This is an optimization exercise on Yosys and OpenROAD, whose aim is small area and a short achievable clock period, not a production implementation.
RTL that was checked went through simulation tests only; none was proved equivalent to the original.
Some runs may be left out. An edit can pass the tests and still lose a function that they never use.
Only the layout flow was run in runs 4 to 8; the RTL was not checked for function there.
No activity file was given, so power comes from the tool's default toggle rates.

==> run_1/port_trees.png <==
Scale: 4 px per µm.
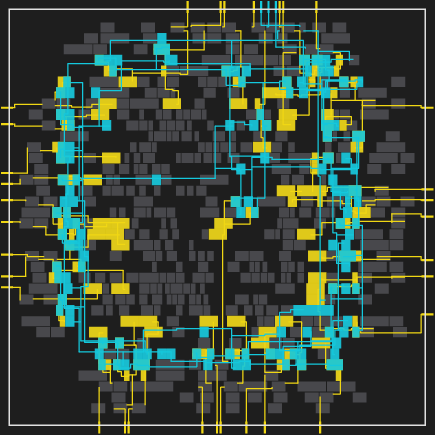
==> run_1/m2.png <==
Scale: 4 px per µm.
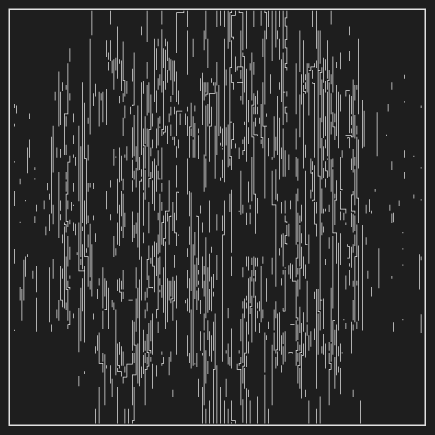
==> run_1/sizing.png <==
Scale: 4 px per µm.
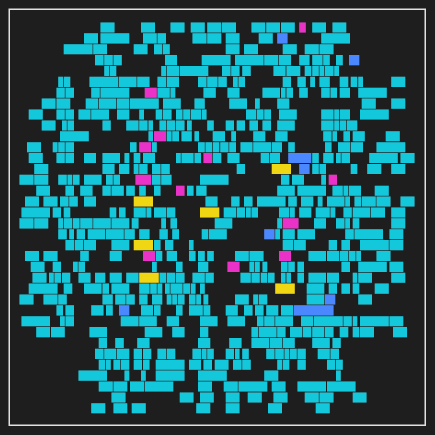
==> run_1/routed.png <==
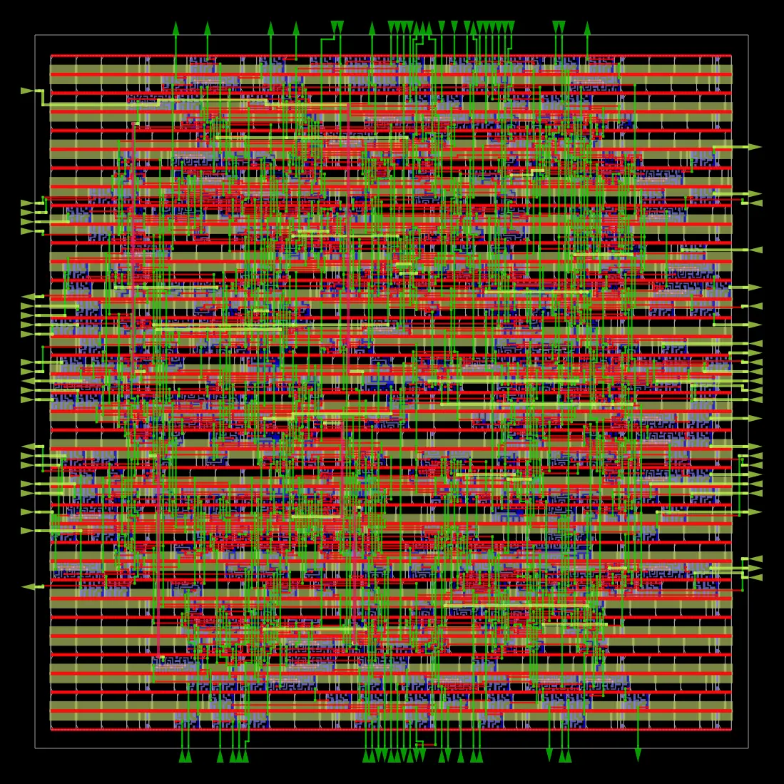
## run.sh

```bash
#!/bin/bash
# synth_recipe.tcl (not shown) runs the flow's synth.tcl, then flattens the netlist and writes it again
# the make line also repeats each setting of config.mk as NAME=value (left out here)
make -C /OpenROAD-flow-scripts/flow DESIGN_CONFIG=/design/flow/config.mk WORK_HOME=/design/flow/orfs CLKGATE_MAP_FILE= SYNTH_SCRIPT=/design/flow/synth_recipe.tcl finish
```

## config.mk

```make
export PLATFORM = sky130hd
export DESIGN_NAME = Nbit_ALU_Register
export DESIGN_NICKNAME = Nbit_ALU_Register
export VERILOG_FILES = /design/flow/design.v
export SDC_FILE = /design/flow/constraint.sdc
export NUM_CORES = 4
export LEC_CHECK = 0
export CAP_MARGIN = 20
export CORE_MARGIN = 2
export CORE_UTILIZATION = 40
export SLEW_MARGIN = 20
```

## constraint.sdc

```tcl
create_clock -name core_clock -period 15.5 [get_ports {clk}]
set_input_delay 3.1000 -clock core_clock [delete_from_list [all_inputs] [get_ports {clk}]]
set_output_delay 3.1000 -clock core_clock [all_outputs]
set_load 0.01 [all_outputs]
```

## design.v

```verilog
`timescale 1ns / 1ps
module FA(
    input a,b, c_in,
    output c_out, sum
    );
wire		not_a, not_b, not_c;
wire		and1_out, and2_out, and3_out, and4_out, and5_out, and6_out, and7_out;
not	   not1		(not_a, a); 
not	   not2		(not_b, b);
not	   not3		(not_c, c_in);
and		and1		(and1_out, a, not_b, not_c);
and		and2		(and2_out, not_a, b, not_c);   
and		and3		(and3_out, not_a, not_b, c_in);  
and		and4		(and4_out, a, b, c_in);
or		or1		    (sum, and1_out, and2_out, and3_out, and4_out);
and		and5		(and5_out, a, c_in);
and		and6		(and6_out, b, c_in);
and		and7		(and7_out, a, b);
or		or2		    (c_out, and5_out, and6_out, and7_out);
endmodule
`timescale 1ns / 1ps
module Nbit_ALU(r1, r2, r3, ALUop);
parameter n = 32;
input  [n-1:0] r2, r3;
input  [2:0]   ALUop;
output reg [n-1:0] r1;
wire         sub  = ALUop[0] ^ ALUop[2];
wire [n-1:0] diff = r2 + (r3 ^ {n{sub}}) + sub;
always @* begin
    case (ALUop)
        3'b000: r1 = r2;
        3'b001: r1 = ~r2;
        3'b010: r1 = diff;
        3'b011: r1 = diff;
        3'b100: r1 = r2 | r3;
        3'b101: r1 = r2 & r3;
        3'b110: r1 = {{(n-1){1'b0}}, diff[n-1]};
        default: r1 = {n{1'b0}};
    endcase
end
endmodule
`timescale 1ns / 1ps
module dff(q, d, clk);
input		d, clk;       
output reg	q;            
always @(posedge clk)
q<=d;
endmodule
`timescale 1ns / 1ps
module Nbit_Register(outo, ino, clk);
parameter n = 32;
input [n-1:0] ino;
output [n-1:0] outo;
input clk;
genvar i;
generate
for (i = 0; i < n; i = i + 1) begin: registerblk
dff Dflipflop(.q(outo[i]) , .d(ino[i]), .clk(clk) );
end
endgenerate
endmodule
`timescale 1ns / 1ps
module Nbit_ALU_Register (r2, r3, ALUop, r0, clk);
parameter n = 32;
input[n-1:0] r2, r3;
input[2:0] ALUop;
input clk;
output [n-1:0] r0;
wire[n-1:0] r1;
Nbit_ALU #(n) alu1 (.r1(r1), .r2(r2), .r3(r3), .ALUop(ALUop) );
Nbit_Register #(n) reg1 (.outo(r0), .ino(r1), .clk(clk) );
endmodule
```

==> metrics.md, run 1 <==
| Metric | Value |
|---|---|
| Vias per cell | 5.49 |
| Area grow syn2layout | 23.7% |
| Critical Path Source Type | input pin |
| Top Family by Delay on Critical Path | buffers and inverters |
| Share of flip-flops with an asynchronous set or reset | 0 |
| Post-Syn Nets | 639 |
| Clock sink count | 32 |
| Most numerous cell on the critical path | buf_4 |
| Vias | 3934 |
| Antenna cells | 0 |
| Post-DP HPWL | 8320 µm |
| Worst-Margin Slew | 0.656 ns |
| Post-DRT Antenna Nets | 0 |
| CP required | 15.69 ns |
| Worst path cell trace | clkdlybuf4s50_1, buf_4, xnor2_4, buf_4, xnor2_1, ha_1, nand4_1, or4_1, a311o_1, o211ai_1, nand2_2, o21ai_4, o21bai_1, nand3_1, a21o_1 |
| Pre-CTS setup slack | 8.15 ns |
| First-pass GRT wire length | 18400 µm |
| Setup tns final | 0 ns |
| Core footprint | 9680 µm² |
| Crit Path Category | in2reg |
| Max cap viols | 0 |
| TritonCTS clock tree | done |
| Cts hold-fix bufs | 0 |
| Share of the synthesized area in the top cell type | 0.161 |
| Final-report max-slew violation count | 0 |
| Critical Path AT | 7.25 ns |
| CP max stage cell | xnor2_4 |
| DIE AREA | 10700 µm² |
| Syn avg cell area | 7.47 µm² |
| Hold slack | 3.49 ns |
| Clk buf depth | 2 |
| Outcome | complete, no violations |
| Largest register by flop count | reg1.registerblk.Dflipflop.q |
| Largest net degree at the start of global routing | 63 |
| Minimum clock period | 7.06 ns |
| First-pass iteration count of the detailed router | 4 |
| FP Rows | 36 |
| Max Fanout on Critical Path | 41 |
| RSZ-0062 raised after global routing | no |
| Layout cells sized above 1 | 0.0446 |
| Placed Area | 4830 µm² |
| Die X | 104 µm |
| CP endpoint kind | register |
| Worst Hold Class | in2reg |
| Synth unique cells | 56 |
| Design area | 4920 µm² |
| Worst setup margin | 8.44 ns |
| Maximum clock rate | 142 MHz |
| Primary FF master, synth | dfxtp_1 |
| Worst path bufs/invs | 3 |
| Die H | 104 µm |
| Overflow after GRT | 0 |
| Relative slew slack | 0.562 |
-- port_trees.png (at the start) --
Key: r2 = yellow [bits 32, direction input, end cells 140, buffers 32, wire 1240 µm]; ALUop = cyan [bits 3, direction input, end cells 134, buffers 6, wire 1470 µm]
Ports: 100
PortBufs: 99

-- m2.png (at the start) --
The wires run mostly vertical. The longest straight run is 36.3 µm.

-- sizing.png (at the start) --
Key: x6 and larger = yellow [cells 6, most used clkbuf_8]; x2 = magenta [cells 12, most used a21oi_2]; x1 and smaller = cyan [cells 557, most used clkdlybuf4s50_1]; x3 and x4 = blue [cells 8, most used buf_4]

-- routed.png (at the start) --
drt wl/cell: 15.6 µm
DR top layer: met4
met2 WL: 5020 µm
final WL: 11200 µm
GRT Util Overall: 0.205

## run 1: cell usage in the layout, fill, tap and decap left out, types with 5 or more instances in the layout
cell             instances
o21ai_0                 15
buf_4                    6
nor2_1                  41
nand2_1                 21
clkdlybuf4s50_1         98
o211ai_1                 6
xor2_1                  15
a21o_1                  15
inv_1                   10
dfxtp_1                 32
a21oi_1                 64
ha_1                    38
o21ai_1                  5
xnor2_1                 45
a31oi_1                 36
nand4_1                  7
nand2b_1                32
clkbuf_8                 6
nor2b_1                  5
o22ai_1                 27
## run 1: cells by family (layout without fill, tap and decap cells)
logic type | after synthesis | after routing | synth area share
AO/OA/AOI/OAI | 194 | 194 | 0.304
XOR/XNOR | 61 | 61 | 0.136
adder cells (fa/ha/maj) | 39 | 39 | 0.125
buffers and inverters | 72 | 123 | 0.0995
flip-flops | 32 | 32 | 0.161
multiplexers | 1 | 1 | 0.00252
AND/OR/NAND/NOR | 133 | 133 | 0.171
## run 1: worst paths after layout
check	start	to	slack, ns	depth (start not counted)
worst max-delay path	ALUop[2]	reg1.registerblk[31].Dflipflop.q	8.44	15
worst min-delay path	ALUop[0]	reg1.registerblk[0].Dflipflop.q	3.49	4
## run 1: cell type report
| class | instances | area, µm² | share of cell area |
|---|---|---|---|
| Sequential cell | 32 | 641 | 0.130 |
| Multi-Input combinational cell | 428 | 2950 | 0.600 |
| Timing Repair Buffer | 105 | 1030 | 0.210 |
| Clock buffer | 8 | 90.1 | 0.0183 |
| Inverter | 10 | 37.5 | 0.00764 |
| Tap cell | 133 | 166 | 0.0339 |
## run 1: tightest hold or removal path: cells and delay by family
kind	cells	cell delay [ns]
AO/OA/AOI/OAI	1	0.21
buffers and inverters	2	0.36
AND/OR/NAND/NOR	1	0.05
## run 1: layer usage
layer | global-route usage | part of all wire
met2 | 0.332 | 0.45
met5 | 0 | 0
met1 | 0.283 | 0.49
met4 | 0.0627 | 0.012
met3 | 0.0277 | 0.050
## run 1: report_power, final
part	switching, mW	internal [mW]
registers	0.00398	0.0965
clock network	0.0353	0.0363
logic	0.138	0.124
total	0.177	0.257
==> run 1 -> run 2 <==
==> flow/run.sh (new file) <==
#!/bin/bash
# Standard ORFS layout; the only change is the cell used to buffer the ports
# (a plain buf_1 instead of the delay buffer buffer_ports picks by default).
set -euo pipefail
export BUFFER_PORTS_ARGS="-buffer_cell sky130_fd_sc_hd__buf_1"
bash standard.sh > standard.log 2>&1
==> standard.sh (new file) <==
#!/bin/bash
# synth_recipe.tcl (not shown) runs the flow's synth.tcl, then flattens the netlist and writes it again
# the make line also repeats each setting of config.mk as NAME=value (left out here)
make -C /OpenROAD-flow-scripts/flow DESIGN_CONFIG=/design/flow/config.mk WORK_HOME=/design/flow/orfs CLKGATE_MAP_FILE= SYNTH_SCRIPT=/design/flow/synth_recipe.tcl "${@:-finish}"
removed: run.sh
==> run_2/port_trees.png <==
Scale: 4 px per µm.
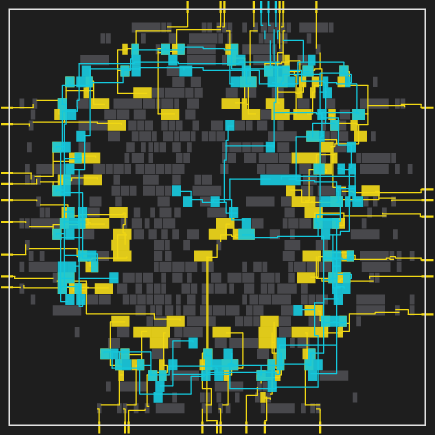
Key: r2 = yellow [bits 32, direction input, end cells 140, buffers 32, wire 1270 µm]; ALUop = cyan [bits 3, direction input, end cells 134, buffers 6, wire 1300 µm]

==> run_2/m2.png <==
Scale: 4 px per µm.
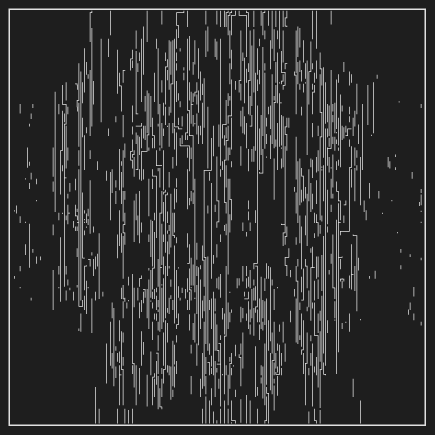
The wires run mostly vertical. The layer carries 5000 µm of wire.

==> run_2/sizing.png <==
Scale: 4 px per µm.
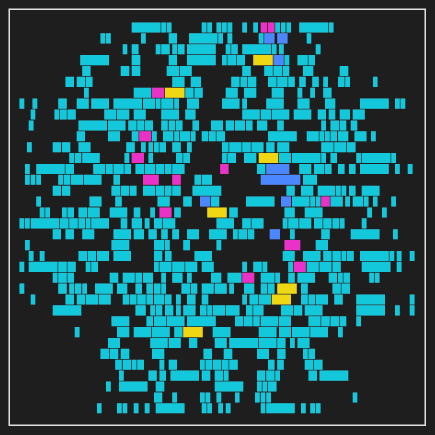
Key: x1 and smaller = cyan [cells 554, most used buf_1]; x6 and larger = yellow [cells 7, most used clkbuf_8]; x3 and x4 = blue [cells 8, most used buf_4]; x2 = magenta [cells 13, most used a21oi_2]
Plain + repair buffers: 105
worst setup margin: 8.84 ns
area grow syn2layout: 8.50%

==> run 2 against run 1 <==
Net effect:
- synthesized cell count stayed put
- utilization is 6.3 points lower
- count of clock-buffer cells in the layout is 1 lower
- flip-flop and latch count stayed put
- final cell count is 0.14% lower
- sequential power hardly changed
- sequential share of layout area is 1.8 points higher
==> metrics.md, run 2 <==
| Metric | Value |
|---|---|
| Post-DP HPWL | 8150 µm (was 8320 µm) |
| Placed insts | 708 (unchanged) |
| GPL Wtd Cong | 0.886 (was 0.912) |
| Pre-CTS setup slack | 8.53 ns (was 8.15 ns) |
| Share of flip-flops with an asynchronous set or reset | 0 (unchanged) |
| Share of the synthesized area in the top cell type | 0.161 (unchanged) |
| Drt wl/cell | 15.4 µm (was 15.6 µm) |
| Critical Path AT | 6.86 ns (was 7.25 ns) |
| Antenna cells | 0 (unchanged) |
| Vias | 3950 (was 3934) |
| Post-DRT Antenna Nets | 0 (unchanged) |
| Max cap viols | 0 (unchanged) |
| PortBufs | 99 (unchanged) |
| GRT Util Overall | 0.199 (was 0.205) |
| Design area | 4310 µm² (was 4920 µm²) |
| Synth unique cells | 56 (unchanged) |
| Pwr Total | 408 µW (was 434 µW) |
| Die X | 104 µm (unchanged) |
| Final WL | 11000 µm (was 11200 µm) |
| Vias in the first global route | 3702 (was 3806) |
| Multi-input gate area | 2950 µm² (unchanged) |
| PwrDens | 94.6 nW/µm² (was 88.4 nW/µm²) |
| Crit Path Category | in2reg (unchanged) |
| Primary FF master, synth | dfxtp_1 (unchanged) |
| Worst-Margin Slew | 0.678 ns (was 0.656 ns) |
| CP endpoint kind | register (unchanged) |
| Post-synth top cells | a21oi_1, xnor2_1, nor2_1 (unchanged) |
| Commonest cells after routing, fill and taps aside | buf_1, a21oi_1, xnor2_1, nor2_1, ha_1 (was clkdlybuf4s50_1, a21oi_1, xnor2_1, nor2_1, ha_1) |
| Register area | 641 µm² (unchanged) |
| TritonCTS clock tree | done (unchanged) |
| Fin. Hold Viols | 0 (unchanged) |
| Initial antenna violation count | 0 (unchanged) |
| # fillers | 1010 (was 957) |
| Area leader, netlist | dfxtp_1 (unchanged) |
| H-tree depth | 2 (unchanged) |
| Maximum clock rate | 150 MHz (was 142 MHz) |
| Overflow after GRT | 0 (unchanged) |
| First-iteration detailed-routing DRC count | 250 (was 200) |
| Minimum clock period | 6.66 ns (was 7.06 ns) |
| First-pass iteration count of the detailed router | 6 (was 4) |
| Vias per cell | 5.52 (was 5.49) |
| Placed Area | 4210 µm² (was 4830 µm²) |
| Finished Layout Cells | 715 (was 716) |
| Largest regs | reg1.registerblk.Dflipflop.q x32 (unchanged) |
| Ports | 100 (unchanged) |
| Cts hold-fix bufs | 0 (unchanged) |
| Post-route clock period utilization | 0.430 (was 0.456) |
| Max Fanout on Critical Path | 64 (was 41) |
| Relative slew slack | 0.548 (was 0.562) |
| Core footprint | 9680 µm² (unchanged) |
| DIE AREA | 10700 µm² (unchanged) |
| Syn avg cell area | 7.47 µm² (unchanged) |
| Hold slack | 3.15 ns (was 3.49 ns) |
| Outcome | complete, no violations (unchanged) |
| Critical Path Source Type | input pin (unchanged) |
| Setup tns final | 0 ns (unchanged) |
| Synth top area cells | dfxtp_1, ha_1, xnor2_1 (unchanged) |
| RSZ-0062 raised after global routing | no (unchanged) |
| Largest net degree at the start of global routing | 65 (was 63) |
| First-pass GRT wire length | 17800 µm (was 18400 µm) |
| Worst Hold Class | in2reg (unchanged) |
| FP Rows | 36 (unchanged) |
| Final-report max-slew violation count | 0 (unchanged) |
| Commonest non-fill, non-tap cell in the layout | buf_1 (was clkdlybuf4s50_1) |
| Clock sink count | 32 (unchanged) |
| Largest register by flop count | reg1.registerblk.Dflipflop.q (unchanged) |
| Layout cells sized above 1 | 0.0481 (was 0.0446) |
| Max FFs per register | 32 (unchanged) |
| Post-Syn Nets | 639 (unchanged) |
| Clk buf depth | 2 (unchanged) |
| Die H | 104 µm (unchanged) |
| CP required | 15.70 ns (was 15.69 ns) |
## run 2: cell counts after synthesis
Identical to the previous run, type by type.
## run 2: worst max-delay path: stages
cell and delay (ns):
clkbuf_2 0.07, buf_4 0.53, xnor2_4 0.20, buf_4 0.46, xnor2_1 0.14, ha_1 0.47, nand4_1 0.17, or4_1 0.52
a311o_1 0.31, o211ai_1 0.12, nand2_2 0.12, o21ai_4 0.22, o21bai_1 0.14, nand3_1 0.09, a21o_1 0.16
## run 2: final cells by class
cell class / instances / share of cell area
Clock buffer: 7 / 0.0224
Inverter: 10 / 0.00871
Multi-Input combinational cell: 428 / 0.684
Sequential cell: 32 / 0.149
Tap cell: 133 / 0.0386
Timing Repair Buffer: 105 / 0.0972
## run 2: metal layers
layer,vias to the layer above,global-route usage,share of wire
met3,11,0.0346,0.055
met1,1808,0.268,0.48
met2,127,0.326,0.46
li1,2004,-,-
met5,-,0,0
met4,0,0.0598,0.013
## run 2: cell families after synthesis
| family | count (synthesis) | synth area share |
|---|---|---|
| simple gates | 133 | 0.171 |
| flops | 32 | 0.161 |
| buf+inv | 72 | 0.0995 |
| mux | 1 | 0.00252 |
| compound gates | 194 | 0.304 |
| xor+xnor | 61 | 0.136 |
| fa+ha+maj | 39 | 0.125 |
## run 2: where the power goes
part           total, mW  internal (mW)  switching (mW)  leakage, nW
logic              0.232         0.0957           0.136         1.32
clock network     0.0753         0.0396          0.0357       0.0503
registers          0.100         0.0965         0.00392        0.269
## run 2: worst paths after layout
| path | to | startpoint | slack [ns] | depth (start not counted) |
|---|---|---|---|---|
| min | reg1.registerblk[23].Dflipflop.q | r3[23] | 3.15 | 3 |
| max | reg1.registerblk[31].Dflipflop.q | ALUop[0] | 8.84 | 15 |
==> run 3: a larger rewrite; changed files in full <==
==> design.v <==
`timescale 1ns / 1ps
module FA(
    input a,b, c_in,
    output c_out, sum
    );
wire		not_a, not_b, not_c;
wire		and1_out, and2_out, and3_out, and4_out, and5_out, and6_out, and7_out;
not	   not1		(not_a, a); 
not	   not2		(not_b, b);
not	   not3		(not_c, c_in);
and		and1		(and1_out, a, not_b, not_c);
and		and2		(and2_out, not_a, b, not_c);   
and		and3		(and3_out, not_a, not_b, c_in);  
and		and4		(and4_out, a, b, c_in);
or		or1		    (sum, and1_out, and2_out, and3_out, and4_out);
and		and5		(and5_out, a, c_in);
and		and6		(and6_out, b, c_in);
and		and7		(and7_out, a, b);
or		or2		    (c_out, and5_out, and6_out, and7_out);
endmodule
`timescale 1ns / 1ps
module Nbit_ALU(r1, r2, r3, ALUop);
parameter n = 32;
input  [n-1:0] r2, r3;
input  [2:0]   ALUop;
output [n-1:0] r1;
wire arith = (ALUop == 3'b010) | (ALUop == 3'b011) | (ALUop == 3'b110);
wire sub   = ALUop[0] ^ ALUop[2];
wire cin   = arith & sub;
wire slt   = (ALUop == 3'b110);
wire [n-1:0] bb = r3 ^ {n{sub}};
wire [n-1:0] p  = r2 ^ bb;
wire [n-1:0] g  = r2 & bb & {n{arith}};
reg  [n-1:0] y;
always @* begin
    case (ALUop)
        3'b000: y = r2;
        3'b001: y = ~r2;
        3'b010: y = p;
        3'b011: y = p;
        3'b100: y = r2 | r3;
        3'b101: y = r2 & r3;
        default: y = {n{1'b0}};
    endcase
end
wire gs0_0 = g[0] | (p[0] & cin);
wire g1_1 = g[1] | (p[1] & gs0_0);
wire g1_3 = g[3] | (p[3] & g[2]);
wire p1_3 = p[3] & p[2];
wire g1_5 = g[5] | (p[5] & g[4]);
wire p1_5 = p[5] & p[4];
wire g1_7 = g[7] | (p[7] & g[6]);
wire p1_7 = p[7] & p[6];
wire g1_9 = g[9] | (p[9] & g[8]);
wire p1_9 = p[9] & p[8];
wire g1_11 = g[11] | (p[11] & g[10]);
wire p1_11 = p[11] & p[10];
wire g1_13 = g[13] | (p[13] & g[12]);
wire p1_13 = p[13] & p[12];
wire g1_15 = g[15] | (p[15] & g[14]);
wire p1_15 = p[15] & p[14];
wire g1_17 = g[17] | (p[17] & g[16]);
wire p1_17 = p[17] & p[16];
wire g1_19 = g[19] | (p[19] & g[18]);
wire p1_19 = p[19] & p[18];
wire g1_21 = g[21] | (p[21] & g[20]);
wire p1_21 = p[21] & p[20];
wire g1_23 = g[23] | (p[23] & g[22]);
wire p1_23 = p[23] & p[22];
wire g1_25 = g[25] | (p[25] & g[24]);
wire p1_25 = p[25] & p[24];
wire g1_27 = g[27] | (p[27] & g[26]);
wire p1_27 = p[27] & p[26];
wire g1_29 = g[29] | (p[29] & g[28]);
wire p1_29 = p[29] & p[28];
wire g1_31 = g[31] | (p[31] & g[30]);
wire p1_31 = p[31] & p[30];
wire g2_3 = g1_3 | (p1_3 & g1_1);
wire g2_5 = g1_5 | (p1_5 & g1_3);
wire p2_5 = p1_5 & p1_3;
wire g2_7 = g1_7 | (p1_7 & g1_5);
wire p2_7 = p1_7 & p1_5;
wire g2_9 = g1_9 | (p1_9 & g1_7);
wire p2_9 = p1_9 & p1_7;
wire g2_11 = g1_11 | (p1_11 & g1_9);
wire p2_11 = p1_11 & p1_9;
wire g2_13 = g1_13 | (p1_13 & g1_11);
wire p2_13 = p1_13 & p1_11;
wire g2_15 = g1_15 | (p1_15 & g1_13);
wire p2_15 = p1_15 & p1_13;
wire g2_17 = g1_17 | (p1_17 & g1_15);
wire p2_17 = p1_17 & p1_15;
wire g2_19 = g1_19 | (p1_19 & g1_17);
wire p2_19 = p1_19 & p1_17;
wire g2_21 = g1_21 | (p1_21 & g1_19);
wire p2_21 = p1_21 & p1_19;
wire g2_23 = g1_23 | (p1_23 & g1_21);
wire p2_23 = p1_23 & p1_21;
wire g2_25 = g1_25 | (p1_25 & g1_23);
wire p2_25 = p1_25 & p1_23;
wire g2_27 = g1_27 | (p1_27 & g1_25);
wire p2_27 = p1_27 & p1_25;
wire g2_29 = g1_29 | (p1_29 & g1_27);
wire p2_29 = p1_29 & p1_27;
wire g2_31 = g1_31 | (p1_31 & g1_29);
wire p2_31 = p1_31 & p1_29;
wire g3_5 = g2_5 | (p2_5 & g1_1);
wire g3_7 = g2_7 | (p2_7 & g2_3);
wire g3_9 = g2_9 | (p2_9 & g2_5);
wire p3_9 = p2_9 & p2_5;
wire g3_11 = g2_11 | (p2_11 & g2_7);
wire p3_11 = p2_11 & p2_7;
wire g3_13 = g2_13 | (p2_13 & g2_9);
wire p3_13 = p2_13 & p2_9;
wire g3_15 = g2_15 | (p2_15 & g2_11);
wire p3_15 = p2_15 & p2_11;
wire g3_17 = g2_17 | (p2_17 & g2_13);
wire p3_17 = p2_17 & p2_13;
wire g3_19 = g2_19 | (p2_19 & g2_15);
wire p3_19 = p2_19 & p2_15;
wire g3_21 = g2_21 | (p2_21 & g2_17);
wire p3_21 = p2_21 & p2_17;
wire g3_23 = g2_23 | (p2_23 & g2_19);
wire p3_23 = p2_23 & p2_19;
wire g3_25 = g2_25 | (p2_25 & g2_21);
wire p3_25 = p2_25 & p2_21;
wire g3_27 = g2_27 | (p2_27 & g2_23);
wire p3_27 = p2_27 & p2_23;
wire g3_29 = g2_29 | (p2_29 & g2_25);
wire p3_29 = p2_29 & p2_25;
wire g3_31 = g2_31 | (p2_31 & g2_27);
wire p3_31 = p2_31 & p2_27;
wire g4_9 = g3_9 | (p3_9 & g1_1);
wire g4_11 = g3_11 | (p3_11 & g2_3);
wire g4_13 = g3_13 | (p3_13 & g3_5);
wire g4_15 = g3_15 | (p3_15 & g3_7);
wire g4_17 = g3_17 | (p3_17 & g3_9);
wire p4_17 = p3_17 & p3_9;
wire g4_19 = g3_19 | (p3_19 & g3_11);
wire p4_19 = p3_19 & p3_11;
wire g4_21 = g3_21 | (p3_21 & g3_13);
wire p4_21 = p3_21 & p3_13;
wire g4_23 = g3_23 | (p3_23 & g3_15);
wire p4_23 = p3_23 & p3_15;
wire g4_25 = g3_25 | (p3_25 & g3_17);
wire p4_25 = p3_25 & p3_17;
wire g4_27 = g3_27 | (p3_27 & g3_19);
wire p4_27 = p3_27 & p3_19;
wire g4_29 = g3_29 | (p3_29 & g3_21);
wire p4_29 = p3_29 & p3_21;
wire g4_31 = g3_31 | (p3_31 & g3_23);
wire p4_31 = p3_31 & p3_23;
wire g5_17 = g4_17 | (p4_17 & g1_1);
wire g5_19 = g4_19 | (p4_19 & g2_3);
wire g5_21 = g4_21 | (p4_21 & g3_5);
wire g5_23 = g4_23 | (p4_23 & g3_7);
wire g5_25 = g4_25 | (p4_25 & g4_9);
wire g5_27 = g4_27 | (p4_27 & g4_11);
wire g5_29 = g4_29 | (p4_29 & g4_13);
wire g5_31 = g4_31 | (p4_31 & g4_15);
wire g6_2 = g[2] | (p[2] & g1_1);
wire g6_4 = g[4] | (p[4] & g2_3);
wire g6_6 = g[6] | (p[6] & g3_5);
wire g6_8 = g[8] | (p[8] & g3_7);
wire g6_10 = g[10] | (p[10] & g4_9);
wire g6_12 = g[12] | (p[12] & g4_11);
wire g6_14 = g[14] | (p[14] & g4_13);
wire g6_16 = g[16] | (p[16] & g4_15);
wire g6_18 = g[18] | (p[18] & g5_17);
wire g6_20 = g[20] | (p[20] & g5_19);
wire g6_22 = g[22] | (p[22] & g5_21);
wire g6_24 = g[24] | (p[24] & g5_23);
wire g6_26 = g[26] | (p[26] & g5_25);
wire g6_28 = g[28] | (p[28] & g5_27);
wire g6_30 = g[30] | (p[30] & g5_29);
wire [n:0] c;
assign c[0] = cin;
assign c[1] = gs0_0;
assign c[2] = g1_1;
assign c[3] = g6_2;
assign c[4] = g2_3;
assign c[5] = g6_4;
assign c[6] = g3_5;
assign c[7] = g6_6;
assign c[8] = g3_7;
assign c[9] = g6_8;
assign c[10] = g4_9;
assign c[11] = g6_10;
assign c[12] = g4_11;
assign c[13] = g6_12;
assign c[14] = g4_13;
assign c[15] = g6_14;
assign c[16] = g4_15;
assign c[17] = g6_16;
assign c[18] = g5_17;
assign c[19] = g6_18;
assign c[20] = g5_19;
assign c[21] = g6_20;
assign c[22] = g5_21;
assign c[23] = g6_22;
assign c[24] = g5_23;
assign c[25] = g6_24;
assign c[26] = g5_25;
assign c[27] = g6_26;
assign c[28] = g5_27;
assign c[29] = g6_28;
assign c[30] = g5_29;
assign c[31] = g6_30;
assign c[32] = g5_31;
wire [n-1:0] y1 = ~y & {n{~slt}};
assign r1[n-1:1] = c[n-1:1] & y1[n-1:1] | ~c[n-1:1] & y[n-1:1];
assign r1[0] = slt ? (p[n-1] ^ c[n-1]) : (y[0] ^ c[0]);
endmodule
`timescale 1ns / 1ps
module dff(q, d, clk);
input		d, clk;       
output reg	q;            
always @(posedge clk)
q<=d;
endmodule
`timescale 1ns / 1ps
module Nbit_Register(outo, ino, clk);
parameter n = 32;
input [n-1:0] ino;
output [n-1:0] outo;
input clk;
genvar i;
generate
for (i = 0; i < n; i = i + 1) begin: registerblk
dff Dflipflop(.q(outo[i]) , .d(ino[i]), .clk(clk) );
end
endgenerate
endmodule
`timescale 1ns / 1ps
module Nbit_ALU_Register (r2, r3, ALUop, r0, clk);
parameter n = 32;
input[n-1:0] r2, r3;
input[2:0] ALUop;
input clk;
output [n-1:0] r0;
wire[n-1:0] r1;
Nbit_ALU #(n) alu1 (.r1(r1), .r2(r2), .r3(r3), .ALUop(ALUop) );
Nbit_Register #(n) reg1 (.outo(r0), .ino(r1), .clk(clk) );
endmodule
==> config.mk <==
export PLATFORM = sky130hd
export DESIGN_NAME = Nbit_ALU_Register
export DESIGN_NICKNAME = Nbit_ALU_Register
export VERILOG_FILES = /design/flow/design.v
export SDC_FILE = /design/flow/constraint.sdc
export NUM_CORES = 4
export LEC_CHECK = 0
export ABC_AREA = 1
export CAP_MARGIN = 20
export CORE_MARGIN = 2
export CORE_UTILIZATION = 40
export SLEW_MARGIN = 20
==> run_3/sizing.png <==
Scale: 4 px per µm.
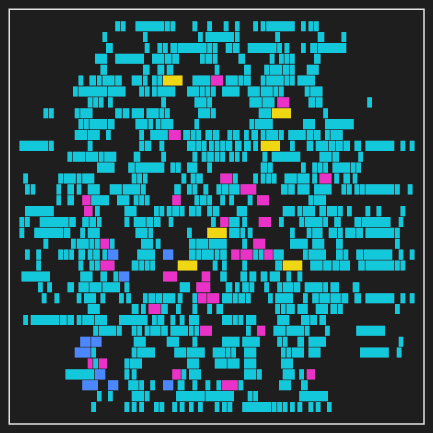
Key: x1 and smaller = cyan [cells 611, most used nand2_1]; x3 and x4 = blue [cells 10, most used buf_4]; x2 = magenta [cells 31, most used o21ai_2]; x6 and larger = yellow [cells 6, most used clkbuf_8]
worst setup margin: 9.73 ns
Plain + repair buffers: 107
area grow syn2layout: 8.88%
design area: 4300 µm²

==> run_3/m2.png <==
Scale: 4 px per µm.
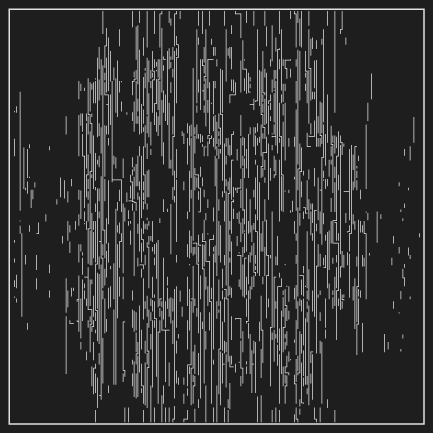
final WL: 12400 µm
GRT met2 Usage: 0.408
vias: 4358

==> run_3/congestion_map.png <==
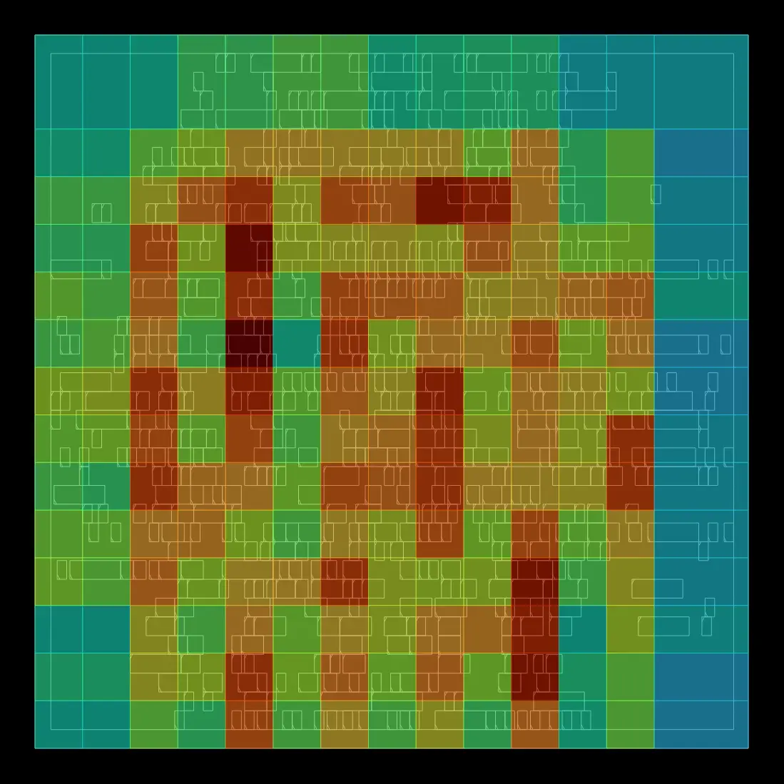
GRT Util Overall: 0.237
met1 GRT Util: 0.302
met3 usage: 0.0437
Core Util, Final: 0.444

==> run 3 against run 2 <==
Net effect:
- still clean on timing, DRC and antenna
- design area shrank 0.32%
- sequential power grew 4%
- setup slack improved by 0.90 ns
- flip-flop and latch count did not move
- non-clock buffer count rose by 2
- die area shrank 0.64%
- final cell count increased by 11%
- first-iteration DRC count shrank 26%
- sequential share of layout area about the same
- via count increased by 10%
- worst hold slack improved by 0.075 ns
- critical path type unchanged
- largest cell class unchanged
- largest power group unchanged
==> metrics.md, run 3 <==
| Metric | Value |
|---|---|
| Outcome | complete, no violations (unchanged) |
| Combinational family with the most area after synthesis | compound AO/OA/AOI/OAI gates (unchanged) |
| Commonest non-fill, non-tap cell in the layout | nand2_1 (was buf_1) |
| Setup tns final | 0 ns (unchanged) |
| First-pass iteration count of the detailed router | 5 (was 6) |
| Primary FF master, synth | dfxtp_1 (unchanged) |
| First-iteration detailed-routing DRC count | 185 (was 250) |
| Overflow after GRT | 0 (unchanged) |
| Maximum clock rate | 173 MHz (was 150 MHz) |
| TritonCTS clock tree | done (unchanged) |
| Critical Path AT | 5.96 ns (was 6.86 ns) |
| Critical Path Source Type | input pin (unchanged) |
| Most numerous cell on the critical path | nand2_1 (was buf_4) |
| Syn avg cell area | 6.59 µm² (was 7.47 µm²) |
| Post-DRT Antenna Nets | 0 (unchanged) |
| Top Family by Delay on Critical Path | simple AND/OR/NAND/NOR gates (was buffers and inverters) |
| Post-synth top cells | nand2_1, o2111ai_1, inv_1, nor2_1, nand3_1 (was a21oi_1, xnor2_1, nor2_1) |
| Int Power | 193 µW (was 232 µW) |
| GPL Wtd Cong | 0.959 (was 0.886) |
| Max FFs per register | 32 (unchanged) |
| Fin. Hold Viols | 0 (unchanged) |
| RSZ-0062 raised after global routing | no (unchanged) |
| Die X | 103 µm (was 104 µm) |
| Synth Area in Compound Gates | 0.273 (was 0.304) |
| Worst Hold Class | in2reg (unchanged) |
| Post-DP HPWL | 8930 µm (was 8150 µm) |
| Initial antenna violation count | 0 (unchanged) |
| Ports | 100 (unchanged) |
| Area leader, netlist | dfxtp_1 (unchanged) |
| Post-Synth XOR/XNOR Area | 0.0710 (was 0.136) |
| FP Rows | 36 (unchanged) |
| Drt wl/cell | 15.6 µm (was 15.4 µm) |
| Post-route clock period utilization | 0.372 (was 0.430) |
| Commonest cells after routing, fill and taps aside | nand2_1, buf_1, o2111ai_1, inv_1, nor2_1 (was buf_1, a21oi_1, xnor2_1, nor2_1, ha_1) |
| CP max stage cell | buf_4 (unchanged) |
| Synth Area in Simple Gates | 0.262 (was 0.171) |
| Clock sink count | 32 (unchanged) |
| Max Fanout on Critical Path | 33 (was 64) |
| CP peak stage delay | 0.47 ns (was 0.53 ns) |
| Crit Path Category | in2reg (unchanged) |
| Post-Syn Nets | 698 (was 639) |
| HP Start | r2[22] (was r3[23]) |
| Sw Share | 0.431 (about the same) |
| Vias in the first global route | 4049 (was 3702) |
| Sequential share of power | 0.306 (was 0.246) |
| Share of the synthesized area in the top cell type | 0.162 (was 0.161) |
| CP required | 15.70 ns (about the same) |
| Worst path bufs/invs | 3 (unchanged) |
| # fillers | 1048 (was 1010) |
| Hold worst-path end | reg1.registerblk[22].Dflipflop.q (was reg1.registerblk[23].Dflipflop.q) |
| Synth unique cells | 38 (was 56) |
| Pre-CTS setup slack | 9.46 ns (was 8.53 ns) |
| Relative slew slack | 0.308 (was 0.548) |
| Worst-Margin Slew | 1.03 ns (was 0.678 ns) |
| Clock Power Share | 0.215 (was 0.185) |
| Minimum clock period | 5.77 ns (was 6.66 ns) |
| Share of flip-flops with an asynchronous set or reset | 0 (unchanged) |
| Pwr Total | 340 µW (was 408 µW) |
| H-tree depth | 2 (unchanged) |
| Antenna cells | 0 (unchanged) |
| Clk buf depth | 2 (unchanged) |
| Final-report max-slew violation count | 0 (unchanged) |
| Layout cells sized above 1 | 0.0714 (was 0.0481) |
| First-pass GRT wire length | 19700 µm (was 17800 µm) |
| Largest regs | reg1.registerblk.Dflipflop.q x32 (unchanged) |
| Largest net degree at the start of global routing | 34 (was 65) |
| DIE AREA | 10700 µm² (about the same) |
| PortBufs | 99 (unchanged) |
| Largest register by flop count | reg1.registerblk.Dflipflop.q (unchanged) |
| Net Switching | 147 µW (was 176 µW) |
| Die H | 103 µm (was 104 µm) |
| Mux cell area share after synthesis | 0.00285 (was 0.00252) |
| Cts hold-fix bufs | 0 (unchanged) |
| Vias per cell | 5.51 (was 5.52) |
| Worst path cell trace | buf_1, buf_4, nor2_1, nor2_4, buf_4, xor2_1, ha_1, o21ai_1, nand2_1, nand2_1, nand2_1, nand2_1, o21ai_2, nand3_2, nand2_2, nand2_1, nand2_1, nand2_1, nand3_1, nand2_1 (was clkbuf_2, buf_4, xnor2_4, buf_4, xnor2_1, ha_1, nand4_1, or4_1, a311o_1, o211ai_1, nand2_2, o21ai_4, o21bai_1, nand3_1, a21o_1) |
| Core footprint | 9680 µm² (unchanged) |
| CP endpoint kind | register (unchanged) |
| Max cap viols | 0 (unchanged) |
| Min-Delay Path Depth | 3 (unchanged) |
| Synth top area cells | dfxtp_1, nand2_1, o2111ai_1 (was dfxtp_1, ha_1, xnor2_1) |
run 3: logic make-up (layout without fill, tap and decap cells):
kind of cell | Yosys count | count (layout)
compound gates | 157 | 157
simple gates | 246 | 246
xor+xnor | 32 | 32
mux | 1 | 1
buf+inv | 100 | 159
flops | 32 | 32
fa+ha+maj | 31 | 31
run 3: area by class of cell:
| type | count | area, µm² | area share |
|---|---|---|---|
| timing repair buffer | 107 | 432 | 0.100 |
| clock buffer | 8 | 90.1 | 0.0210 |
| sequential | 32 | 641 | 0.149 |
| multi-input combinational | 467 | 2800 | 0.652 |
| inverter | 44 | 165 | 0.0384 |
| tap | 133 | 166 | 0.0387 |
run 3: worst max-delay path by stage:
stage | from | to | slack [ns] | cells after the start
after floorplan | ALUop[2] | reg1.registerblk[0].Dflipflop.q | 10.23 | 21
after global placement | ALUop[2] | reg1.registerblk[21].Dflipflop.q | 9.52 | 20
after detailed placement | ALUop[2] | reg1.registerblk[21].Dflipflop.q | 9.46 | 20
after CTS | ALUop[2] | reg1.registerblk[21].Dflipflop.q | 9.76 | 20
after global routing | ALUop[2] | reg1.registerblk[21].Dflipflop.q | 9.48 | 20
final | ALUop[2] | reg1.registerblk[21].Dflipflop.q | 9.73 | 20
run 3: metal layers:
metal,up-vias,global-route usage,wire length [µm]
met5,-,0,0
met4,0,0.0719,238
met3,16,0.0437,811
met2,157,0.408,5700
met1,2005,0.302,5610
li1,2180,-,-
run 3: power by group through the flow:
stage	Combinational [mW]	Clock (mW)	Sequential (mW)
after floorplan	0.134	0	0.105
after global placement	0.159	0	0.106
after detailed placement	0.162	0	0.106
after CTS	0.163	0.0756	0.104
after global routing	0.184	0.0776	0.106
final	0.163	0.0730	0.104
run 3: metrics by stage:
| step | cell area, µm² | utilization | instances | hold WS (ns) |
|---|---|---|---|---|
| global placement | 4200 | 0.434 | 783 | 3.49 |
| global route | 4300 | 0.444 | 791 | 3.28 |
| floorplan | 3950 | - | 599 | 3.29 |
| detailed placement | 4210 | 0.434 | 783 | 3.48 |
| CTS | 4300 | 0.444 | 791 | 3.21 |
| finish | 4300 | 0.444 | 791 | 3.23 |
==> run 4: a larger rewrite; changed files in full <==
==> design.v <==
`timescale 1ns / 1ps
module g_inv    (input a, output y);                  assign y = ~a;                             endmodule
module g_buf    (input a, output y);                  assign y = a;                              endmodule
module g_nand2  (input a, b, output y);               assign y = ~(a & b);                       endmodule
module g_nor2   (input a, b, output y);               assign y = ~(a | b);                       endmodule
module g_and2   (input a, b, output y);               assign y = a & b;                          endmodule
module g_or2    (input a, b, output y);               assign y = a | b;                          endmodule
module g_nand2b (input an, b, output y);              assign y = ~(~an & b);                     endmodule
module g_a21oi  (input a1, a2, b1, output y);         assign y = ~((a1 & a2) | b1);              endmodule
module g_o21ai  (input a1, a2, b1, output y);         assign y = ~((a1 | a2) & b1);              endmodule
module g_a21o   (input a1, a2, b1, output y);         assign y = (a1 & a2) | b1;                 endmodule
module g_o21a   (input a1, a2, b1, output y);         assign y = (a1 | a2) & b1;                 endmodule
module g_o22ai  (input a1, a2, b1, b2, output y);     assign y = ~((a1 | a2) & (b1 | b2));       endmodule
module g_xor2   (input a, b, output y);               assign y = a ^ b;                          endmodule
module g_xnor2  (input a, b, output y);               assign y = ~(a ^ b);                       endmodule
module g_mux2i  (input a0, a1, s, output y);          assign y = ~(s ? a1 : a0);                 endmodule
module g_nand3  (input a, b, c, output y);            assign y = ~(a & b & c);                   endmodule
module g_a31oi  (input a1, a2, a3, b1, output y);     assign y = ~((a1 & a2 & a3) | b1);         endmodule
`timescale 1ns / 1ps
module Nbit_ALU(r1, r2, r3, ALUop);
parameter n = 32;
input  [n-1:0] r2, r3;
input  [2:0]   ALUop;
output [n-1:0] r1;
wire x01;
g_xor2 u_x01 (.a(ALUop[0]), .b(ALUop[1]), .y(x01));
wire op1n;
g_inv u_op1n (.a(ALUop[1]), .y(op1n));
wire t0n_d;
g_mux2i u_t0n_d (.a0(ALUop[0]), .a1(ALUop[1]), .s(ALUop[2]), .y(t0n_d));
wire t0n_0;
g_buf u_t0n_0 (.a(t0n_d), .y(t0n_0));
wire t0n_1;
g_buf u_t0n_1 (.a(t0n_d), .y(t0n_1));
wire t1n_d;
g_mux2i u_t1n_d (.a0(x01), .a1(op1n), .s(ALUop[2]), .y(t1n_d));
wire t1n_0;
g_buf u_t1n_0 (.a(t1n_d), .y(t1n_0));
wire t1n_1;
g_buf u_t1n_1 (.a(t1n_d), .y(t1n_1));
wire esn_d;
g_o21a u_esn_d (.a1(ALUop[1]), .a2(ALUop[0]), .b1(ALUop[2]), .y(esn_d));
wire esn_0;
g_buf u_esn_0 (.a(esn_d), .y(esn_0));
wire esn_1;
g_buf u_esn_1 (.a(esn_d), .y(esn_1));
wire ecn_d;
g_nand2b u_ecn_d (.an(ALUop[1]), .b(ALUop[2]), .y(ecn_d));
wire ecn_0;
g_buf u_ecn_0 (.a(ecn_d), .y(ecn_0));
wire ecn_1;
g_buf u_ecn_1 (.a(ecn_d), .y(ecn_1));
wire enn_d;
g_nand2b u_enn_d (.an(ALUop[2]), .b(ALUop[1]), .y(enn_d));
wire enn_0;
g_buf u_enn_0 (.a(enn_d), .y(enn_0));
wire enn_1;
g_buf u_enn_1 (.a(enn_d), .y(enn_1));
wire en_d;
g_inv u_en_d (.a(enn_0), .y(en_d));
wire en_0;
g_buf u_en_0 (.a(en_d), .y(en_0));
wire en_1;
g_buf u_en_1 (.a(en_d), .y(en_1));
wire op01n;
g_nand2 u_op01n (.a(ALUop[0]), .b(ALUop[1]), .y(op01n));
wire sub;
g_nor2 u_sub (.a(ALUop[2]), .b(op01n), .y(sub));
wire op12n;
g_nand2 u_op12n (.a(ALUop[1]), .b(ALUop[2]), .y(op12n));
wire slt;
g_nor2 u_slt (.a(ALUop[0]), .b(op12n), .y(slt));
wire bb0;
g_mux2i u_bb0 (.a0(t0n_0), .a1(t1n_0), .s(r3[0]), .y(bb0));
wire gn0;
g_nand2 u_gn0 (.a(r2[0]), .b(bb0), .y(gn0));
wire tn0;
g_nor2 u_tn0 (.a(r2[0]), .b(bb0), .y(tn0));
wire pn0;
g_nand2b u_pn0 (.an(tn0), .b(gn0), .y(pn0));
wire y0;
g_o22ai u_y0 (.a1(gn0), .a2(ecn_0), .b1(pn0), .b2(esn_0), .y(y0));
wire bb1;
g_mux2i u_bb1 (.a0(t0n_0), .a1(t1n_0), .s(r3[1]), .y(bb1));
wire gn1;
g_nand2 u_gn1 (.a(r2[1]), .b(bb1), .y(gn1));
wire tn1;
g_nor2 u_tn1 (.a(r2[1]), .b(bb1), .y(tn1));
wire pn1;
g_nand2b u_pn1 (.an(tn1), .b(gn1), .y(pn1));
wire y1;
g_o22ai u_y1 (.a1(gn1), .a2(ecn_0), .b1(pn1), .b2(esn_0), .y(y1));
wire bb2;
g_mux2i u_bb2 (.a0(t0n_0), .a1(t1n_0), .s(r3[2]), .y(bb2));
wire gn2;
g_nand2 u_gn2 (.a(r2[2]), .b(bb2), .y(gn2));
wire tn2;
g_nor2 u_tn2 (.a(r2[2]), .b(bb2), .y(tn2));
wire pn2;
g_nand2b u_pn2 (.an(tn2), .b(gn2), .y(pn2));
wire y2;
g_o22ai u_y2 (.a1(gn2), .a2(ecn_0), .b1(pn2), .b2(esn_0), .y(y2));
wire bb3;
g_mux2i u_bb3 (.a0(t0n_0), .a1(t1n_0), .s(r3[3]), .y(bb3));
wire gn3;
g_nand2 u_gn3 (.a(r2[3]), .b(bb3), .y(gn3));
wire tn3;
g_nor2 u_tn3 (.a(r2[3]), .b(bb3), .y(tn3));
wire pn3;
g_nand2b u_pn3 (.an(tn3), .b(gn3), .y(pn3));
wire y3;
g_o22ai u_y3 (.a1(gn3), .a2(ecn_0), .b1(pn3), .b2(esn_0), .y(y3));
wire bb4;
g_mux2i u_bb4 (.a0(t0n_0), .a1(t1n_0), .s(r3[4]), .y(bb4));
wire gn4;
g_nand2 u_gn4 (.a(r2[4]), .b(bb4), .y(gn4));
wire tn4;
g_nor2 u_tn4 (.a(r2[4]), .b(bb4), .y(tn4));
wire pn4;
g_nand2b u_pn4 (.an(tn4), .b(gn4), .y(pn4));
wire y4;
g_o22ai u_y4 (.a1(gn4), .a2(ecn_0), .b1(pn4), .b2(esn_0), .y(y4));
wire bb5;
g_mux2i u_bb5 (.a0(t0n_0), .a1(t1n_0), .s(r3[5]), .y(bb5));
wire gn5;
g_nand2 u_gn5 (.a(r2[5]), .b(bb5), .y(gn5));
wire tn5;
g_nor2 u_tn5 (.a(r2[5]), .b(bb5), .y(tn5));
wire pn5;
g_nand2b u_pn5 (.an(tn5), .b(gn5), .y(pn5));
wire y5;
g_o22ai u_y5 (.a1(gn5), .a2(ecn_0), .b1(pn5), .b2(esn_0), .y(y5));
wire bb6;
g_mux2i u_bb6 (.a0(t0n_0), .a1(t1n_0), .s(r3[6]), .y(bb6));
wire gn6;
g_nand2 u_gn6 (.a(r2[6]), .b(bb6), .y(gn6));
wire tn6;
g_nor2 u_tn6 (.a(r2[6]), .b(bb6), .y(tn6));
wire pn6;
g_nand2b u_pn6 (.an(tn6), .b(gn6), .y(pn6));
wire y6;
g_o22ai u_y6 (.a1(gn6), .a2(ecn_0), .b1(pn6), .b2(esn_0), .y(y6));
wire bb7;
g_mux2i u_bb7 (.a0(t0n_0), .a1(t1n_0), .s(r3[7]), .y(bb7));
wire gn7;
g_nand2 u_gn7 (.a(r2[7]), .b(bb7), .y(gn7));
wire tn7;
g_nor2 u_tn7 (.a(r2[7]), .b(bb7), .y(tn7));
wire pn7;
g_nand2b u_pn7 (.an(tn7), .b(gn7), .y(pn7));
wire y7;
g_o22ai u_y7 (.a1(gn7), .a2(ecn_0), .b1(pn7), .b2(esn_0), .y(y7));
wire bb8;
g_mux2i u_bb8 (.a0(t0n_0), .a1(t1n_0), .s(r3[8]), .y(bb8));
wire gn8;
g_nand2 u_gn8 (.a(r2[8]), .b(bb8), .y(gn8));
wire tn8;
g_nor2 u_tn8 (.a(r2[8]), .b(bb8), .y(tn8));
wire pn8;
g_nand2b u_pn8 (.an(tn8), .b(gn8), .y(pn8));
wire y8;
g_o22ai u_y8 (.a1(gn8), .a2(ecn_0), .b1(pn8), .b2(esn_0), .y(y8));
wire bb9;
g_mux2i u_bb9 (.a0(t0n_0), .a1(t1n_0), .s(r3[9]), .y(bb9));
wire gn9;
g_nand2 u_gn9 (.a(r2[9]), .b(bb9), .y(gn9));
wire tn9;
g_nor2 u_tn9 (.a(r2[9]), .b(bb9), .y(tn9));
wire pn9;
g_nand2b u_pn9 (.an(tn9), .b(gn9), .y(pn9));
wire y9;
g_o22ai u_y9 (.a1(gn9), .a2(ecn_0), .b1(pn9), .b2(esn_0), .y(y9));
wire bb10;
g_mux2i u_bb10 (.a0(t0n_0), .a1(t1n_0), .s(r3[10]), .y(bb10));
wire gn10;
g_nand2 u_gn10 (.a(r2[10]), .b(bb10), .y(gn10));
wire tn10;
g_nor2 u_tn10 (.a(r2[10]), .b(bb10), .y(tn10));
wire pn10;
g_nand2b u_pn10 (.an(tn10), .b(gn10), .y(pn10));
wire y10;
g_o22ai u_y10 (.a1(gn10), .a2(ecn_0), .b1(pn10), .b2(esn_0), .y(y10));
wire bb11;
g_mux2i u_bb11 (.a0(t0n_0), .a1(t1n_0), .s(r3[11]), .y(bb11));
wire gn11;
g_nand2 u_gn11 (.a(r2[11]), .b(bb11), .y(gn11));
wire tn11;
g_nor2 u_tn11 (.a(r2[11]), .b(bb11), .y(tn11));
wire pn11;
g_nand2b u_pn11 (.an(tn11), .b(gn11), .y(pn11));
wire y11;
g_o22ai u_y11 (.a1(gn11), .a2(ecn_0), .b1(pn11), .b2(esn_0), .y(y11));
wire bb12;
g_mux2i u_bb12 (.a0(t0n_0), .a1(t1n_0), .s(r3[12]), .y(bb12));
wire gn12;
g_nand2 u_gn12 (.a(r2[12]), .b(bb12), .y(gn12));
wire tn12;
g_nor2 u_tn12 (.a(r2[12]), .b(bb12), .y(tn12));
wire pn12;
g_nand2b u_pn12 (.an(tn12), .b(gn12), .y(pn12));
wire y12;
g_o22ai u_y12 (.a1(gn12), .a2(ecn_0), .b1(pn12), .b2(esn_0), .y(y12));
wire bb13;
g_mux2i u_bb13 (.a0(t0n_0), .a1(t1n_0), .s(r3[13]), .y(bb13));
wire gn13;
g_nand2 u_gn13 (.a(r2[13]), .b(bb13), .y(gn13));
wire tn13;
g_nor2 u_tn13 (.a(r2[13]), .b(bb13), .y(tn13));
wire pn13;
g_nand2b u_pn13 (.an(tn13), .b(gn13), .y(pn13));
wire y13;
g_o22ai u_y13 (.a1(gn13), .a2(ecn_0), .b1(pn13), .b2(esn_0), .y(y13));
wire bb14;
g_mux2i u_bb14 (.a0(t0n_0), .a1(t1n_0), .s(r3[14]), .y(bb14));
wire gn14;
g_nand2 u_gn14 (.a(r2[14]), .b(bb14), .y(gn14));
wire tn14;
g_nor2 u_tn14 (.a(r2[14]), .b(bb14), .y(tn14));
wire pn14;
g_nand2b u_pn14 (.an(tn14), .b(gn14), .y(pn14));
wire y14;
g_o22ai u_y14 (.a1(gn14), .a2(ecn_0), .b1(pn14), .b2(esn_0), .y(y14));
wire bb15;
g_mux2i u_bb15 (.a0(t0n_0), .a1(t1n_0), .s(r3[15]), .y(bb15));
wire gn15;
g_nand2 u_gn15 (.a(r2[15]), .b(bb15), .y(gn15));
wire tn15;
g_nor2 u_tn15 (.a(r2[15]), .b(bb15), .y(tn15));
wire pn15;
g_nand2b u_pn15 (.an(tn15), .b(gn15), .y(pn15));
wire y15;
g_o22ai u_y15 (.a1(gn15), .a2(ecn_0), .b1(pn15), .b2(esn_0), .y(y15));
wire bb16;
g_mux2i u_bb16 (.a0(t0n_1), .a1(t1n_1), .s(r3[16]), .y(bb16));
wire gn16;
g_nand2 u_gn16 (.a(r2[16]), .b(bb16), .y(gn16));
wire tn16;
g_nor2 u_tn16 (.a(r2[16]), .b(bb16), .y(tn16));
wire pn16;
g_nand2b u_pn16 (.an(tn16), .b(gn16), .y(pn16));
wire y16;
g_o22ai u_y16 (.a1(gn16), .a2(ecn_1), .b1(pn16), .b2(esn_1), .y(y16));
wire bb17;
g_mux2i u_bb17 (.a0(t0n_1), .a1(t1n_1), .s(r3[17]), .y(bb17));
wire gn17;
g_nand2 u_gn17 (.a(r2[17]), .b(bb17), .y(gn17));
wire tn17;
g_nor2 u_tn17 (.a(r2[17]), .b(bb17), .y(tn17));
wire pn17;
g_nand2b u_pn17 (.an(tn17), .b(gn17), .y(pn17));
wire y17;
g_o22ai u_y17 (.a1(gn17), .a2(ecn_1), .b1(pn17), .b2(esn_1), .y(y17));
wire bb18;
g_mux2i u_bb18 (.a0(t0n_1), .a1(t1n_1), .s(r3[18]), .y(bb18));
wire gn18;
g_nand2 u_gn18 (.a(r2[18]), .b(bb18), .y(gn18));
wire tn18;
g_nor2 u_tn18 (.a(r2[18]), .b(bb18), .y(tn18));
wire pn18;
g_nand2b u_pn18 (.an(tn18), .b(gn18), .y(pn18));
wire y18;
g_o22ai u_y18 (.a1(gn18), .a2(ecn_1), .b1(pn18), .b2(esn_1), .y(y18));
wire bb19;
g_mux2i u_bb19 (.a0(t0n_1), .a1(t1n_1), .s(r3[19]), .y(bb19));
wire gn19;
g_nand2 u_gn19 (.a(r2[19]), .b(bb19), .y(gn19));
wire tn19;
g_nor2 u_tn19 (.a(r2[19]), .b(bb19), .y(tn19));
wire pn19;
g_nand2b u_pn19 (.an(tn19), .b(gn19), .y(pn19));
wire y19;
g_o22ai u_y19 (.a1(gn19), .a2(ecn_1), .b1(pn19), .b2(esn_1), .y(y19));
wire bb20;
g_mux2i u_bb20 (.a0(t0n_1), .a1(t1n_1), .s(r3[20]), .y(bb20));
wire gn20;
g_nand2 u_gn20 (.a(r2[20]), .b(bb20), .y(gn20));
wire tn20;
g_nor2 u_tn20 (.a(r2[20]), .b(bb20), .y(tn20));
wire pn20;
g_nand2b u_pn20 (.an(tn20), .b(gn20), .y(pn20));
wire y20;
g_o22ai u_y20 (.a1(gn20), .a2(ecn_1), .b1(pn20), .b2(esn_1), .y(y20));
wire bb21;
g_mux2i u_bb21 (.a0(t0n_1), .a1(t1n_1), .s(r3[21]), .y(bb21));
wire gn21;
g_nand2 u_gn21 (.a(r2[21]), .b(bb21), .y(gn21));
wire tn21;
g_nor2 u_tn21 (.a(r2[21]), .b(bb21), .y(tn21));
wire pn21;
g_nand2b u_pn21 (.an(tn21), .b(gn21), .y(pn21));
wire y21;
g_o22ai u_y21 (.a1(gn21), .a2(ecn_1), .b1(pn21), .b2(esn_1), .y(y21));
wire bb22;
g_mux2i u_bb22 (.a0(t0n_1), .a1(t1n_1), .s(r3[22]), .y(bb22));
wire gn22;
g_nand2 u_gn22 (.a(r2[22]), .b(bb22), .y(gn22));
wire tn22;
g_nor2 u_tn22 (.a(r2[22]), .b(bb22), .y(tn22));
wire pn22;
g_nand2b u_pn22 (.an(tn22), .b(gn22), .y(pn22));
wire y22;
g_o22ai u_y22 (.a1(gn22), .a2(ecn_1), .b1(pn22), .b2(esn_1), .y(y22));
wire bb23;
g_mux2i u_bb23 (.a0(t0n_1), .a1(t1n_1), .s(r3[23]), .y(bb23));
wire gn23;
g_nand2 u_gn23 (.a(r2[23]), .b(bb23), .y(gn23));
wire tn23;
g_nor2 u_tn23 (.a(r2[23]), .b(bb23), .y(tn23));
wire pn23;
g_nand2b u_pn23 (.an(tn23), .b(gn23), .y(pn23));
wire y23;
g_o22ai u_y23 (.a1(gn23), .a2(ecn_1), .b1(pn23), .b2(esn_1), .y(y23));
wire bb24;
g_mux2i u_bb24 (.a0(t0n_1), .a1(t1n_1), .s(r3[24]), .y(bb24));
wire gn24;
g_nand2 u_gn24 (.a(r2[24]), .b(bb24), .y(gn24));
wire tn24;
g_nor2 u_tn24 (.a(r2[24]), .b(bb24), .y(tn24));
wire pn24;
g_nand2b u_pn24 (.an(tn24), .b(gn24), .y(pn24));
wire y24;
g_o22ai u_y24 (.a1(gn24), .a2(ecn_1), .b1(pn24), .b2(esn_1), .y(y24));
wire bb25;
g_mux2i u_bb25 (.a0(t0n_1), .a1(t1n_1), .s(r3[25]), .y(bb25));
wire gn25;
g_nand2 u_gn25 (.a(r2[25]), .b(bb25), .y(gn25));
wire tn25;
g_nor2 u_tn25 (.a(r2[25]), .b(bb25), .y(tn25));
wire pn25;
g_nand2b u_pn25 (.an(tn25), .b(gn25), .y(pn25));
wire y25;
g_o22ai u_y25 (.a1(gn25), .a2(ecn_1), .b1(pn25), .b2(esn_1), .y(y25));
wire bb26;
g_mux2i u_bb26 (.a0(t0n_1), .a1(t1n_1), .s(r3[26]), .y(bb26));
wire gn26;
g_nand2 u_gn26 (.a(r2[26]), .b(bb26), .y(gn26));
wire tn26;
g_nor2 u_tn26 (.a(r2[26]), .b(bb26), .y(tn26));
wire pn26;
g_nand2b u_pn26 (.an(tn26), .b(gn26), .y(pn26));
wire y26;
g_o22ai u_y26 (.a1(gn26), .a2(ecn_1), .b1(pn26), .b2(esn_1), .y(y26));
wire bb27;
g_mux2i u_bb27 (.a0(t0n_1), .a1(t1n_1), .s(r3[27]), .y(bb27));
wire gn27;
g_nand2 u_gn27 (.a(r2[27]), .b(bb27), .y(gn27));
wire tn27;
g_nor2 u_tn27 (.a(r2[27]), .b(bb27), .y(tn27));
wire pn27;
g_nand2b u_pn27 (.an(tn27), .b(gn27), .y(pn27));
wire y27;
g_o22ai u_y27 (.a1(gn27), .a2(ecn_1), .b1(pn27), .b2(esn_1), .y(y27));
wire bb28;
g_mux2i u_bb28 (.a0(t0n_1), .a1(t1n_1), .s(r3[28]), .y(bb28));
wire gn28;
g_nand2 u_gn28 (.a(r2[28]), .b(bb28), .y(gn28));
wire tn28;
g_nor2 u_tn28 (.a(r2[28]), .b(bb28), .y(tn28));
wire pn28;
g_nand2b u_pn28 (.an(tn28), .b(gn28), .y(pn28));
wire y28;
g_o22ai u_y28 (.a1(gn28), .a2(ecn_1), .b1(pn28), .b2(esn_1), .y(y28));
wire bb29;
g_mux2i u_bb29 (.a0(t0n_1), .a1(t1n_1), .s(r3[29]), .y(bb29));
wire gn29;
g_nand2 u_gn29 (.a(r2[29]), .b(bb29), .y(gn29));
wire tn29;
g_nor2 u_tn29 (.a(r2[29]), .b(bb29), .y(tn29));
wire pn29;
g_nand2b u_pn29 (.an(tn29), .b(gn29), .y(pn29));
wire y29;
g_o22ai u_y29 (.a1(gn29), .a2(ecn_1), .b1(pn29), .b2(esn_1), .y(y29));
wire bb30;
g_mux2i u_bb30 (.a0(t0n_1), .a1(t1n_1), .s(r3[30]), .y(bb30));
wire gn30;
g_nand2 u_gn30 (.a(r2[30]), .b(bb30), .y(gn30));
wire tn30;
g_nor2 u_tn30 (.a(r2[30]), .b(bb30), .y(tn30));
wire pn30;
g_nand2b u_pn30 (.an(tn30), .b(gn30), .y(pn30));
wire y30;
g_o22ai u_y30 (.a1(gn30), .a2(ecn_1), .b1(pn30), .b2(esn_1), .y(y30));
wire bb31;
g_mux2i u_bb31 (.a0(t0n_1), .a1(t1n_1), .s(r3[31]), .y(bb31));
wire gn31;
g_nand2 u_gn31 (.a(r2[31]), .b(bb31), .y(gn31));
wire tn31;
g_nor2 u_tn31 (.a(r2[31]), .b(bb31), .y(tn31));
wire pn31;
g_nand2b u_pn31 (.an(tn31), .b(gn31), .y(pn31));
wire y31;
g_o22ai u_y31 (.a1(gn31), .a2(ecn_1), .b1(pn31), .b2(esn_1), .y(y31));
wire G0n;
g_o21a u_G0n (.a1(tn0), .a2(t0n_0), .b1(gn0), .y(G0n));
wire G1_1;
g_o21ai u_G1_1 (.a1(tn1), .a2(G0n), .b1(gn1), .y(G1_1));
wire G1_3;
g_o21ai u_G1_3 (.a1(tn3), .a2(gn2), .b1(gn3), .y(G1_3));
wire T1_3;
g_nor2 u_T1_3 (.a(tn3), .b(tn2), .y(T1_3));
wire G1_5;
g_o21ai u_G1_5 (.a1(tn5), .a2(gn4), .b1(gn5), .y(G1_5));
wire T1_5;
g_nor2 u_T1_5 (.a(tn5), .b(tn4), .y(T1_5));
wire G1_7;
g_o21ai u_G1_7 (.a1(tn7), .a2(gn6), .b1(gn7), .y(G1_7));
wire T1_7;
g_nor2 u_T1_7 (.a(tn7), .b(tn6), .y(T1_7));
wire G1_9;
g_o21ai u_G1_9 (.a1(tn9), .a2(gn8), .b1(gn9), .y(G1_9));
wire T1_9;
g_nor2 u_T1_9 (.a(tn9), .b(tn8), .y(T1_9));
wire G1_11;
g_o21ai u_G1_11 (.a1(tn11), .a2(gn10), .b1(gn11), .y(G1_11));
wire T1_11;
g_nor2 u_T1_11 (.a(tn11), .b(tn10), .y(T1_11));
wire G1_13;
g_o21ai u_G1_13 (.a1(tn13), .a2(gn12), .b1(gn13), .y(G1_13));
wire T1_13;
g_nor2 u_T1_13 (.a(tn13), .b(tn12), .y(T1_13));
wire G1_15;
g_o21ai u_G1_15 (.a1(tn15), .a2(gn14), .b1(gn15), .y(G1_15));
wire T1_15;
g_nor2 u_T1_15 (.a(tn15), .b(tn14), .y(T1_15));
wire G1_17;
g_o21ai u_G1_17 (.a1(tn17), .a2(gn16), .b1(gn17), .y(G1_17));
wire T1_17;
g_nor2 u_T1_17 (.a(tn17), .b(tn16), .y(T1_17));
wire G1_19;
g_o21ai u_G1_19 (.a1(tn19), .a2(gn18), .b1(gn19), .y(G1_19));
wire T1_19;
g_nor2 u_T1_19 (.a(tn19), .b(tn18), .y(T1_19));
wire G1_21;
g_o21ai u_G1_21 (.a1(tn21), .a2(gn20), .b1(gn21), .y(G1_21));
wire T1_21;
g_nor2 u_T1_21 (.a(tn21), .b(tn20), .y(T1_21));
wire G1_23;
g_o21ai u_G1_23 (.a1(tn23), .a2(gn22), .b1(gn23), .y(G1_23));
wire T1_23;
g_nor2 u_T1_23 (.a(tn23), .b(tn22), .y(T1_23));
wire G1_25;
g_o21ai u_G1_25 (.a1(tn25), .a2(gn24), .b1(gn25), .y(G1_25));
wire T1_25;
g_nor2 u_T1_25 (.a(tn25), .b(tn24), .y(T1_25));
wire G1_27;
g_o21ai u_G1_27 (.a1(tn27), .a2(gn26), .b1(gn27), .y(G1_27));
wire T1_27;
g_nor2 u_T1_27 (.a(tn27), .b(tn26), .y(T1_27));
wire G1_29;
g_o21a u_G1_29 (.a1(tn29), .a2(gn28), .b1(gn29), .y(G1_29));
wire T1_29;
g_or2 u_T1_29 (.a(tn29), .b(tn28), .y(T1_29));
wire G2_3;
g_a21oi u_G2_3 (.a1(T1_3), .a2(G1_1), .b1(G1_3), .y(G2_3));
wire G2_7;
g_a21oi u_G2_7 (.a1(T1_7), .a2(G1_5), .b1(G1_7), .y(G2_7));
wire T2_7;
g_nand2 u_T2_7 (.a(T1_7), .b(T1_5), .y(T2_7));
wire G2_11;
g_a21o u_G2_11 (.a1(T1_11), .a2(G1_9), .b1(G1_11), .y(G2_11));
wire T2_11;
g_and2 u_T2_11 (.a(T1_11), .b(T1_9), .y(T2_11));
wire G2_15;
g_a21oi u_G2_15 (.a1(T1_15), .a2(G1_13), .b1(G1_15), .y(G2_15));
wire T2_15;
g_nand2 u_T2_15 (.a(T1_15), .b(T1_13), .y(T2_15));
wire G2_19;
g_a21o u_G2_19 (.a1(T1_19), .a2(G1_17), .b1(G1_19), .y(G2_19));
wire T2_19;
g_and2 u_T2_19 (.a(T1_19), .b(T1_17), .y(T2_19));
wire G2_23;
g_a21oi u_G2_23 (.a1(T1_23), .a2(G1_21), .b1(G1_23), .y(G2_23));
wire T2_23;
g_nand2 u_T2_23 (.a(T1_23), .b(T1_21), .y(T2_23));
wire G2_27;
g_a21o u_G2_27 (.a1(T1_27), .a2(G1_25), .b1(G1_27), .y(G2_27));
wire T2_27;
g_and2 u_T2_27 (.a(T1_27), .b(T1_25), .y(T2_27));
wire G3_7;
g_o21ai u_G3_7 (.a1(T2_7), .a2(G2_3), .b1(G2_7), .y(G3_7));
wire n_G2_15;
g_inv u_n_G2_15 (.a(G2_15), .y(n_G2_15));
wire n_T2_15;
g_inv u_n_T2_15 (.a(T2_15), .y(n_T2_15));
wire G3_15;
g_a21o u_G3_15 (.a1(n_T2_15), .a2(G2_11), .b1(n_G2_15), .y(G3_15));
wire T3_15;
g_and2 u_T3_15 (.a(n_T2_15), .b(T2_11), .y(T3_15));
wire n_G2_23;
g_inv u_n_G2_23 (.a(G2_23), .y(n_G2_23));
wire n_T2_23;
g_inv u_n_T2_23 (.a(T2_23), .y(n_T2_23));
wire G3_23;
g_a21oi u_G3_23 (.a1(n_T2_23), .a2(G2_19), .b1(n_G2_23), .y(G3_23));
wire T3_23;
g_nand2 u_T3_23 (.a(n_T2_23), .b(T2_19), .y(T3_23));
wire G4_15;
g_a21o u_G4_15 (.a1(T3_15), .a2(G3_7), .b1(G3_15), .y(G4_15));
wire n_G4_15;
g_inv u_n_G4_15 (.a(G4_15), .y(n_G4_15));
wire G5_23;
g_o21ai u_G5_23 (.a1(T3_23), .a2(n_G4_15), .b1(G3_23), .y(G5_23));
wire G6_11;
g_a21o u_G6_11 (.a1(T2_11), .a2(G3_7), .b1(G2_11), .y(G6_11));
wire G6_19;
g_a21o u_G6_19 (.a1(T2_19), .a2(G4_15), .b1(G2_19), .y(G6_19));
wire G6_27;
g_a21o u_G6_27 (.a1(T2_27), .a2(G5_23), .b1(G2_27), .y(G6_27));
wire n_G2_3;
g_inv u_n_G2_3 (.a(G2_3), .y(n_G2_3));
wire G7_5;
g_a21o u_G7_5 (.a1(T1_5), .a2(n_G2_3), .b1(G1_5), .y(G7_5));
wire G7_9;
g_a21o u_G7_9 (.a1(T1_9), .a2(G3_7), .b1(G1_9), .y(G7_9));
wire G7_13;
g_a21o u_G7_13 (.a1(T1_13), .a2(G6_11), .b1(G1_13), .y(G7_13));
wire G7_17;
g_a21o u_G7_17 (.a1(T1_17), .a2(G4_15), .b1(G1_17), .y(G7_17));
wire G7_21;
g_a21o u_G7_21 (.a1(T1_21), .a2(G6_19), .b1(G1_21), .y(G7_21));
wire G7_25;
g_a21o u_G7_25 (.a1(T1_25), .a2(G5_23), .b1(G1_25), .y(G7_25));
wire n_G6_27;
g_inv u_n_G6_27 (.a(G6_27), .y(n_G6_27));
wire G7_29;
g_o21ai u_G7_29 (.a1(T1_29), .a2(n_G6_27), .b1(G1_29), .y(G7_29));
wire n_G1_1;
g_inv u_n_G1_1 (.a(G1_1), .y(n_G1_1));
wire G8_2;
g_o21ai u_G8_2 (.a1(tn2), .a2(n_G1_1), .b1(gn2), .y(G8_2));
wire G8_4;
g_o21ai u_G8_4 (.a1(tn4), .a2(G2_3), .b1(gn4), .y(G8_4));
wire n_G7_5;
g_inv u_n_G7_5 (.a(G7_5), .y(n_G7_5));
wire G8_6;
g_o21ai u_G8_6 (.a1(tn6), .a2(n_G7_5), .b1(gn6), .y(G8_6));
wire n_G3_7;
g_inv u_n_G3_7 (.a(G3_7), .y(n_G3_7));
wire G8_8;
g_o21ai u_G8_8 (.a1(tn8), .a2(n_G3_7), .b1(gn8), .y(G8_8));
wire n_G7_9;
g_inv u_n_G7_9 (.a(G7_9), .y(n_G7_9));
wire G8_10;
g_o21ai u_G8_10 (.a1(tn10), .a2(n_G7_9), .b1(gn10), .y(G8_10));
wire n_G6_11;
g_inv u_n_G6_11 (.a(G6_11), .y(n_G6_11));
wire G8_12;
g_o21ai u_G8_12 (.a1(tn12), .a2(n_G6_11), .b1(gn12), .y(G8_12));
wire n_G7_13;
g_inv u_n_G7_13 (.a(G7_13), .y(n_G7_13));
wire G8_14;
g_o21ai u_G8_14 (.a1(tn14), .a2(n_G7_13), .b1(gn14), .y(G8_14));
wire G8_16;
g_o21ai u_G8_16 (.a1(tn16), .a2(n_G4_15), .b1(gn16), .y(G8_16));
wire n_G7_17;
g_inv u_n_G7_17 (.a(G7_17), .y(n_G7_17));
wire G8_18;
g_o21ai u_G8_18 (.a1(tn18), .a2(n_G7_17), .b1(gn18), .y(G8_18));
wire n_G6_19;
g_inv u_n_G6_19 (.a(G6_19), .y(n_G6_19));
wire G8_20;
g_o21ai u_G8_20 (.a1(tn20), .a2(n_G6_19), .b1(gn20), .y(G8_20));
wire n_G7_21;
g_inv u_n_G7_21 (.a(G7_21), .y(n_G7_21));
wire G8_22;
g_o21ai u_G8_22 (.a1(tn22), .a2(n_G7_21), .b1(gn22), .y(G8_22));
wire n_G5_23;
g_inv u_n_G5_23 (.a(G5_23), .y(n_G5_23));
wire G8_24;
g_o21ai u_G8_24 (.a1(tn24), .a2(n_G5_23), .b1(gn24), .y(G8_24));
wire n_G7_25;
g_inv u_n_G7_25 (.a(G7_25), .y(n_G7_25));
wire G8_26;
g_o21ai u_G8_26 (.a1(tn26), .a2(n_G7_25), .b1(gn26), .y(G8_26));
wire G8_28;
g_o21ai u_G8_28 (.a1(tn28), .a2(n_G6_27), .b1(gn28), .y(G8_28));
wire n_G7_29;
g_inv u_n_G7_29 (.a(G7_29), .y(n_G7_29));
wire G8_30;
g_o21ai u_G8_30 (.a1(tn30), .a2(n_G7_29), .b1(gn30), .y(G8_30));
wire k1;
g_nor2 u_k1 (.a(G0n), .b(enn_0), .y(k1));
g_xor2 u_r1 (.a(y1), .b(k1), .y(r1[1]));
wire kn2;
g_nand2 u_kn2 (.a(G1_1), .b(en_0), .y(kn2));
g_xnor2 u_r2 (.a(y2), .b(kn2), .y(r1[2]));
wire kn3;
g_nand2 u_kn3 (.a(G8_2), .b(en_0), .y(kn3));
g_xnor2 u_r3 (.a(y3), .b(kn3), .y(r1[3]));
wire k4;
g_nor2 u_k4 (.a(G2_3), .b(enn_0), .y(k4));
g_xor2 u_r4 (.a(y4), .b(k4), .y(r1[4]));
wire kn5;
g_nand2 u_kn5 (.a(G8_4), .b(en_0), .y(kn5));
g_xnor2 u_r5 (.a(y5), .b(kn5), .y(r1[5]));
wire kn6;
g_nand2 u_kn6 (.a(G7_5), .b(en_0), .y(kn6));
g_xnor2 u_r6 (.a(y6), .b(kn6), .y(r1[6]));
wire kn7;
g_nand2 u_kn7 (.a(G8_6), .b(en_0), .y(kn7));
g_xnor2 u_r7 (.a(y7), .b(kn7), .y(r1[7]));
wire kn8;
g_nand2 u_kn8 (.a(G3_7), .b(en_0), .y(kn8));
g_xnor2 u_r8 (.a(y8), .b(kn8), .y(r1[8]));
wire kn9;
g_nand2 u_kn9 (.a(G8_8), .b(en_0), .y(kn9));
g_xnor2 u_r9 (.a(y9), .b(kn9), .y(r1[9]));
wire kn10;
g_nand2 u_kn10 (.a(G7_9), .b(en_0), .y(kn10));
g_xnor2 u_r10 (.a(y10), .b(kn10), .y(r1[10]));
wire kn11;
g_nand2 u_kn11 (.a(G8_10), .b(en_0), .y(kn11));
g_xnor2 u_r11 (.a(y11), .b(kn11), .y(r1[11]));
wire kn12;
g_nand2 u_kn12 (.a(G6_11), .b(en_0), .y(kn12));
g_xnor2 u_r12 (.a(y12), .b(kn12), .y(r1[12]));
wire kn13;
g_nand2 u_kn13 (.a(G8_12), .b(en_0), .y(kn13));
g_xnor2 u_r13 (.a(y13), .b(kn13), .y(r1[13]));
wire kn14;
g_nand2 u_kn14 (.a(G7_13), .b(en_0), .y(kn14));
g_xnor2 u_r14 (.a(y14), .b(kn14), .y(r1[14]));
wire kn15;
g_nand2 u_kn15 (.a(G8_14), .b(en_0), .y(kn15));
g_xnor2 u_r15 (.a(y15), .b(kn15), .y(r1[15]));
wire kn16;
g_nand2 u_kn16 (.a(G4_15), .b(en_1), .y(kn16));
g_xnor2 u_r16 (.a(y16), .b(kn16), .y(r1[16]));
wire kn17;
g_nand2 u_kn17 (.a(G8_16), .b(en_1), .y(kn17));
g_xnor2 u_r17 (.a(y17), .b(kn17), .y(r1[17]));
wire kn18;
g_nand2 u_kn18 (.a(G7_17), .b(en_1), .y(kn18));
g_xnor2 u_r18 (.a(y18), .b(kn18), .y(r1[18]));
wire kn19;
g_nand2 u_kn19 (.a(G8_18), .b(en_1), .y(kn19));
g_xnor2 u_r19 (.a(y19), .b(kn19), .y(r1[19]));
wire kn20;
g_nand2 u_kn20 (.a(G6_19), .b(en_1), .y(kn20));
g_xnor2 u_r20 (.a(y20), .b(kn20), .y(r1[20]));
wire kn21;
g_nand2 u_kn21 (.a(G8_20), .b(en_1), .y(kn21));
g_xnor2 u_r21 (.a(y21), .b(kn21), .y(r1[21]));
wire kn22;
g_nand2 u_kn22 (.a(G7_21), .b(en_1), .y(kn22));
g_xnor2 u_r22 (.a(y22), .b(kn22), .y(r1[22]));
wire kn23;
g_nand2 u_kn23 (.a(G8_22), .b(en_1), .y(kn23));
g_xnor2 u_r23 (.a(y23), .b(kn23), .y(r1[23]));
wire kn24;
g_nand2 u_kn24 (.a(G5_23), .b(en_1), .y(kn24));
g_xnor2 u_r24 (.a(y24), .b(kn24), .y(r1[24]));
wire kn25;
g_nand2 u_kn25 (.a(G8_24), .b(en_1), .y(kn25));
g_xnor2 u_r25 (.a(y25), .b(kn25), .y(r1[25]));
wire kn26;
g_nand2 u_kn26 (.a(G7_25), .b(en_1), .y(kn26));
g_xnor2 u_r26 (.a(y26), .b(kn26), .y(r1[26]));
wire kn27;
g_nand2 u_kn27 (.a(G8_26), .b(en_1), .y(kn27));
g_xnor2 u_r27 (.a(y27), .b(kn27), .y(r1[27]));
wire kn28;
g_nand2 u_kn28 (.a(G6_27), .b(en_1), .y(kn28));
g_xnor2 u_r28 (.a(y28), .b(kn28), .y(r1[28]));
wire kn29;
g_nand2 u_kn29 (.a(G8_28), .b(en_1), .y(kn29));
g_xnor2 u_r29 (.a(y29), .b(kn29), .y(r1[29]));
wire kn30;
g_nand2 u_kn30 (.a(G7_29), .b(en_1), .y(kn30));
g_xnor2 u_r30 (.a(y30), .b(kn30), .y(r1[30]));
wire kn31;
g_nand2 u_kn31 (.a(G8_30), .b(en_1), .y(kn31));
g_xnor2 u_r31 (.a(y31), .b(kn31), .y(r1[31]));
wire x31n;
g_xor2 u_x31n (.a(pn31), .b(G8_30), .y(x31n));
wire z0n;
g_xnor2 u_z0n (.a(y0), .b(sub), .y(z0n));
g_mux2i u_r0 (.a0(z0n), .a1(x31n), .s(slt), .y(r1[0]));
endmodule
`timescale 1ns / 1ps
module dff(q, d, clk);
input		d, clk;       
output reg	q;            
always @(posedge clk)
q<=d;
endmodule
`timescale 1ns / 1ps
module Nbit_Register(outo, ino, clk);
parameter n = 32;
input [n-1:0] ino;
output [n-1:0] outo;
input clk;
genvar i;
generate
for (i = 0; i < n; i = i + 1) begin: registerblk
dff Dflipflop(.q(outo[i]) , .d(ino[i]), .clk(clk) );
end
endgenerate
endmodule
`timescale 1ns / 1ps
module Nbit_ALU_Register (r2, r3, ALUop, r0, clk);
parameter n = 32;
input[n-1:0] r2, r3;
input[2:0] ALUop;
input clk;
output [n-1:0] r0;
wire[n-1:0] r1;
Nbit_ALU #(n) alu1 (.r1(r1), .r2(r2), .r3(r3), .ALUop(ALUop) );
Nbit_Register #(n) reg1 (.outo(r0), .ino(r1), .clk(clk) );
endmodule
==> config.mk <==
export PLATFORM = sky130hd
export DESIGN_NAME = Nbit_ALU_Register
export DESIGN_NICKNAME = Nbit_ALU_Register
export VERILOG_FILES = /design/flow/design.v
export SDC_FILE = /design/flow/constraint.sdc
export NUM_CORES = 4
export LEC_CHECK = 0
export CAP_MARGIN = 20
export CORE_MARGIN = 2
export CORE_UTILIZATION = 40
export SLEW_MARGIN = 20
export SYNTH_HIERARCHICAL = 1
export SYNTH_MINIMUM_KEEP_SIZE = 0
==> run_4/congestion_map.png <==
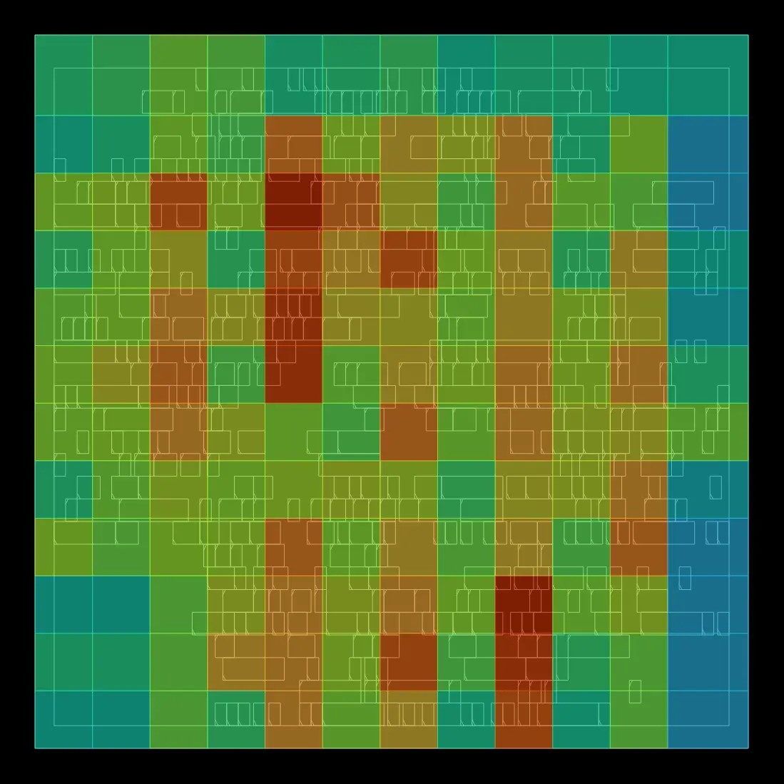
GRT met2 Usage: 0.337
GR peak layer: met2
met3 usage: 0.0318

==> run_4/port_trees.png <==
Scale: 6 px per µm.
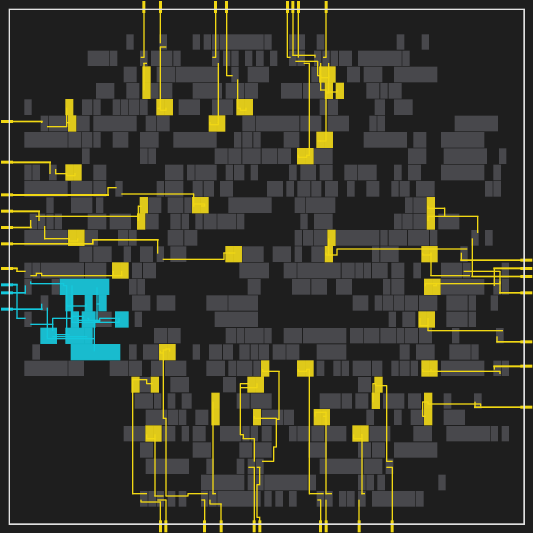

==> run_4/sizing.png <==
Scale: 6 px per µm.
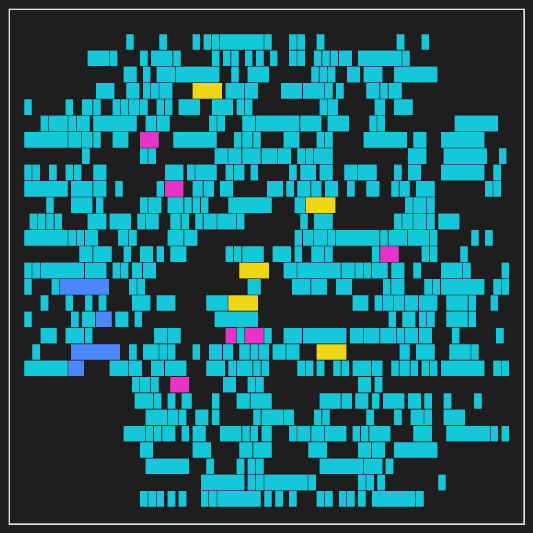
worst setup margin: 8.93 ns
design area: 3160 µm²
area grow syn2layout: 18.9%

==> run 4 against run 3 <==
Net effect:
- combinational power fell by 18%
- critical path depth down 1
- flip-flop and latch count unchanged
- final cell count fell by 31%
- highest routed layer unchanged
==> metrics.md, run 4 <==
| Metric | Value |
|---|---|
| Commonest cells after routing, fill and taps aside | buf_1, nand2_1, nor2_1, nand2b_1, mux2i_1 (was nand2_1, buf_1, o2111ai_1, inv_1, nor2_1) |
| Worst path bufs/invs | 4 (was 3) |
| HP Start | r2[31] (was r2[22]) |
| Worst Hold Class | in2reg (unchanged) |
| Die X | 85.6 µm (was 103 µm) |
| Clock sink count | 32 (unchanged) |
| Commonest non-fill, non-tap cell in the layout | buf_1 (was nand2_1) |
| DIE AREA | 7320 µm² (was 10700 µm²) |
| TritonCTS clock tree | done (unchanged) |
| Die H | 85.6 µm (was 103 µm) |
| Clk buf depth | 2 (unchanged) |
| Pwr Total | 301 µW (was 340 µW) |
| Seq/Total Area, Yosys | 0.241 (was 0.162) |
| Initial Util | 0.417 (was 0.407) |
| Post-route clock period utilization | 0.424 (was 0.372) |
| Setup tns final | 0 ns (unchanged) |
| RSZ-0062 raised after global routing | no (unchanged) |
| Post-Syn Nets | 442 (was 698) |
| CP required | 15.67 ns (was 15.70 ns) |
| Cts hold-fix bufs | 0 (unchanged) |
| Outcome | complete, no violations (unchanged) |
| Antenna cells | 0 (unchanged) |
| Cell depth of the worst setup path | 19 (was 20) |
| Largest net degree at the start of global routing | 34 (unchanged) |
| Largest regs | reg1.registerblk.Dflipflop.q x32 (unchanged) |
| Final WL | 6980 µm (was 12400 µm) |
| Largest register by flop count | reg1.registerblk.Dflipflop.q (unchanged) |
| Post-DP HPWL | 5030 µm (was 8930 µm) |
| CP peak stage delay | 0.36 ns (was 0.47 ns) |
| Synth unique cells | 16 (was 38) |
| Maximum vdd ir drop | 0.0478 mV (was 0.0386 mV) |
| Vias per cell | 5.04 (was 5.51) |
| Hold slack | 3.23 ns (about the same) |
| Min-Delay Path Depth | 4 (was 3) |
| Placed insts | 541 (was 783) |
| YS warnings | 7 (was 2) |
| CP endpoint kind | register (unchanged) |
| Maximum clock rate | 152 MHz (was 173 MHz) |
| Register bit total from synthesis | 32 (unchanged) |
| Overflow after GRT | 0 (unchanged) |
| Area leader, netlist | dfxtp_1 (unchanged) |
| Share of the synthesized area in the top cell type | 0.241 (was 0.162) |
| Post-synth top cells | nand2_1, nor2_1, mux2i_1 (was nand2_1, o2111ai_1, inv_1, nor2_1, nand3_1) |
| Fin. Hold Viols | 0 (unchanged) |
| FP Rows | 29 (was 36) |
| Minimum clock period | 6.57 ns (was 5.77 ns) |
| CP max stage cell | o21ai_1 (was buf_4) |
| Worst path cell trace | buf_1, xor2_1, mux2i_4, mux2i_1, nor2_1, o21a_1, o21ai_1, a21oi_2, o21ai_1, a21o_1, inv_1, o21ai_1, a21o_1, inv_1, o21ai_1, inv_1, o21ai_1, xor2_1, mux2i_1 (was buf_1, buf_4, nor2_1, nor2_4, buf_4, xor2_1, ha_1, o21ai_1, nand2_1, nand2_1, nand2_1, nand2_1, o21ai_2, nand3_2, nand2_2, nand2_1, nand2_1, nand2_1, nand3_1, nand2_1) |
| Vias | 2761 (was 4358) |
| Critical Path AT | 6.74 ns (was 5.96 ns) |
| First-iteration detailed-routing DRC count | 137 (was 185) |
| GPL Wtd Cong | 0.827 (was 0.959) |
| Final-report max-slew violation count | 0 (unchanged) |
| Hold worst-path end | reg1.registerblk[31].Dflipflop.q (was reg1.registerblk[22].Dflipflop.q) |
| Pre-CTS setup slack | 8.66 ns (was 9.46 ns) |
| Core footprint | 6390 µm² (was 9680 µm²) |
| PortBufs | 99 (unchanged) |
| Syn Inst Count | 374 (was 599) |
| Max FFs per register | 32 (unchanged) |
| PwrDens | 95.1 nW/µm² (was 79.1 nW/µm²) |
| First-pass iteration count of the detailed router | 5 (unchanged) |
| Vias in the first global route | 2552 (was 4049) |
| Postcts setup bufs | 0 (unchanged) |
| Endpoints failing setup | 0 (unchanged) |
| Drt wl/cell | 12.7 µm (was 15.6 µm) |
| Critical Path Source Type | input pin (unchanged) |
| Most numerous cell on the critical path | o21ai_1 (was nand2_1) |
| Placed Area | 3090 µm² (was 4210 µm²) |
| Synth top area cells | dfxtp_1, mux2i_1, xnor2_1 (was dfxtp_1, nand2_1, o2111ai_1) |
| Top Family by Delay on Critical Path | compound AO/OA/AOI/OAI gates (was simple AND/OR/NAND/NOR gates) |
| Max Fanout on Critical Path | 32 (was 33) |
| Initial antenna violation count | 0 (unchanged) |
| Primary FF master, synth | dfxtp_1 (unchanged) |
| Share of flip-flops with an asynchronous set or reset | 0 (unchanged) |
| PostCTS Resize Cnt | 0 (unchanged) |
| Ports | 100 (unchanged) |
| H-tree depth | 2 (unchanged) |
| Relative slew slack | 0.305 (was 0.308) |
| Syn avg cell area | 7.12 µm² (was 6.59 µm²) |
| GRT Util Overall | 0.189 (was 0.237) |
| Mapped cell area | 2660 µm² (was 3950 µm²) |
| Core Util, Final | 0.495 (was 0.444) |
| Finished Layout Cells | 548 (was 791) |
| Nets | 539 (was 756) |
| Worst-Margin Slew | 1.02 ns (was 1.03 ns) |
| Max cap viols | 0 (unchanged) |
| Layout cells sized above 1 | 0.0318 (was 0.0714) |
| First-pass GRT wire length | 11200 µm (was 19700 µm) |
| Post-DRT Antenna Nets | 0 (unchanged) |
| Crit Path Category | in2reg (unchanged) |
run 4: cell types whose count changed in the layout (fill, tap and decap cells not counted), sizes merged, moves of 28 or more:
cell,change
mux2i,+35
xor2,-28
nand2b,+34
ha,-31
nand2,-88
xnor2,+30
o2111ai,-46
nand3,-38
run 4: cells by family after synthesis:
| group | after synthesis | share of synthesized area |
|---|---|---|
| AND/OR/NAND/NOR | 155 | 0.255 |
| AO/OA/AOI/OAI | 86 | 0.200 |
| multiplexers | 35 | 0.132 |
| XOR/XNOR | 34 | 0.112 |
| flip-flops | 32 | 0.241 |
| buffers and inverters | 32 | 0.0607 |
run 4: how the worst max path moves through the flow:
| stage | to | from |
|---|---|---|
| 2_1_floorplan | reg1.registerblk[0].Dflipflop.q | ALUop[0] |
| 3_3_place_gp | reg1.registerblk[31].Dflipflop.q | ALUop[1] |
| 3_5_place_dp | reg1.registerblk[0].Dflipflop.q | ALUop[1] |
| 4_1_cts | reg1.registerblk[0].Dflipflop.q | ALUop[1] |
| 5_1_grt | reg1.registerblk[0].Dflipflop.q | ALUop[1] |
| 6_report | reg1.registerblk[0].Dflipflop.q | ALUop[1] |
run 4: power by group:
group,internal (mW),switching [mW]
sequential,0.100,0.00478
combinational,0.0544,0.0785
clock,0.0306,0.0324
total,0.185,0.116
run 4: per-module statistics from Yosys, one instance, submodules excluded, excerpt:
module / area (µm²) / flip-flops and latches
dff: 20.0 / 1
g_a21oi: 8.76 / 0
g_and2: 6.26 / 0
g_inv: 3.75 / 0
g_nand2b: 6.26 / 0
g_nor2: 3.75 / 0
g_o21ai: 5.00 / 0
g_o22ai: 6.26 / 0
g_or2: 6.26 / 0
g_xnor2: 8.76 / 0
g_xor2: 8.76 / 0
run 4: area by class of cell:
cell class              count  area, µm²
inverters                  21       78.8
well taps                  77       96.3
flip-flops and latches     32        641
repair buffers            101        387
multi-input cells         310       1880
fillers                   666       3220
clock inverters             1       5.00
clock buffers               6       72.6
run 4: routing by layer:
metal | vias to the layer above | GRT usage | part of all wire
li1 | 1456 | - | -
met1 | 1231 | 0.232 | 0.45
met2 | 70 | 0.337 | 0.49
met3 | 4 | 0.0318 | 0.051
met4 | 0 | 0.0592 | 0.0064
met5 | - | 0 | 0
==> run 5: too many edits to list; what changed since run 4 <==
design.v: 710 -> 710 lines; modules unchanged: 20
  Nbit_ALU: edited, 660 -> 660 lines
==> run_5/routed.png <==
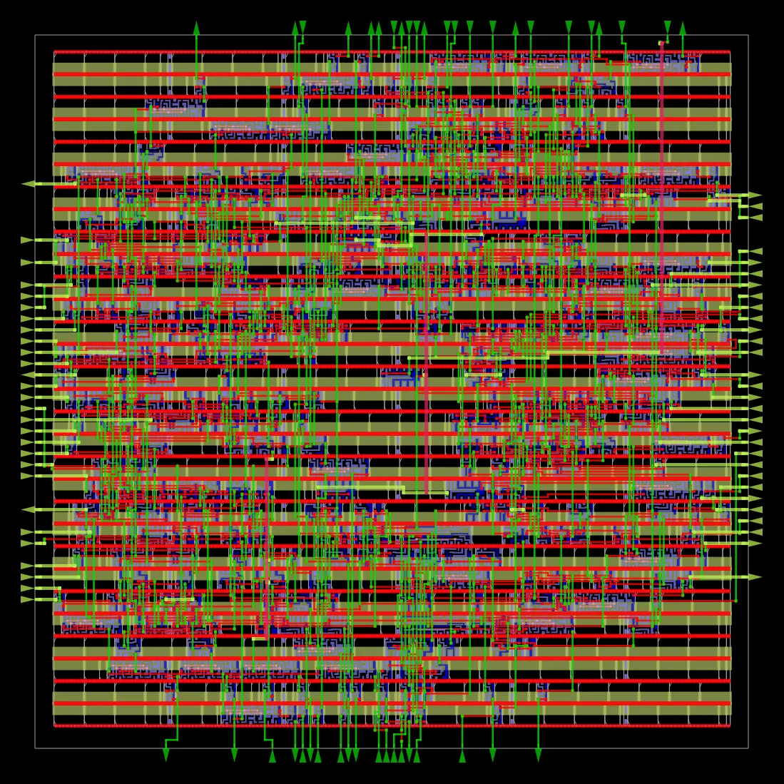
final WL: 6800 µm
WL met3: 345 µm

==> run_5/port_trees.png <==
Scale: 6 px per µm.
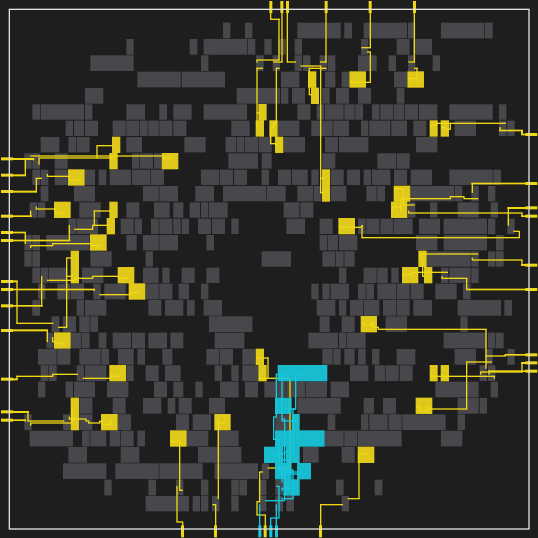

==> run_5/layers.png <==
Scale: 6 px per µm.
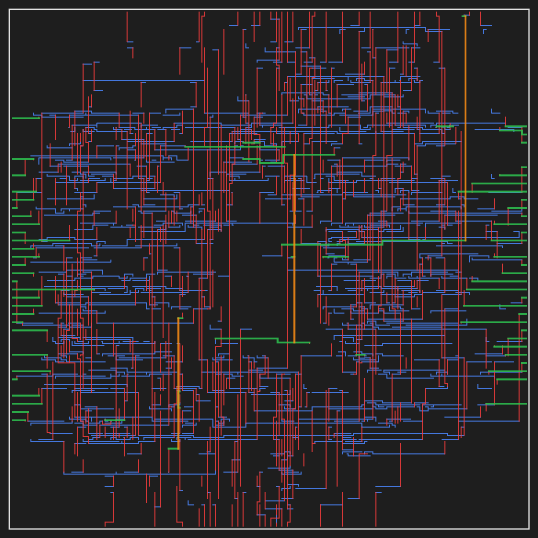
Key: M4 = orange [wire length 90.4 µm]; M3 = green [wire length 346 µm]; M2 = red [wire length 3150 µm]; M1 = blue [wire length 3210 µm]
drt wl/cell: 12.3 µm
vias: 2728

==> run 5 against run 4 <==
Net effect:
- largest cell class unchanged
- critical path type unchanged
- synthesized area increased by 2.0%
- clock power decreased by 3.7%
- flip-flop and latch count did not move
- still clean
- non-clock buffer count stayed put
- sequential power barely moved
- critical path depth down 4
- critical endpoint unchanged
==> metrics.md, run 5 <==
| Metric | Value |
|---|---|
| Die H | 86.4 µm (was 85.6 µm) |
| CP endpoint kind | register (unchanged) |
| Maximum vdd ir drop | 0.0365 mV (was 0.0478 mV) |
| Antenna cells | 0 (unchanged) |
| Crit Path Category | in2reg (unchanged) |
| Max Fanout on Critical Path | 33 (was 32) |
| Commonest non-fill, non-tap cell in the layout | buf_1 (unchanged) |
| Commonest cells after routing, fill and taps aside | buf_1, nand2_1, nor2_1, nand2b_1, mux2i_1 (unchanged) |
| Post-DP HPWL | 4970 µm (was 5030 µm) |
| Clk buf depth | 2 (unchanged) |
| Largest regs | reg1.registerblk.Dflipflop.q x32 (unchanged) |
| Postcts setup bufs | 0 (unchanged) |
| Share of the synthesized area in the top cell type | 0.236 (was 0.241) |
| Outcome | complete, no violations (unchanged) |
| Layout cells sized above 1 | 0.0446 (was 0.0318) |
| H-tree depth | 2 (unchanged) |
| Synth unique cells | 16 (unchanged) |
| Post-DRT Antenna Nets | 0 (unchanged) |
| Critical Path AT | 6.60 ns (was 6.74 ns) |
| Largest register by flop count | reg1.registerblk.Dflipflop.q (unchanged) |
| GPL Wtd Cong | 0.793 (was 0.827) |
| TritonCTS clock tree | done (unchanged) |
| Share of flip-flops with an asynchronous set or reset | 0 (unchanged) |
| Max FFs per register | 32 (unchanged) |
| CP peak stage delay | 0.88 ns (was 0.36 ns) |
| Setup tns final | 0 ns (unchanged) |
| Combinational family with the most area after synthesis | simple AND/OR/NAND/NOR gates (unchanged) |
| Nets | 539 (unchanged) |
| Post-synth top cells | nand2_1, nor2_1, mux2i_1 (unchanged) |
| Synth Area in Simple Gates | 0.258 (was 0.255) |
| Clock sink count | 32 (unchanged) |
| DIE AREA | 7460 µm² (was 7320 µm²) |
| Mapped cell area | 2710 µm² (was 2660 µm²) |
| Most numerous cell on the critical path | o21ai_1 (unchanged) |
| Top Family by Delay on Critical Path | compound AO/OA/AOI/OAI gates (unchanged) |
| Overflow after GRT | 0 (unchanged) |
| Synth top area cells | dfxtp_1, mux2i_1, nand2b_1 (was dfxtp_1, mux2i_1, xnor2_1) |
| DR top layer | met4 (unchanged) |
| RSZ-0062 raised after global routing | no (unchanged) |
| Vias per cell | 4.95 (was 5.04) |
| Met2 WL | 3150 µm (was 3400 µm) |
| Mux cell area share after synthesis | 0.129 (was 0.132) |
| Critical Path Source Type | input pin (unchanged) |
-- run 5: cell types whose count changed after synthesis, moves of 3 or more --
| cell | previous run | this run |
|---|---|---|
| a21o_1 | 14 | 8 |
| o21ai_1 | 32 | 25 |
| nand2_1 | 67 | 56 |
| nor2_1 | 49 | 52 |
| a21oi_2 | 5 | 11 |
| xnor2_1 | 30 | 21 |
| or2_1 | 1 | 7 |
| xor2_1 | 4 | 13 |
| o21a_1 | 3 | 10 |
-- run 5: logic make-up after synthesis --
group / after synthesis
AO/OA/AOI/OAI: 86
XOR/XNOR: 34
buffers and inverters: 33
flip-flops: 32
multiplexers: 35
AND/OR/NAND/NOR: 155
-- run 5: routing by layer --
layer,up-vias,GRT usage
met4,0,0.0526
li1,1452,-
met1,1188,0.227
met2,81,0.314
met5,-,0
met3,7,0.0362
-- run 5: path summary, 6_finish.rpt --
path / from / depth (start not counted) / slack, ns / endpoint
worst min-delay path: r2[31] / 4 / 3.23 / reg1.registerblk[31].Dflipflop.q
worst max-delay path: ALUop[2] / 15 / 9.11 / reg1.registerblk[0].Dflipflop.q
-- run 5: cell type report --
cell class / instances / area [µm²]
multi-input cells: 310 / 1930
well taps: 80 / 100
clock inverters: 1 / 5.00
flip-flops and latches: 32 / 641
clock buffers: 6 / 72.6
repair buffers: 101 / 387
fillers: 727 / 3470
inverters: 21 / 78.8
-- run 5: report_power, final --
part / leakage, nW / switching (mW) / internal (mW) / total, mW
combinational: 1.11 / 0.0785 / 0.0543 / 0.133
clock: 0.0410 / 0.0301 / 0.0305 / 0.0606
sequential: 0.270 / 0.00430 / 0.100 / 0.105
total: 1.43 / 0.113 / 0.185 / 0.298
-- run 5: worst min-delay path: cells and delay by family --
| family | cells | cell delay [ns] |
|---|---|---|
| compound gates | 1 | 0.09 |
| buf+inv | 1 | 0.08 |
| xor+xnor | 1 | 0.13 |
| simple gates | 1 | 0.08 |
-- run 5: metrics by stage --
| step | instance area [µm²] | setup slack, ns | util | std cells |
|---|---|---|---|---|
| 5_1_grt | 3210 | 8.72 | 0.481 | 551 |
| 2_1_floorplan | 2710 | 9.74 | - | 375 |
| 4_1_cts | 3210 | 9.10 | 0.481 | 551 |
| 3_5_place_dp | 3140 | 8.83 | 0.469 | 544 |
| 6_report | 3210 | 9.11 | 0.481 | 551 |
| 3_3_place_gp | 3140 | 8.98 | 0.469 | 544 |
-- run 5: modules after synthesis, one instance, submodules excluded, excerpt --
module	cells inside	flip-flops and latches	cell area [µm²]	copies in the design
g_nand2	1	0	3.75	56
g_a21o	1	0	7.51	8
g_xnor2	1	0	8.76	21
g_o22ai	1	0	6.26	32
g_inv	1	0	3.75	21
g_mux2i	1	0	10.0	35
g_or2	1	0	6.26	7
g_o21a	1	0	7.51	10
g_nor2	1	0	3.75	52
g_buf	1	0	7.51	12
g_and2	1	0	6.26	6
dff	1	1	20.0	32
g_a21oi	1	0	8.76	11
==> run 6: too many edits to list; what changed since run 5 <==
design.v: 710 -> 722 lines; modules unchanged: 20
  Nbit_ALU: edited, 660 -> 672 lines
==> run_6/congestion_map.png <==
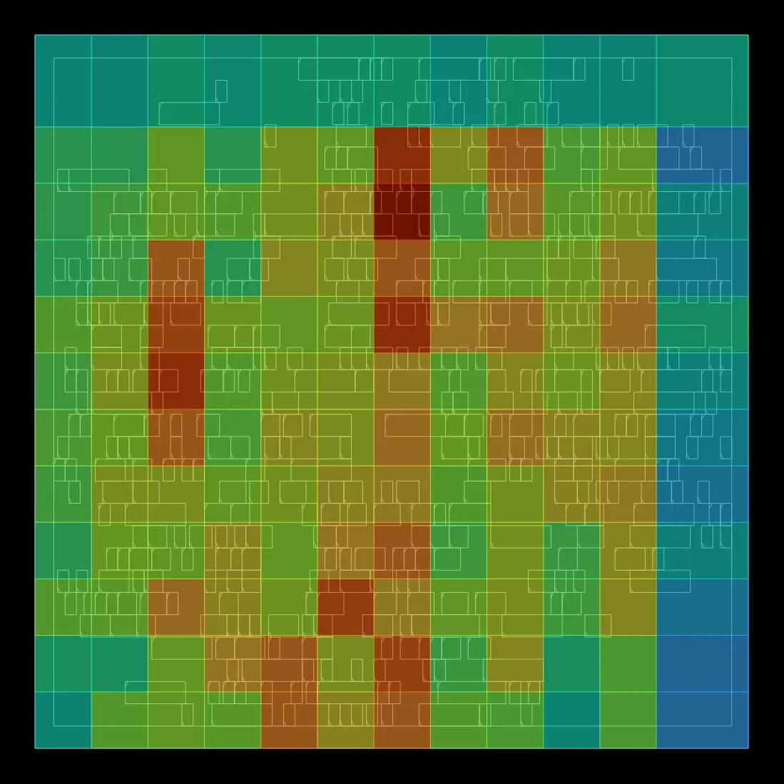
GRT met2 Usage: 0.332
met3 usage: 0.0332
drt wl/cell: 12.7 µm
met1 GRT Util: 0.222

==> run_6/m2.png <==
Scale: 6 px per µm.
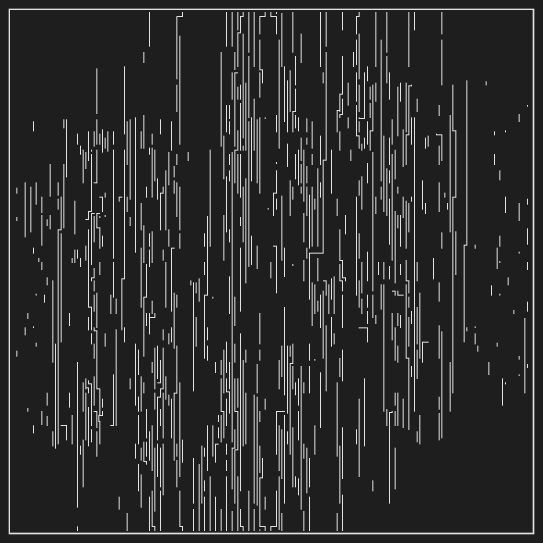
439 nets have wire on it. The longest straight run is 49.0 µm. The layer holds 48% of the routed length.
final WL: 7030 µm
vias: 2789

==> run_6/port_trees.png <==
Scale: 6 px per µm.
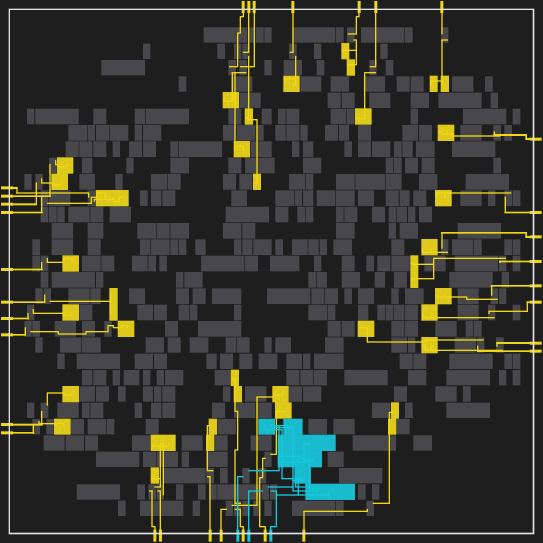
Key: ALUop = cyan [bits 3, direction input, end cells 11, buffers 3, wire 122 µm]; r2 = yellow [bits 32, direction input, end cells 64, buffers 32, wire 656 µm]

==> run 6 against run 5 <==
Net effect:
- worst hold slack improved by 0.0095 ns
- final cell count up 0.73%
- sequential power about the same
- power grew 1.5%
- design area grew 1.3%
- largest cell class unchanged
- highest routed layer unchanged
==> metrics.md, run 6 <==
| Metric | Value |
|---|---|
| GRT Util Overall | 0.184 (was 0.181) |
| Core footprint | 6760 µm² (was 6680 µm²) |
| Placed Area | 3190 µm² (was 3140 µm²) |
| H-tree depth | 2 (unchanged) |
| Critical Path AT | 6.61 ns (was 6.60 ns) |
| Clock Power Share | 0.197 (was 0.203) |
| Minimum clock period | 6.44 ns (was 6.39 ns) |
| Initial antenna violation count | 0 (unchanged) |
| Post-Syn Nets | 449 (was 443) |
| Post-route clock period utilization | 0.415 (was 0.412) |
| DIE AREA | 7590 µm² (was 7460 µm²) |
| TritonCTS clock tree | done (unchanged) |
| First-iteration detailed-routing DRC count | 106 (was 117) |
| Fin. Hold Viols | 0 (unchanged) |
| Commonest cells after routing, fill and taps aside | buf_1, nor2_1, nand2_1, nand2b_1, mux2i_1 (was buf_1, nand2_1, nor2_1, nand2b_1, mux2i_1) |
| # fillers | 735 (was 727) |
| Layout cells sized above 1 | 0.0463 (was 0.0446) |
| Largest net degree at the start of global routing | 34 (unchanged) |
| Max cap viols | 0 (unchanged) |
| Seq/Total Area, Yosys | 0.232 (was 0.236) |
| Vias in the first global route | 2566 (was 2486) |
| Antenna cells | 0 (unchanged) |
| Syn Inst Count | 381 (was 375) |
| Comb power frac | 0.454 (was 0.446) |
| Initial Util | 0.409 (was 0.406) |
| Worst path cell trace | buf_1, xor2_1, mux2i_4, mux2i_1, nor2_1, o21a_1, o21a_1, o21ai_1, a21oi_2, o21ai_1, inv_1, o21a_1, o21ai_1, nand2_1, xnor2_1 (was buf_1, mux2i_4, mux2i_1, nor2_1, o21a_1, o21a_1, o21ai_1, a21oi_2, o21ai_1, a21oi_2, o21ai_1, a21oi_2, o21ai_1, xor2_1, mux2i_1) |
| Endpoints failing setup | 0 (unchanged) |
| Max FFs per register | 32 (unchanged) |
| Synth unique cells | 16 (unchanged) |
| Pwr Total | 302 µW (was 298 µW) |
| PwrDens | 92.9 nW/µm² (was 92.8 nW/µm²) |
| Nets | 545 (was 539) |
| Commonest non-fill, non-tap cell in the layout | buf_1 (unchanged) |
| CP peak stage delay | 0.66 ns (was 0.88 ns) |
| Share of the synthesized area in the top cell type | 0.232 (was 0.236) |
| Overflow after GRT | 0 (unchanged) |
| Share of flip-flops with an asynchronous set or reset | 0 (unchanged) |
| Sequential share of power | 0.349 (was 0.351) |
| Postcts setup bufs | 0 (unchanged) |
| Worst Hold Class | in2reg (unchanged) |
| CP endpoint kind | register (unchanged) |
| Relative slew slack | 0.335 (was 0.353) |
| Largest regs | reg1.registerblk.Dflipflop.q x32 (unchanged) |
| Max Fanout on Critical Path | 32 (was 33) |
| Clock sink count | 32 (unchanged) |
| GPL Wtd Cong | 0.818 (was 0.793) |
| Int Power | 185 µW (about the same) |
| Syn avg cell area | 7.25 µm² (was 7.24 µm²) |
| Top Family by Delay on Critical Path | compound AO/OA/AOI/OAI gates (unchanged) |
| Register bit total from synthesis | 32 (unchanged) |
| Hold slack | 3.24 ns (was 3.23 ns) |
| Outcome | complete, no violations (unchanged) |
| Maximum clock rate | 155 MHz (was 157 MHz) |
| PostCTS Resize Cnt | 0 (unchanged) |
| Vias per cell | 5.03 (was 4.95) |
| CP max stage cell | o21ai_1 (was mux2i_4) |
| Cell depth of the worst setup path | 15 (unchanged) |
| Primary FF master, synth | dfxtp_1 (unchanged) |
| Die H | 87.1 µm (was 86.4 µm) |
| Final-report max-slew violation count | 0 (unchanged) |
| Crit path capture | reg1.registerblk[25].Dflipflop.q (was reg1.registerblk[0].Dflipflop.q) |
| Ports | 100 (unchanged) |
| Area grow syn2layout | 17.7% (was 18.4%) |
| Synth top area cells | dfxtp_1, mux2i_1, nor2_1 (was dfxtp_1, mux2i_1, nand2b_1) |
| Largest register by flop count | reg1.registerblk.Dflipflop.q (unchanged) |
| Area leader, netlist | dfxtp_1 (unchanged) |
| Design area | 3250 µm² (was 3210 µm²) |
| Crit Path Category | in2reg (unchanged) |
| Worst Setup SP | ALUop[1] (was ALUop[2]) |
| Worst-Margin Slew | 0.977 ns (was 0.951 ns) |
| CP required | 15.68 ns (was 15.71 ns) |
-- run 6: how the worst min path moves through the flow --
stage,from,endpoint,slack [ns],cells past startpoint
CTS,r2[13],reg1.registerblk[13].Dflipflop.q,3.24,4
global placement,reg1.registerblk[16].Dflipflop.q,r0[16],3.49,1
detailed placement,reg1.registerblk[26].Dflipflop.q,r0[26],3.48,1
finish,r2[29],reg1.registerblk[29].Dflipflop.q,3.24,4
global route,r2[25],reg1.registerblk[25].Dflipflop.q,3.26,4
floorplan,ALUop[0],reg1.registerblk[0].Dflipflop.q,3.28,2
-- run 6: kinds of logic after synthesis --
kind of cell    Yosys count  synth area share
simple gates            161             0.263
buf+inv                  27            0.0530
compound gates           92             0.218
flops                    32             0.232
xor+xnor                 34             0.108
mux                      35             0.127
-- run 6: metal layers --
layer / vias up / part of all wire / track usage
li1: 1472 / - / -
met2: 78 / 0.48 / 0.332
met3: 8 / 0.052 / 0.0332
met1: 1231 / 0.46 / 0.222
met5: - / 0 / 0
met4: 0 / 0.014 / 0.0503
-- run 6: layout make-up --
class	instances	area [µm²]	share of cell area
Clock buffer	5	68.8	0.0211
Inverter	15	56.3	0.0173
Multi-Input combinational cell	322	2000	0.615
Sequential cell	32	641	0.197
Tap cell	80	100	0.0308
Timing Repair Buffer	101	387	0.119
-- run 6: power groups by stage --
stage / Clock, mW / Sequential, mW / Combinational (mW)
3_5_place_dp: 0 / 0.107 / 0.138
5_1_grt: 0.0657 / 0.107 / 0.154
6_report: 0.0596 / 0.105 / 0.137
2_1_floorplan: 0 / 0.117 / 0.0917
4_1_cts: 0.0617 / 0.106 / 0.139
3_3_place_gp: 0 / 0.107 / 0.137
-- run 6: per-stage QoR --
step                instances  setup slack (ns)   util
finish                    555              9.06  0.482
global route              555              8.75  0.482
global placement          550              8.88  0.471
CTS                       555              9.07  0.482
floorplan                 381              9.73      -
detailed placement        550              8.78  0.471
-- run 6: worst min-delay path: stages --
cell and delay [ns]:
buf_1 0.08, nand2_1 0.10, o22ai_1 0.10, xnor2_1 0.12
-- run 6: per-module statistics from Yosys (local to each module, per instance), excerpt --
module	copies in the design	cell area [µm²]	cells	flops+latches
g_a21oi	13	8.76	1	0
dff	32	20.0	1	1
g_a21o	6	7.51	1	0
g_inv	15	3.75	1	0
g_mux2i	35	10.0	1	0
g_buf	12	7.51	1	0
g_xor2	16	8.76	1	0
g_o22ai	32	6.26	1	0
g_or2	9	6.26	1	0
g_nand2	55	3.75	1	0
g_o21a	15	7.51	1	0
g_and2	6	6.26	1	0
g_xnor2	18	8.76	1	0
## Run 7: large edit since run 6, in outline
design.v: 722 -> 778 lines; modules unchanged: 20
  Nbit_ALU: edited, 672 -> 728 lines
==> run_7/congestion_map.png <==
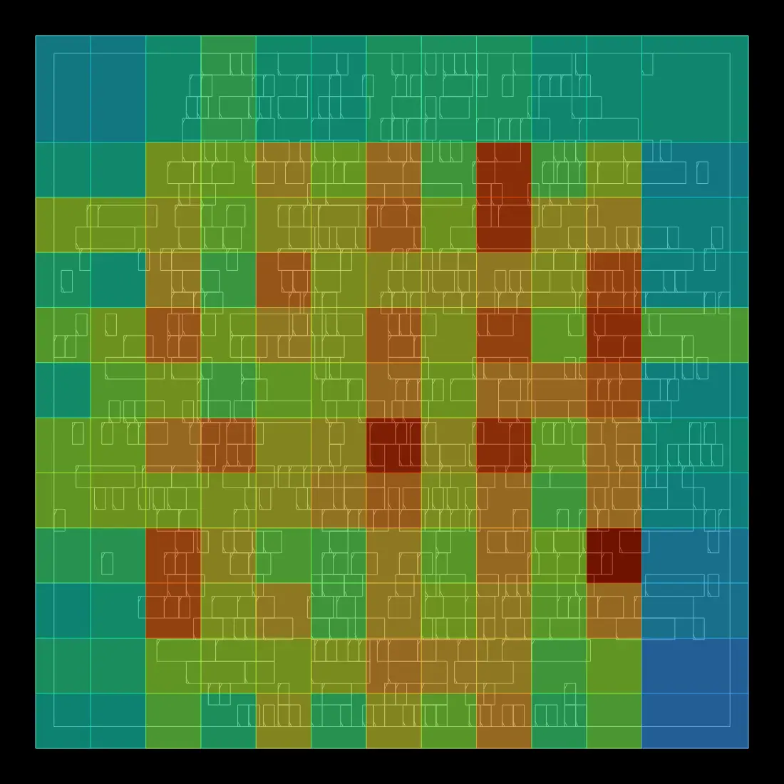
GRT Util Overall: 0.202
Core Util, Final: 0.481
met1 GRT Util: 0.266

==> run_7/sizing.png <==
Scale: 6 px per µm.
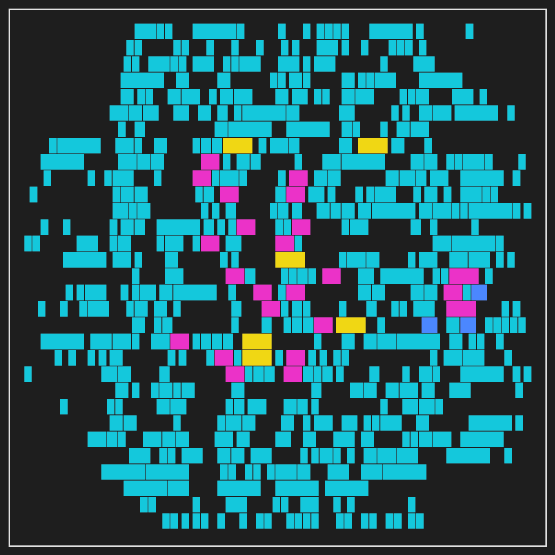
Key: x1 and smaller = cyan [cells 475, most used buf_1]; x3 and x4 = blue [cells 3, most used buf_4]; x2 = magenta [cells 23, most used a21oi_2]; x6 and larger = yellow [cells 6, most used clkbuf_8]
area grow syn2layout: 18.1%
Plain + repair buffers: 102
worst setup margin: 9.74 ns

==> run_7/port_trees.png <==
Scale: 6 px per µm.
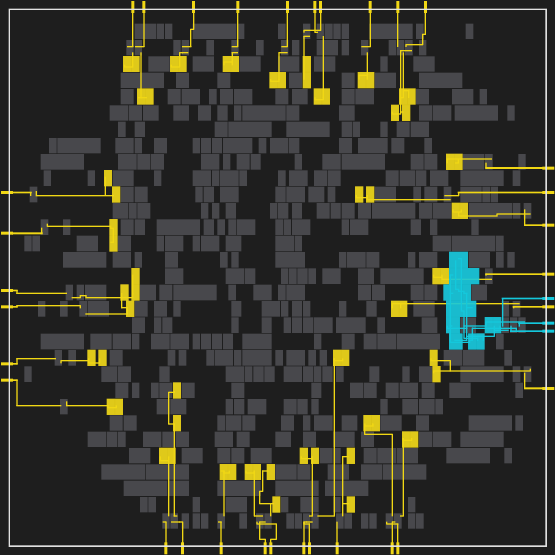
Key: r2 = yellow [bits 32, direction input, end cells 64, buffers 32, wire 633 µm]; ALUop = cyan [bits 3, direction input, end cells 11, buffers 3, wire 107 µm]

==> run 7 against run 6 <==
Net effect:
- via count grew 9.8%
- non-clock buffer count grew 1
- utilization shrank 0.060 points
- synthesized area grew 5.2%
- synthesized cell count grew 7.3%
- clock power grew 17%
- power grew 8.7%
- sequential share of layout area shrank 1.0 points
- count of clock-buffer cells in the layout grew 3
- combinational power grew 12%
==> metrics.md, run 7 <==
| Metric | Value |
|---|---|
| WL met3 | 371 µm (was 366 µm) |
| TritonCTS clock tree | done (unchanged) |
| Max FFs per register | 32 (unchanged) |
| Vias in the first global route | 2855 (was 2566) |
| Antenna cells | 0 (unchanged) |
| First-iteration detailed-routing DRC count | 128 (was 106) |
| Multi-input gate area | 2150 µm² (was 2000 µm²) |
| Worst path cell trace | buf_1, xor2_1, mux2i_2, buf_4, mux2i_1, nor2_1, o21a_1, o21a_1, o21ai_1, inv_1, o21ai_1, a21oi_2, o21ai_1, nand2_1, xnor2_1 (was buf_1, xor2_1, mux2i_4, mux2i_1, nor2_1, o21a_1, o21a_1, o21ai_1, a21oi_2, o21ai_1, inv_1, o21a_1, o21ai_1, nand2_1, xnor2_1) |
| # fillers | 794 (was 735) |
| Synth top area cells | dfxtp_1, mux2i_1, nor2_1 (unchanged) |
| CP peak stage delay | 0.38 ns (was 0.66 ns) |
| Most numerous cell on the critical path | o21ai_1 |
| Post-DP HPWL | 5870 µm (was 5080 µm) |
| Fin. Hold Viols | 0 (unchanged) |
| Outcome | complete, no violations (unchanged) |
| Post-synth top cells | nor2_1, nand2_1, o21ai_1 (was nor2_1, nand2_1, mux2i_1) |
| Syn Inst Count | 409 (was 381) |
| Top Family by Delay on Critical Path | compound AO/OA/AOI/OAI gates (unchanged) |
| Register bit total from synthesis | 32 (unchanged) |
| Overflow after GRT | 0 (unchanged) |
| Postcts setup bufs | 0 (unchanged) |
| Worst-Margin Slew | 0.709 ns (was 0.977 ns) |
| Placed Area | 3340 µm² (was 3190 µm²) |
| DIE AREA | 7960 µm² (was 7590 µm²) |
| Critical Path Source Type | input pin (unchanged) |
| Routed met1 length | 3620 µm (was 3210 µm) |
| RSZ-0062 raised after global routing | no (unchanged) |
| Largest regs | reg1.registerblk.Dflipflop.q x32 (unchanged) |
| Drt wl/cell | 12.9 µm (was 12.7 µm) |
| Mapped cell area | 2910 µm² (was 2760 µm²) |
| Die X | 89.2 µm (was 87.1 µm) |
| Critical Path AT | 5.94 ns (was 6.61 ns) |
| GPL Wtd Cong | 0.832 (was 0.818) |
| H-tree depth | 2 (unchanged) |
| Synth unique cells | 14 (was 16) |
| Nets | 574 (was 545) |
| Post-route clock period utilization | 0.372 (was 0.415) |
| Core footprint | 7140 µm² (was 6760 µm²) |
| Final WL | 7840 µm (was 7030 µm) |
| First-pass iteration count of the detailed router | 5 (was 4) |
| Die H | 89.2 µm (was 87.1 µm) |
| Endpoints failing setup | 0 (unchanged) |
| Seq/Total Area, Yosys | 0.220 (was 0.232) |
| Initial antenna violation count | 0 (unchanged) |
| Layout cells sized above 1 | 0.0631 (was 0.0463) |
| Post-DRT Antenna Nets | 0 (unchanged) |
| CP max stage cell | o21ai_1 (unchanged) |
| Largest net degree at the start of global routing | 34 (unchanged) |
| YS warnings | 7 (unchanged) |
| Maximum clock rate | 174 MHz (was 155 MHz) |
| Post-Syn Nets | 477 (was 449) |
| PortBufs | 99 (unchanged) |
| Crit Path Category | in2reg (unchanged) |
| Minimum clock period | 5.76 ns (was 6.44 ns) |
| Commonest cells after routing, fill and taps aside | buf_1, nor2_1, nand2_1, o21ai_1, nand2b_1 (was buf_1, nor2_1, nand2_1, nand2b_1, mux2i_1) |
| Met2 WL | 3790 µm (was 3360 µm) |
| PostCTS Resize Cnt | 0 (unchanged) |
| Worst Setup SP | ALUop[1] (unchanged) |
| Worst Hold Class | in2reg (unchanged) |
| Clock sink count | 32 (unchanged) |
| Cts hold-fix bufs | 0 (unchanged) |
| Initial Util | 0.407 (was 0.409) |
| Largest register by flop count | reg1.registerblk.Dflipflop.q (unchanged) |
| Maximum vdd ir drop | 0.0478 mV (was 0.0355 mV) |
| Syn avg cell area | 7.11 µm² (was 7.25 µm²) |
| Share of flip-flops with an asynchronous set or reset | 0 (unchanged) |
| Area leader, netlist | dfxtp_1 (unchanged) |
| Max Fanout on Critical Path | 32 (unchanged) |
| HP Start | r2[31] (was r2[29]) |
| Ports | 100 (unchanged) |
run 7: cell types whose count changed in the layout (fill, tap and decap cells not counted), moves of 2 or more:
cell      previous run  this run
mux2i_2              0         2
clkbuf_1             0         2
nand2_1             55        64
o21a_1              15        17
a21oi_2             13        20
xor2_1              16        14
nor2_1              57        66
inv_1               15         9
or2_1                9        14
a21o_1               6         0
xnor2_1             18        20
o21ai_1             26        39
mux2i_4              2         0
and2_1               6         0
run 7: cells by family (layout without fill, tap and decap cells):
group / after synthesis / in the layout / share of synthesized area
multiplexers: 35 / 35 / 0.121
AO/OA/AOI/OAI: 109 / 109 / 0.243
buffers and inverters: 21 / 119 / 0.0426
flip-flops: 32 / 32 / 0.220
XOR/XNOR: 34 / 34 / 0.102
AND/OR/NAND/NOR: 178 / 178 / 0.271
run 7: report_power, final:
group	leakage, nW	switching [mW]	internal [mW]	total [mW]
clock network	0.0455	0.0336	0.0363	0.0699
logic	1.08	0.0940	0.0591	0.153
registers	0.270	0.00508	0.101	0.106
total	1.40	0.133	0.196	0.329
run 7: path summary, 6_finish.rpt:
check | depth (start not counted) | to | slack, ns
worst min-delay path | 4 | reg1.registerblk[31].Dflipflop.q | 3.22
worst max-delay path | 15 | reg1.registerblk[29].Dflipflop.q | 9.74
run 7: final cells by class:
class | count | share of cell area
clock buffer | 8 | 0.0262
inverter | 9 | 0.00984
multi-input combinational | 356 | 0.626
sequential | 32 | 0.187
tap | 99 | 0.0361
timing repair buffer | 102 | 0.115
run 7: per-layer routing:
metal | global-route usage | vias to the layer above
met1 | 0.266 | 1394
met5 | 0 | -
met4 | 0.0461 | 0
met2 | 0.348 | 73
met3 | 0.0314 | 6
li1 | - | 1589
run 7: Yosys stat by module, one instance, submodules excluded, excerpt:
module,cells inside,copies in the design
g_nand2b,1,34
g_nor2,1,66
g_xor2,1,14
g_inv,1,9
g_o21a,1,18
g_mux2i,1,35
g_xnor2,1,20
g_a21oi,1,20
run 7: stage by stage:
stage	total power [mW]	hold slack [ns]	cells	worst slack, ns
after detailed placement	0.260	3.49	598	9.49
after global routing	0.356	3.24	606	9.49
final	0.329	3.22	606	9.74
after global placement	0.258	3.49	598	9.61
after floorplan	0.219	3.28	409	10.30
after CTS	0.332	3.22	606	9.78
run 7: worst min-delay path, stage by stage:
cell and delay (ns):
buf_1 0.08, nand2_1 0.08, o22ai_1 0.09, xnor2_1 0.12
==> run 7 -> run 8 <==
==> flow/run.sh (replaced) <==
#!/bin/bash
# Standard ORFS layout with two changes: the ports are buffered with buf_1 (instead of the
# delay buffer buffer_ports picks by default), and timing repair aims for a setup slack of
# 10.0 ns, so that it sizes the critical paths for a shorter period than the clock's.
set -euo pipefail
export BUFFER_PORTS_ARGS="-buffer_cell sky130_fd_sc_hd__buf_1"
export SETUP_SLACK_MARGIN=10.0
bash standard.sh > standard.log 2>&1
==> run_8/congestion_map.png <==
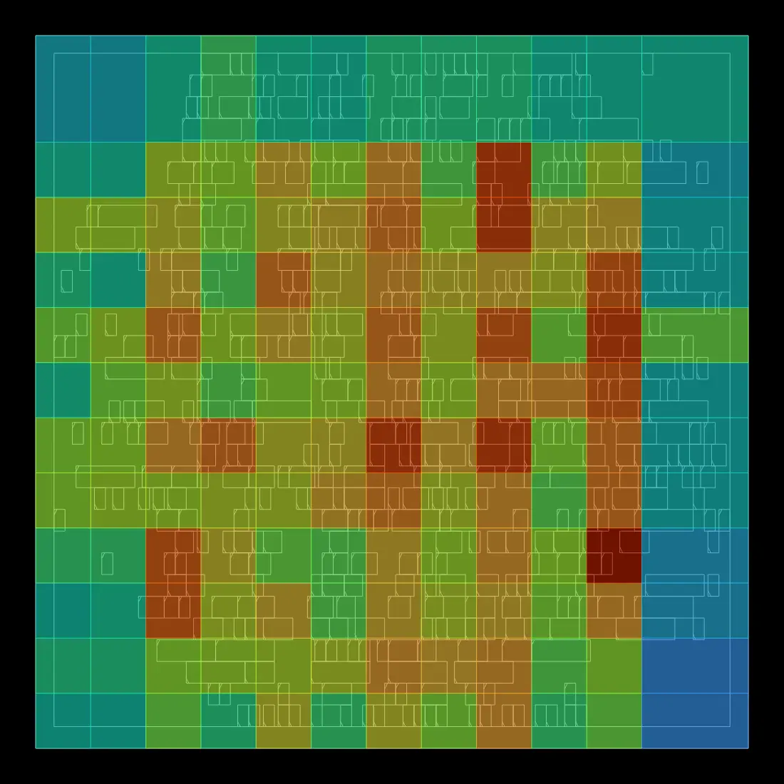
met3 usage: 0.0314
GRT met2 Usage: 0.352

==> run_8/routed.png <==
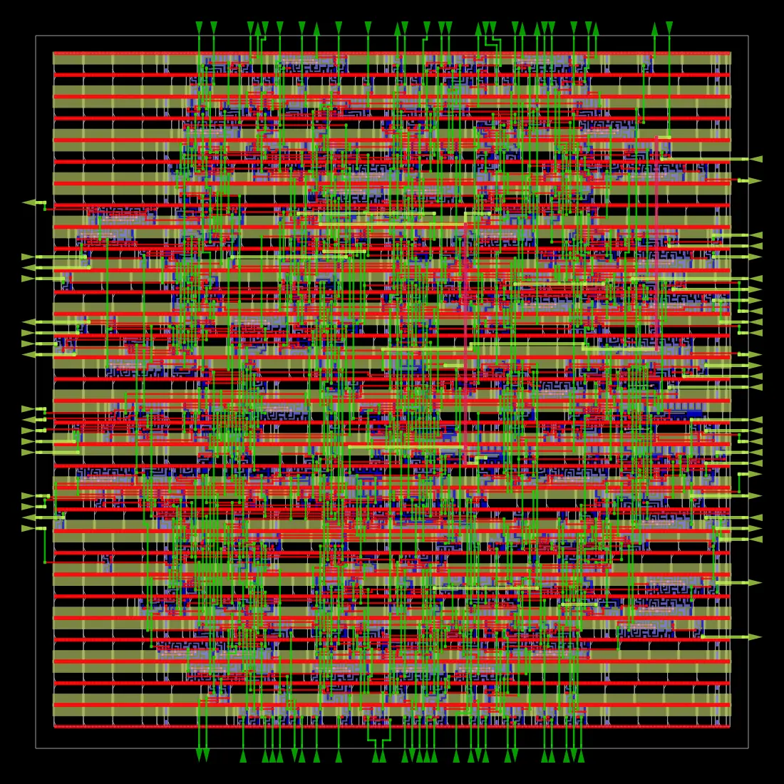
drt wl/cell: 13.0 µm
final WL: 7900 µm
GRT Util Overall: 0.203

==> run_8/sizing.png <==
Scale: 6 px per µm.
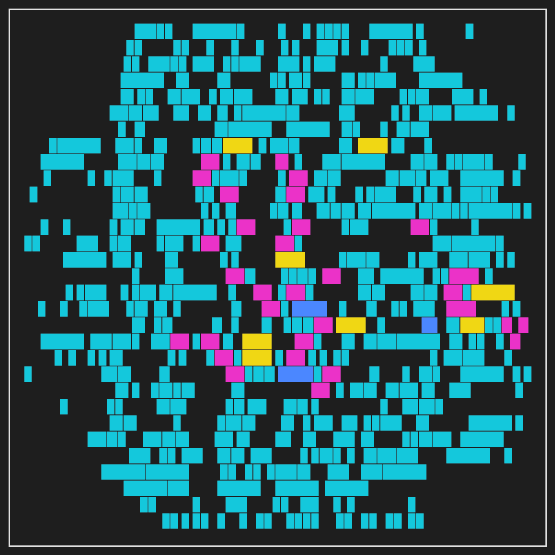
Key: x1 and smaller = cyan [cells 465, most used buf_1]; x2 = magenta [cells 31, most used a21oi_2]; x6 and larger = yellow [cells 8, most used clkbuf_8]; x3 and x4 = blue [cells 3]
design area: 3490 µm²
worst setup margin: 10.14 ns
area grow syn2layout: 20.2%

==> run 8 against run 7 <==
Net effect:
- flip-flop and latch count is the same
- die area stayed put
- synthesized cell count stayed put
- maximum frequency is 7.6% higher
- combinational power is 3% higher
- setup slack better by 0.41 ns
- final cell count did not move
- non-clock buffer count unchanged
- power rose by 1.5%
==> metrics.md, run 8 <==
| Metric | Value |
|---|---|
| Area leader, netlist | dfxtp_1 (unchanged) |
| Post-synth top cells | nor2_1, nand2_1, o21ai_1 (unchanged) |
| Final-report max-slew violation count | 0 (unchanged) |
| Maximum clock rate | 187 MHz (was 174 MHz) |
| Antenna cells | 0 (unchanged) |
| GPL Wtd Cong | 0.832 (unchanged) |
| Crit Path Category | in2reg (unchanged) |
| First-iteration detailed-routing DRC count | 144 (was 128) |
| Combinational family with the most area after synthesis | simple AND/OR/NAND/NOR gates (unchanged) |
| Die H | 89.2 µm (unchanged) |
| Sw Share | 0.405 (was 0.404) |
| Sequential share of power | 0.317 (was 0.322) |
| Largest register by flop count | reg1.registerblk.Dflipflop.q (unchanged) |
| YS warnings | 7 (unchanged) |
| Initial antenna violation count | 0 (unchanged) |
| Minimum clock period | 5.36 ns (was 5.76 ns) |
| Vias in the first global route | 2865 (was 2855) |
| Worst path cell trace | buf_2, xor2_1, mux2i_2, buf_12, mux2i_1, nor2_1, o21a_1, o21a_1, o21ai_2, inv_1, o21ai_2, a21oi_2, o21ai_1, nand2_1, xnor2_1 (was buf_1, xor2_1, mux2i_2, buf_4, mux2i_1, nor2_1, o21a_1, o21a_1, o21ai_1, inv_1, o21ai_1, a21oi_2, o21ai_1, nand2_1, xnor2_1) |
| H-tree depth | 2 (unchanged) |
| Share of the synthesized area in the top cell type | 0.220 (unchanged) |
| Register bit total from synthesis | 32 (unchanged) |
| Ports | 100 (unchanged) |
| Share of flip-flops with an asynchronous set or reset | 0 (unchanged) |
| Pwr Total | 334 µW (was 329 µW) |
| Post-Syn Nets | 477 (unchanged) |
| RSZ-0062 raised after global routing | yes (was no) |
| TritonCTS clock tree | done (unchanged) |
| PostCTS Resize Cnt | 5 (was 0) |
| Cell depth of the worst setup path | 15 (unchanged) |
| FP Rows | 31 (unchanged) |
| Post-DP HPWL | 5870 µm (unchanged) |
| Int Power | 198 µW (was 196 µW) |
| Largest regs | reg1.registerblk.Dflipflop.q x32 (unchanged) |
| Commonest non-fill, non-tap cell in the layout | buf_1 (unchanged) |
| First-pass iteration count of the detailed router | 5 (unchanged) |
| Synth Area in Adders | 0 (unchanged) |
| Mapped cell area | 2910 µm² (unchanged) |
| Worst Hold Class | in2reg (unchanged) |
| CP peak stage delay | 0.28 ns (was 0.38 ns) |
| Maximum vdd ir drop | 0.0478 mV (about the same) |
| Max Fanout on Critical Path | 32 (unchanged) |
| Postcts setup bufs | 0 (unchanged) |
| Largest net degree at the start of global routing | 34 (unchanged) |
| Worst-Margin Slew | 0.695 ns (was 0.709 ns) |
| Post-DRT Antenna Nets | 0 (unchanged) |
| Vias per cell | 5.05 (about the same) |
| Worst path bufs/invs | 3 (unchanged) |
| Commonest cells after routing, fill and taps aside | buf_1, nor2_1, nand2_1, nand2b_1 (was buf_1, nor2_1, nand2_1, o21ai_1, nand2b_1) |
| Net Switching | 135 µW (was 133 µW) |
| Clk buf depth | 2 (unchanged) |
| Setup tns final | 0 ns (unchanged) |
| Outcome | complete, no violations (unchanged) |
==> run 8: cell types whose count changed in the layout (fill, tap and decap cells not counted), moves of 2 or more <==
cell / previous run / this run
o21ai_1: 39 / 33
o21ai_2: 0 / 5
buf_1: 99 / 96
buf_4: 3 / 1
clkbuf_2: 0 / 2
==> run 8: cell families after synthesis <==
group	Yosys count
AND/OR/NAND/NOR	178
AO/OA/AOI/OAI	109
buffers and inverters	21
multiplexers	35
XOR/XNOR	34
flip-flops	32
==> run 8: Yosys stat by module (local to each module, per instance), excerpt <==
module | cells inside | area [µm²] | flops+latches
g_nand2b | 1 | 6.26 | 0
g_o22ai | 1 | 6.26 | 0
g_buf | 1 | 7.51 | 0
g_nand2 | 1 | 3.75 | 0
g_o21a | 1 | 7.51 | 0
g_mux2i | 1 | 10.0 | 0
g_a21oi | 1 | 8.76 | 0
g_nor2 | 1 | 3.75 | 0
g_xor2 | 1 | 8.76 | 0
g_or2 | 1 | 6.26 | 0
g_o21ai | 1 | 5.00 | 0
dff | 1 | 20.0 | 1
g_inv | 1 | 3.75 | 0
g_xnor2 | 1 | 8.76 | 0
==> run 8: layout make-up <==
class | count | area (µm²)
flip-flops and latches | 32 | 641
inverters | 9 | 33.8
fillers | 785 | 3640
well taps | 99 | 124
repair buffers | 102 | 414
clock buffers | 8 | 90.1
multi-input cells | 356 | 2190
==> run 8: worst min path at each step <==
stage,startpoint,slack (ns),end
2_1_floorplan,ALUop[0],3.28,reg1.registerblk[0].Dflipflop.q
3_3_place_gp,reg1.registerblk[18].Dflipflop.q,3.49,r0[18]
3_5_place_dp,reg1.registerblk[30].Dflipflop.q,3.49,r0[30]
4_1_cts,r2[31],3.22,reg1.registerblk[31].Dflipflop.q
5_1_grt,ALUop[0],3.19,reg1.registerblk[0].Dflipflop.q
6_report,ALUop[0],3.18,reg1.registerblk[0].Dflipflop.q
==> run 8: power groups by stage <==
stage          registers (mW)  clock network, mW  logic [mW]
6_report                0.106             0.0700       0.158
5_1_grt                 0.108             0.0755       0.178
4_1_cts                 0.106             0.0723       0.155
3_5_place_dp            0.107                  0       0.153
3_3_place_gp            0.107                  0       0.151
2_1_floorplan           0.117                  0       0.102
==> run 8: per-layer routing <==
| layer | vias up | routed length, µm | global-route usage |
|---|---|---|---|
| met4 | 0 | 56 | 0.0448 |
| li1 | 1597 | - | - |
| met1 | 1396 | 3710 | 0.266 |
| met3 | 6 | 324 | 0.0314 |
| met5 | - | 0 | 0 |
| met2 | 64 | 3810 | 0.352 |
==> run 8: stage by stage <==
step	util	instance area (µm²)	hold slack, ns	instances
2_1_floorplan	-	2910	3.28	409
3_3_place_gp	0.468	3340	3.49	598
3_5_place_dp	0.468	3340	3.49	598
4_1_cts	0.483	3450	3.22	606
5_1_grt	0.489	3490	3.19	606
6_report	0.489	3490	3.18	606

## port drivers added, routing unchanged
The flow's constraints put no driver on any port. The routed layouts listed below were extracted and timed again, unchanged, in two steps.
Step 1: set_driving_cell puts a clkbuf_16 on clk and a buf_2 on each other input, an assumption about the parent block.
Step 2, shift: input delay + t, output delay - t, t = (earliest + latest rising clock arrival at the registers) / 2. This alone moves slack from input paths to output paths.
Slacks: ideal / step 1 / step 2; pairs: ideal / step 1.
run | t, ns | slack for setup (ns)
run 1 | 0.318 | 8.439 / 8.451 / 8.133
run 2 | 0.329 | 8.837 / 8.847 / 8.518
run 3 | 0.336 | 9.733 / 9.745 / 9.409
run 4 | 0.309 | 8.930 / 8.935 / 8.626
run 5 | 0.306 | 9.115 / 9.118 / 8.811
run 6 | 0.309 | 9.063 / 9.066 / 8.756
run 7 | 0.315 | 9.738 / 9.739 / 9.425
run 8 | 0.316 | 10.144 / 10.147 / 9.831
After both steps setup and hold are still met in every run listed.
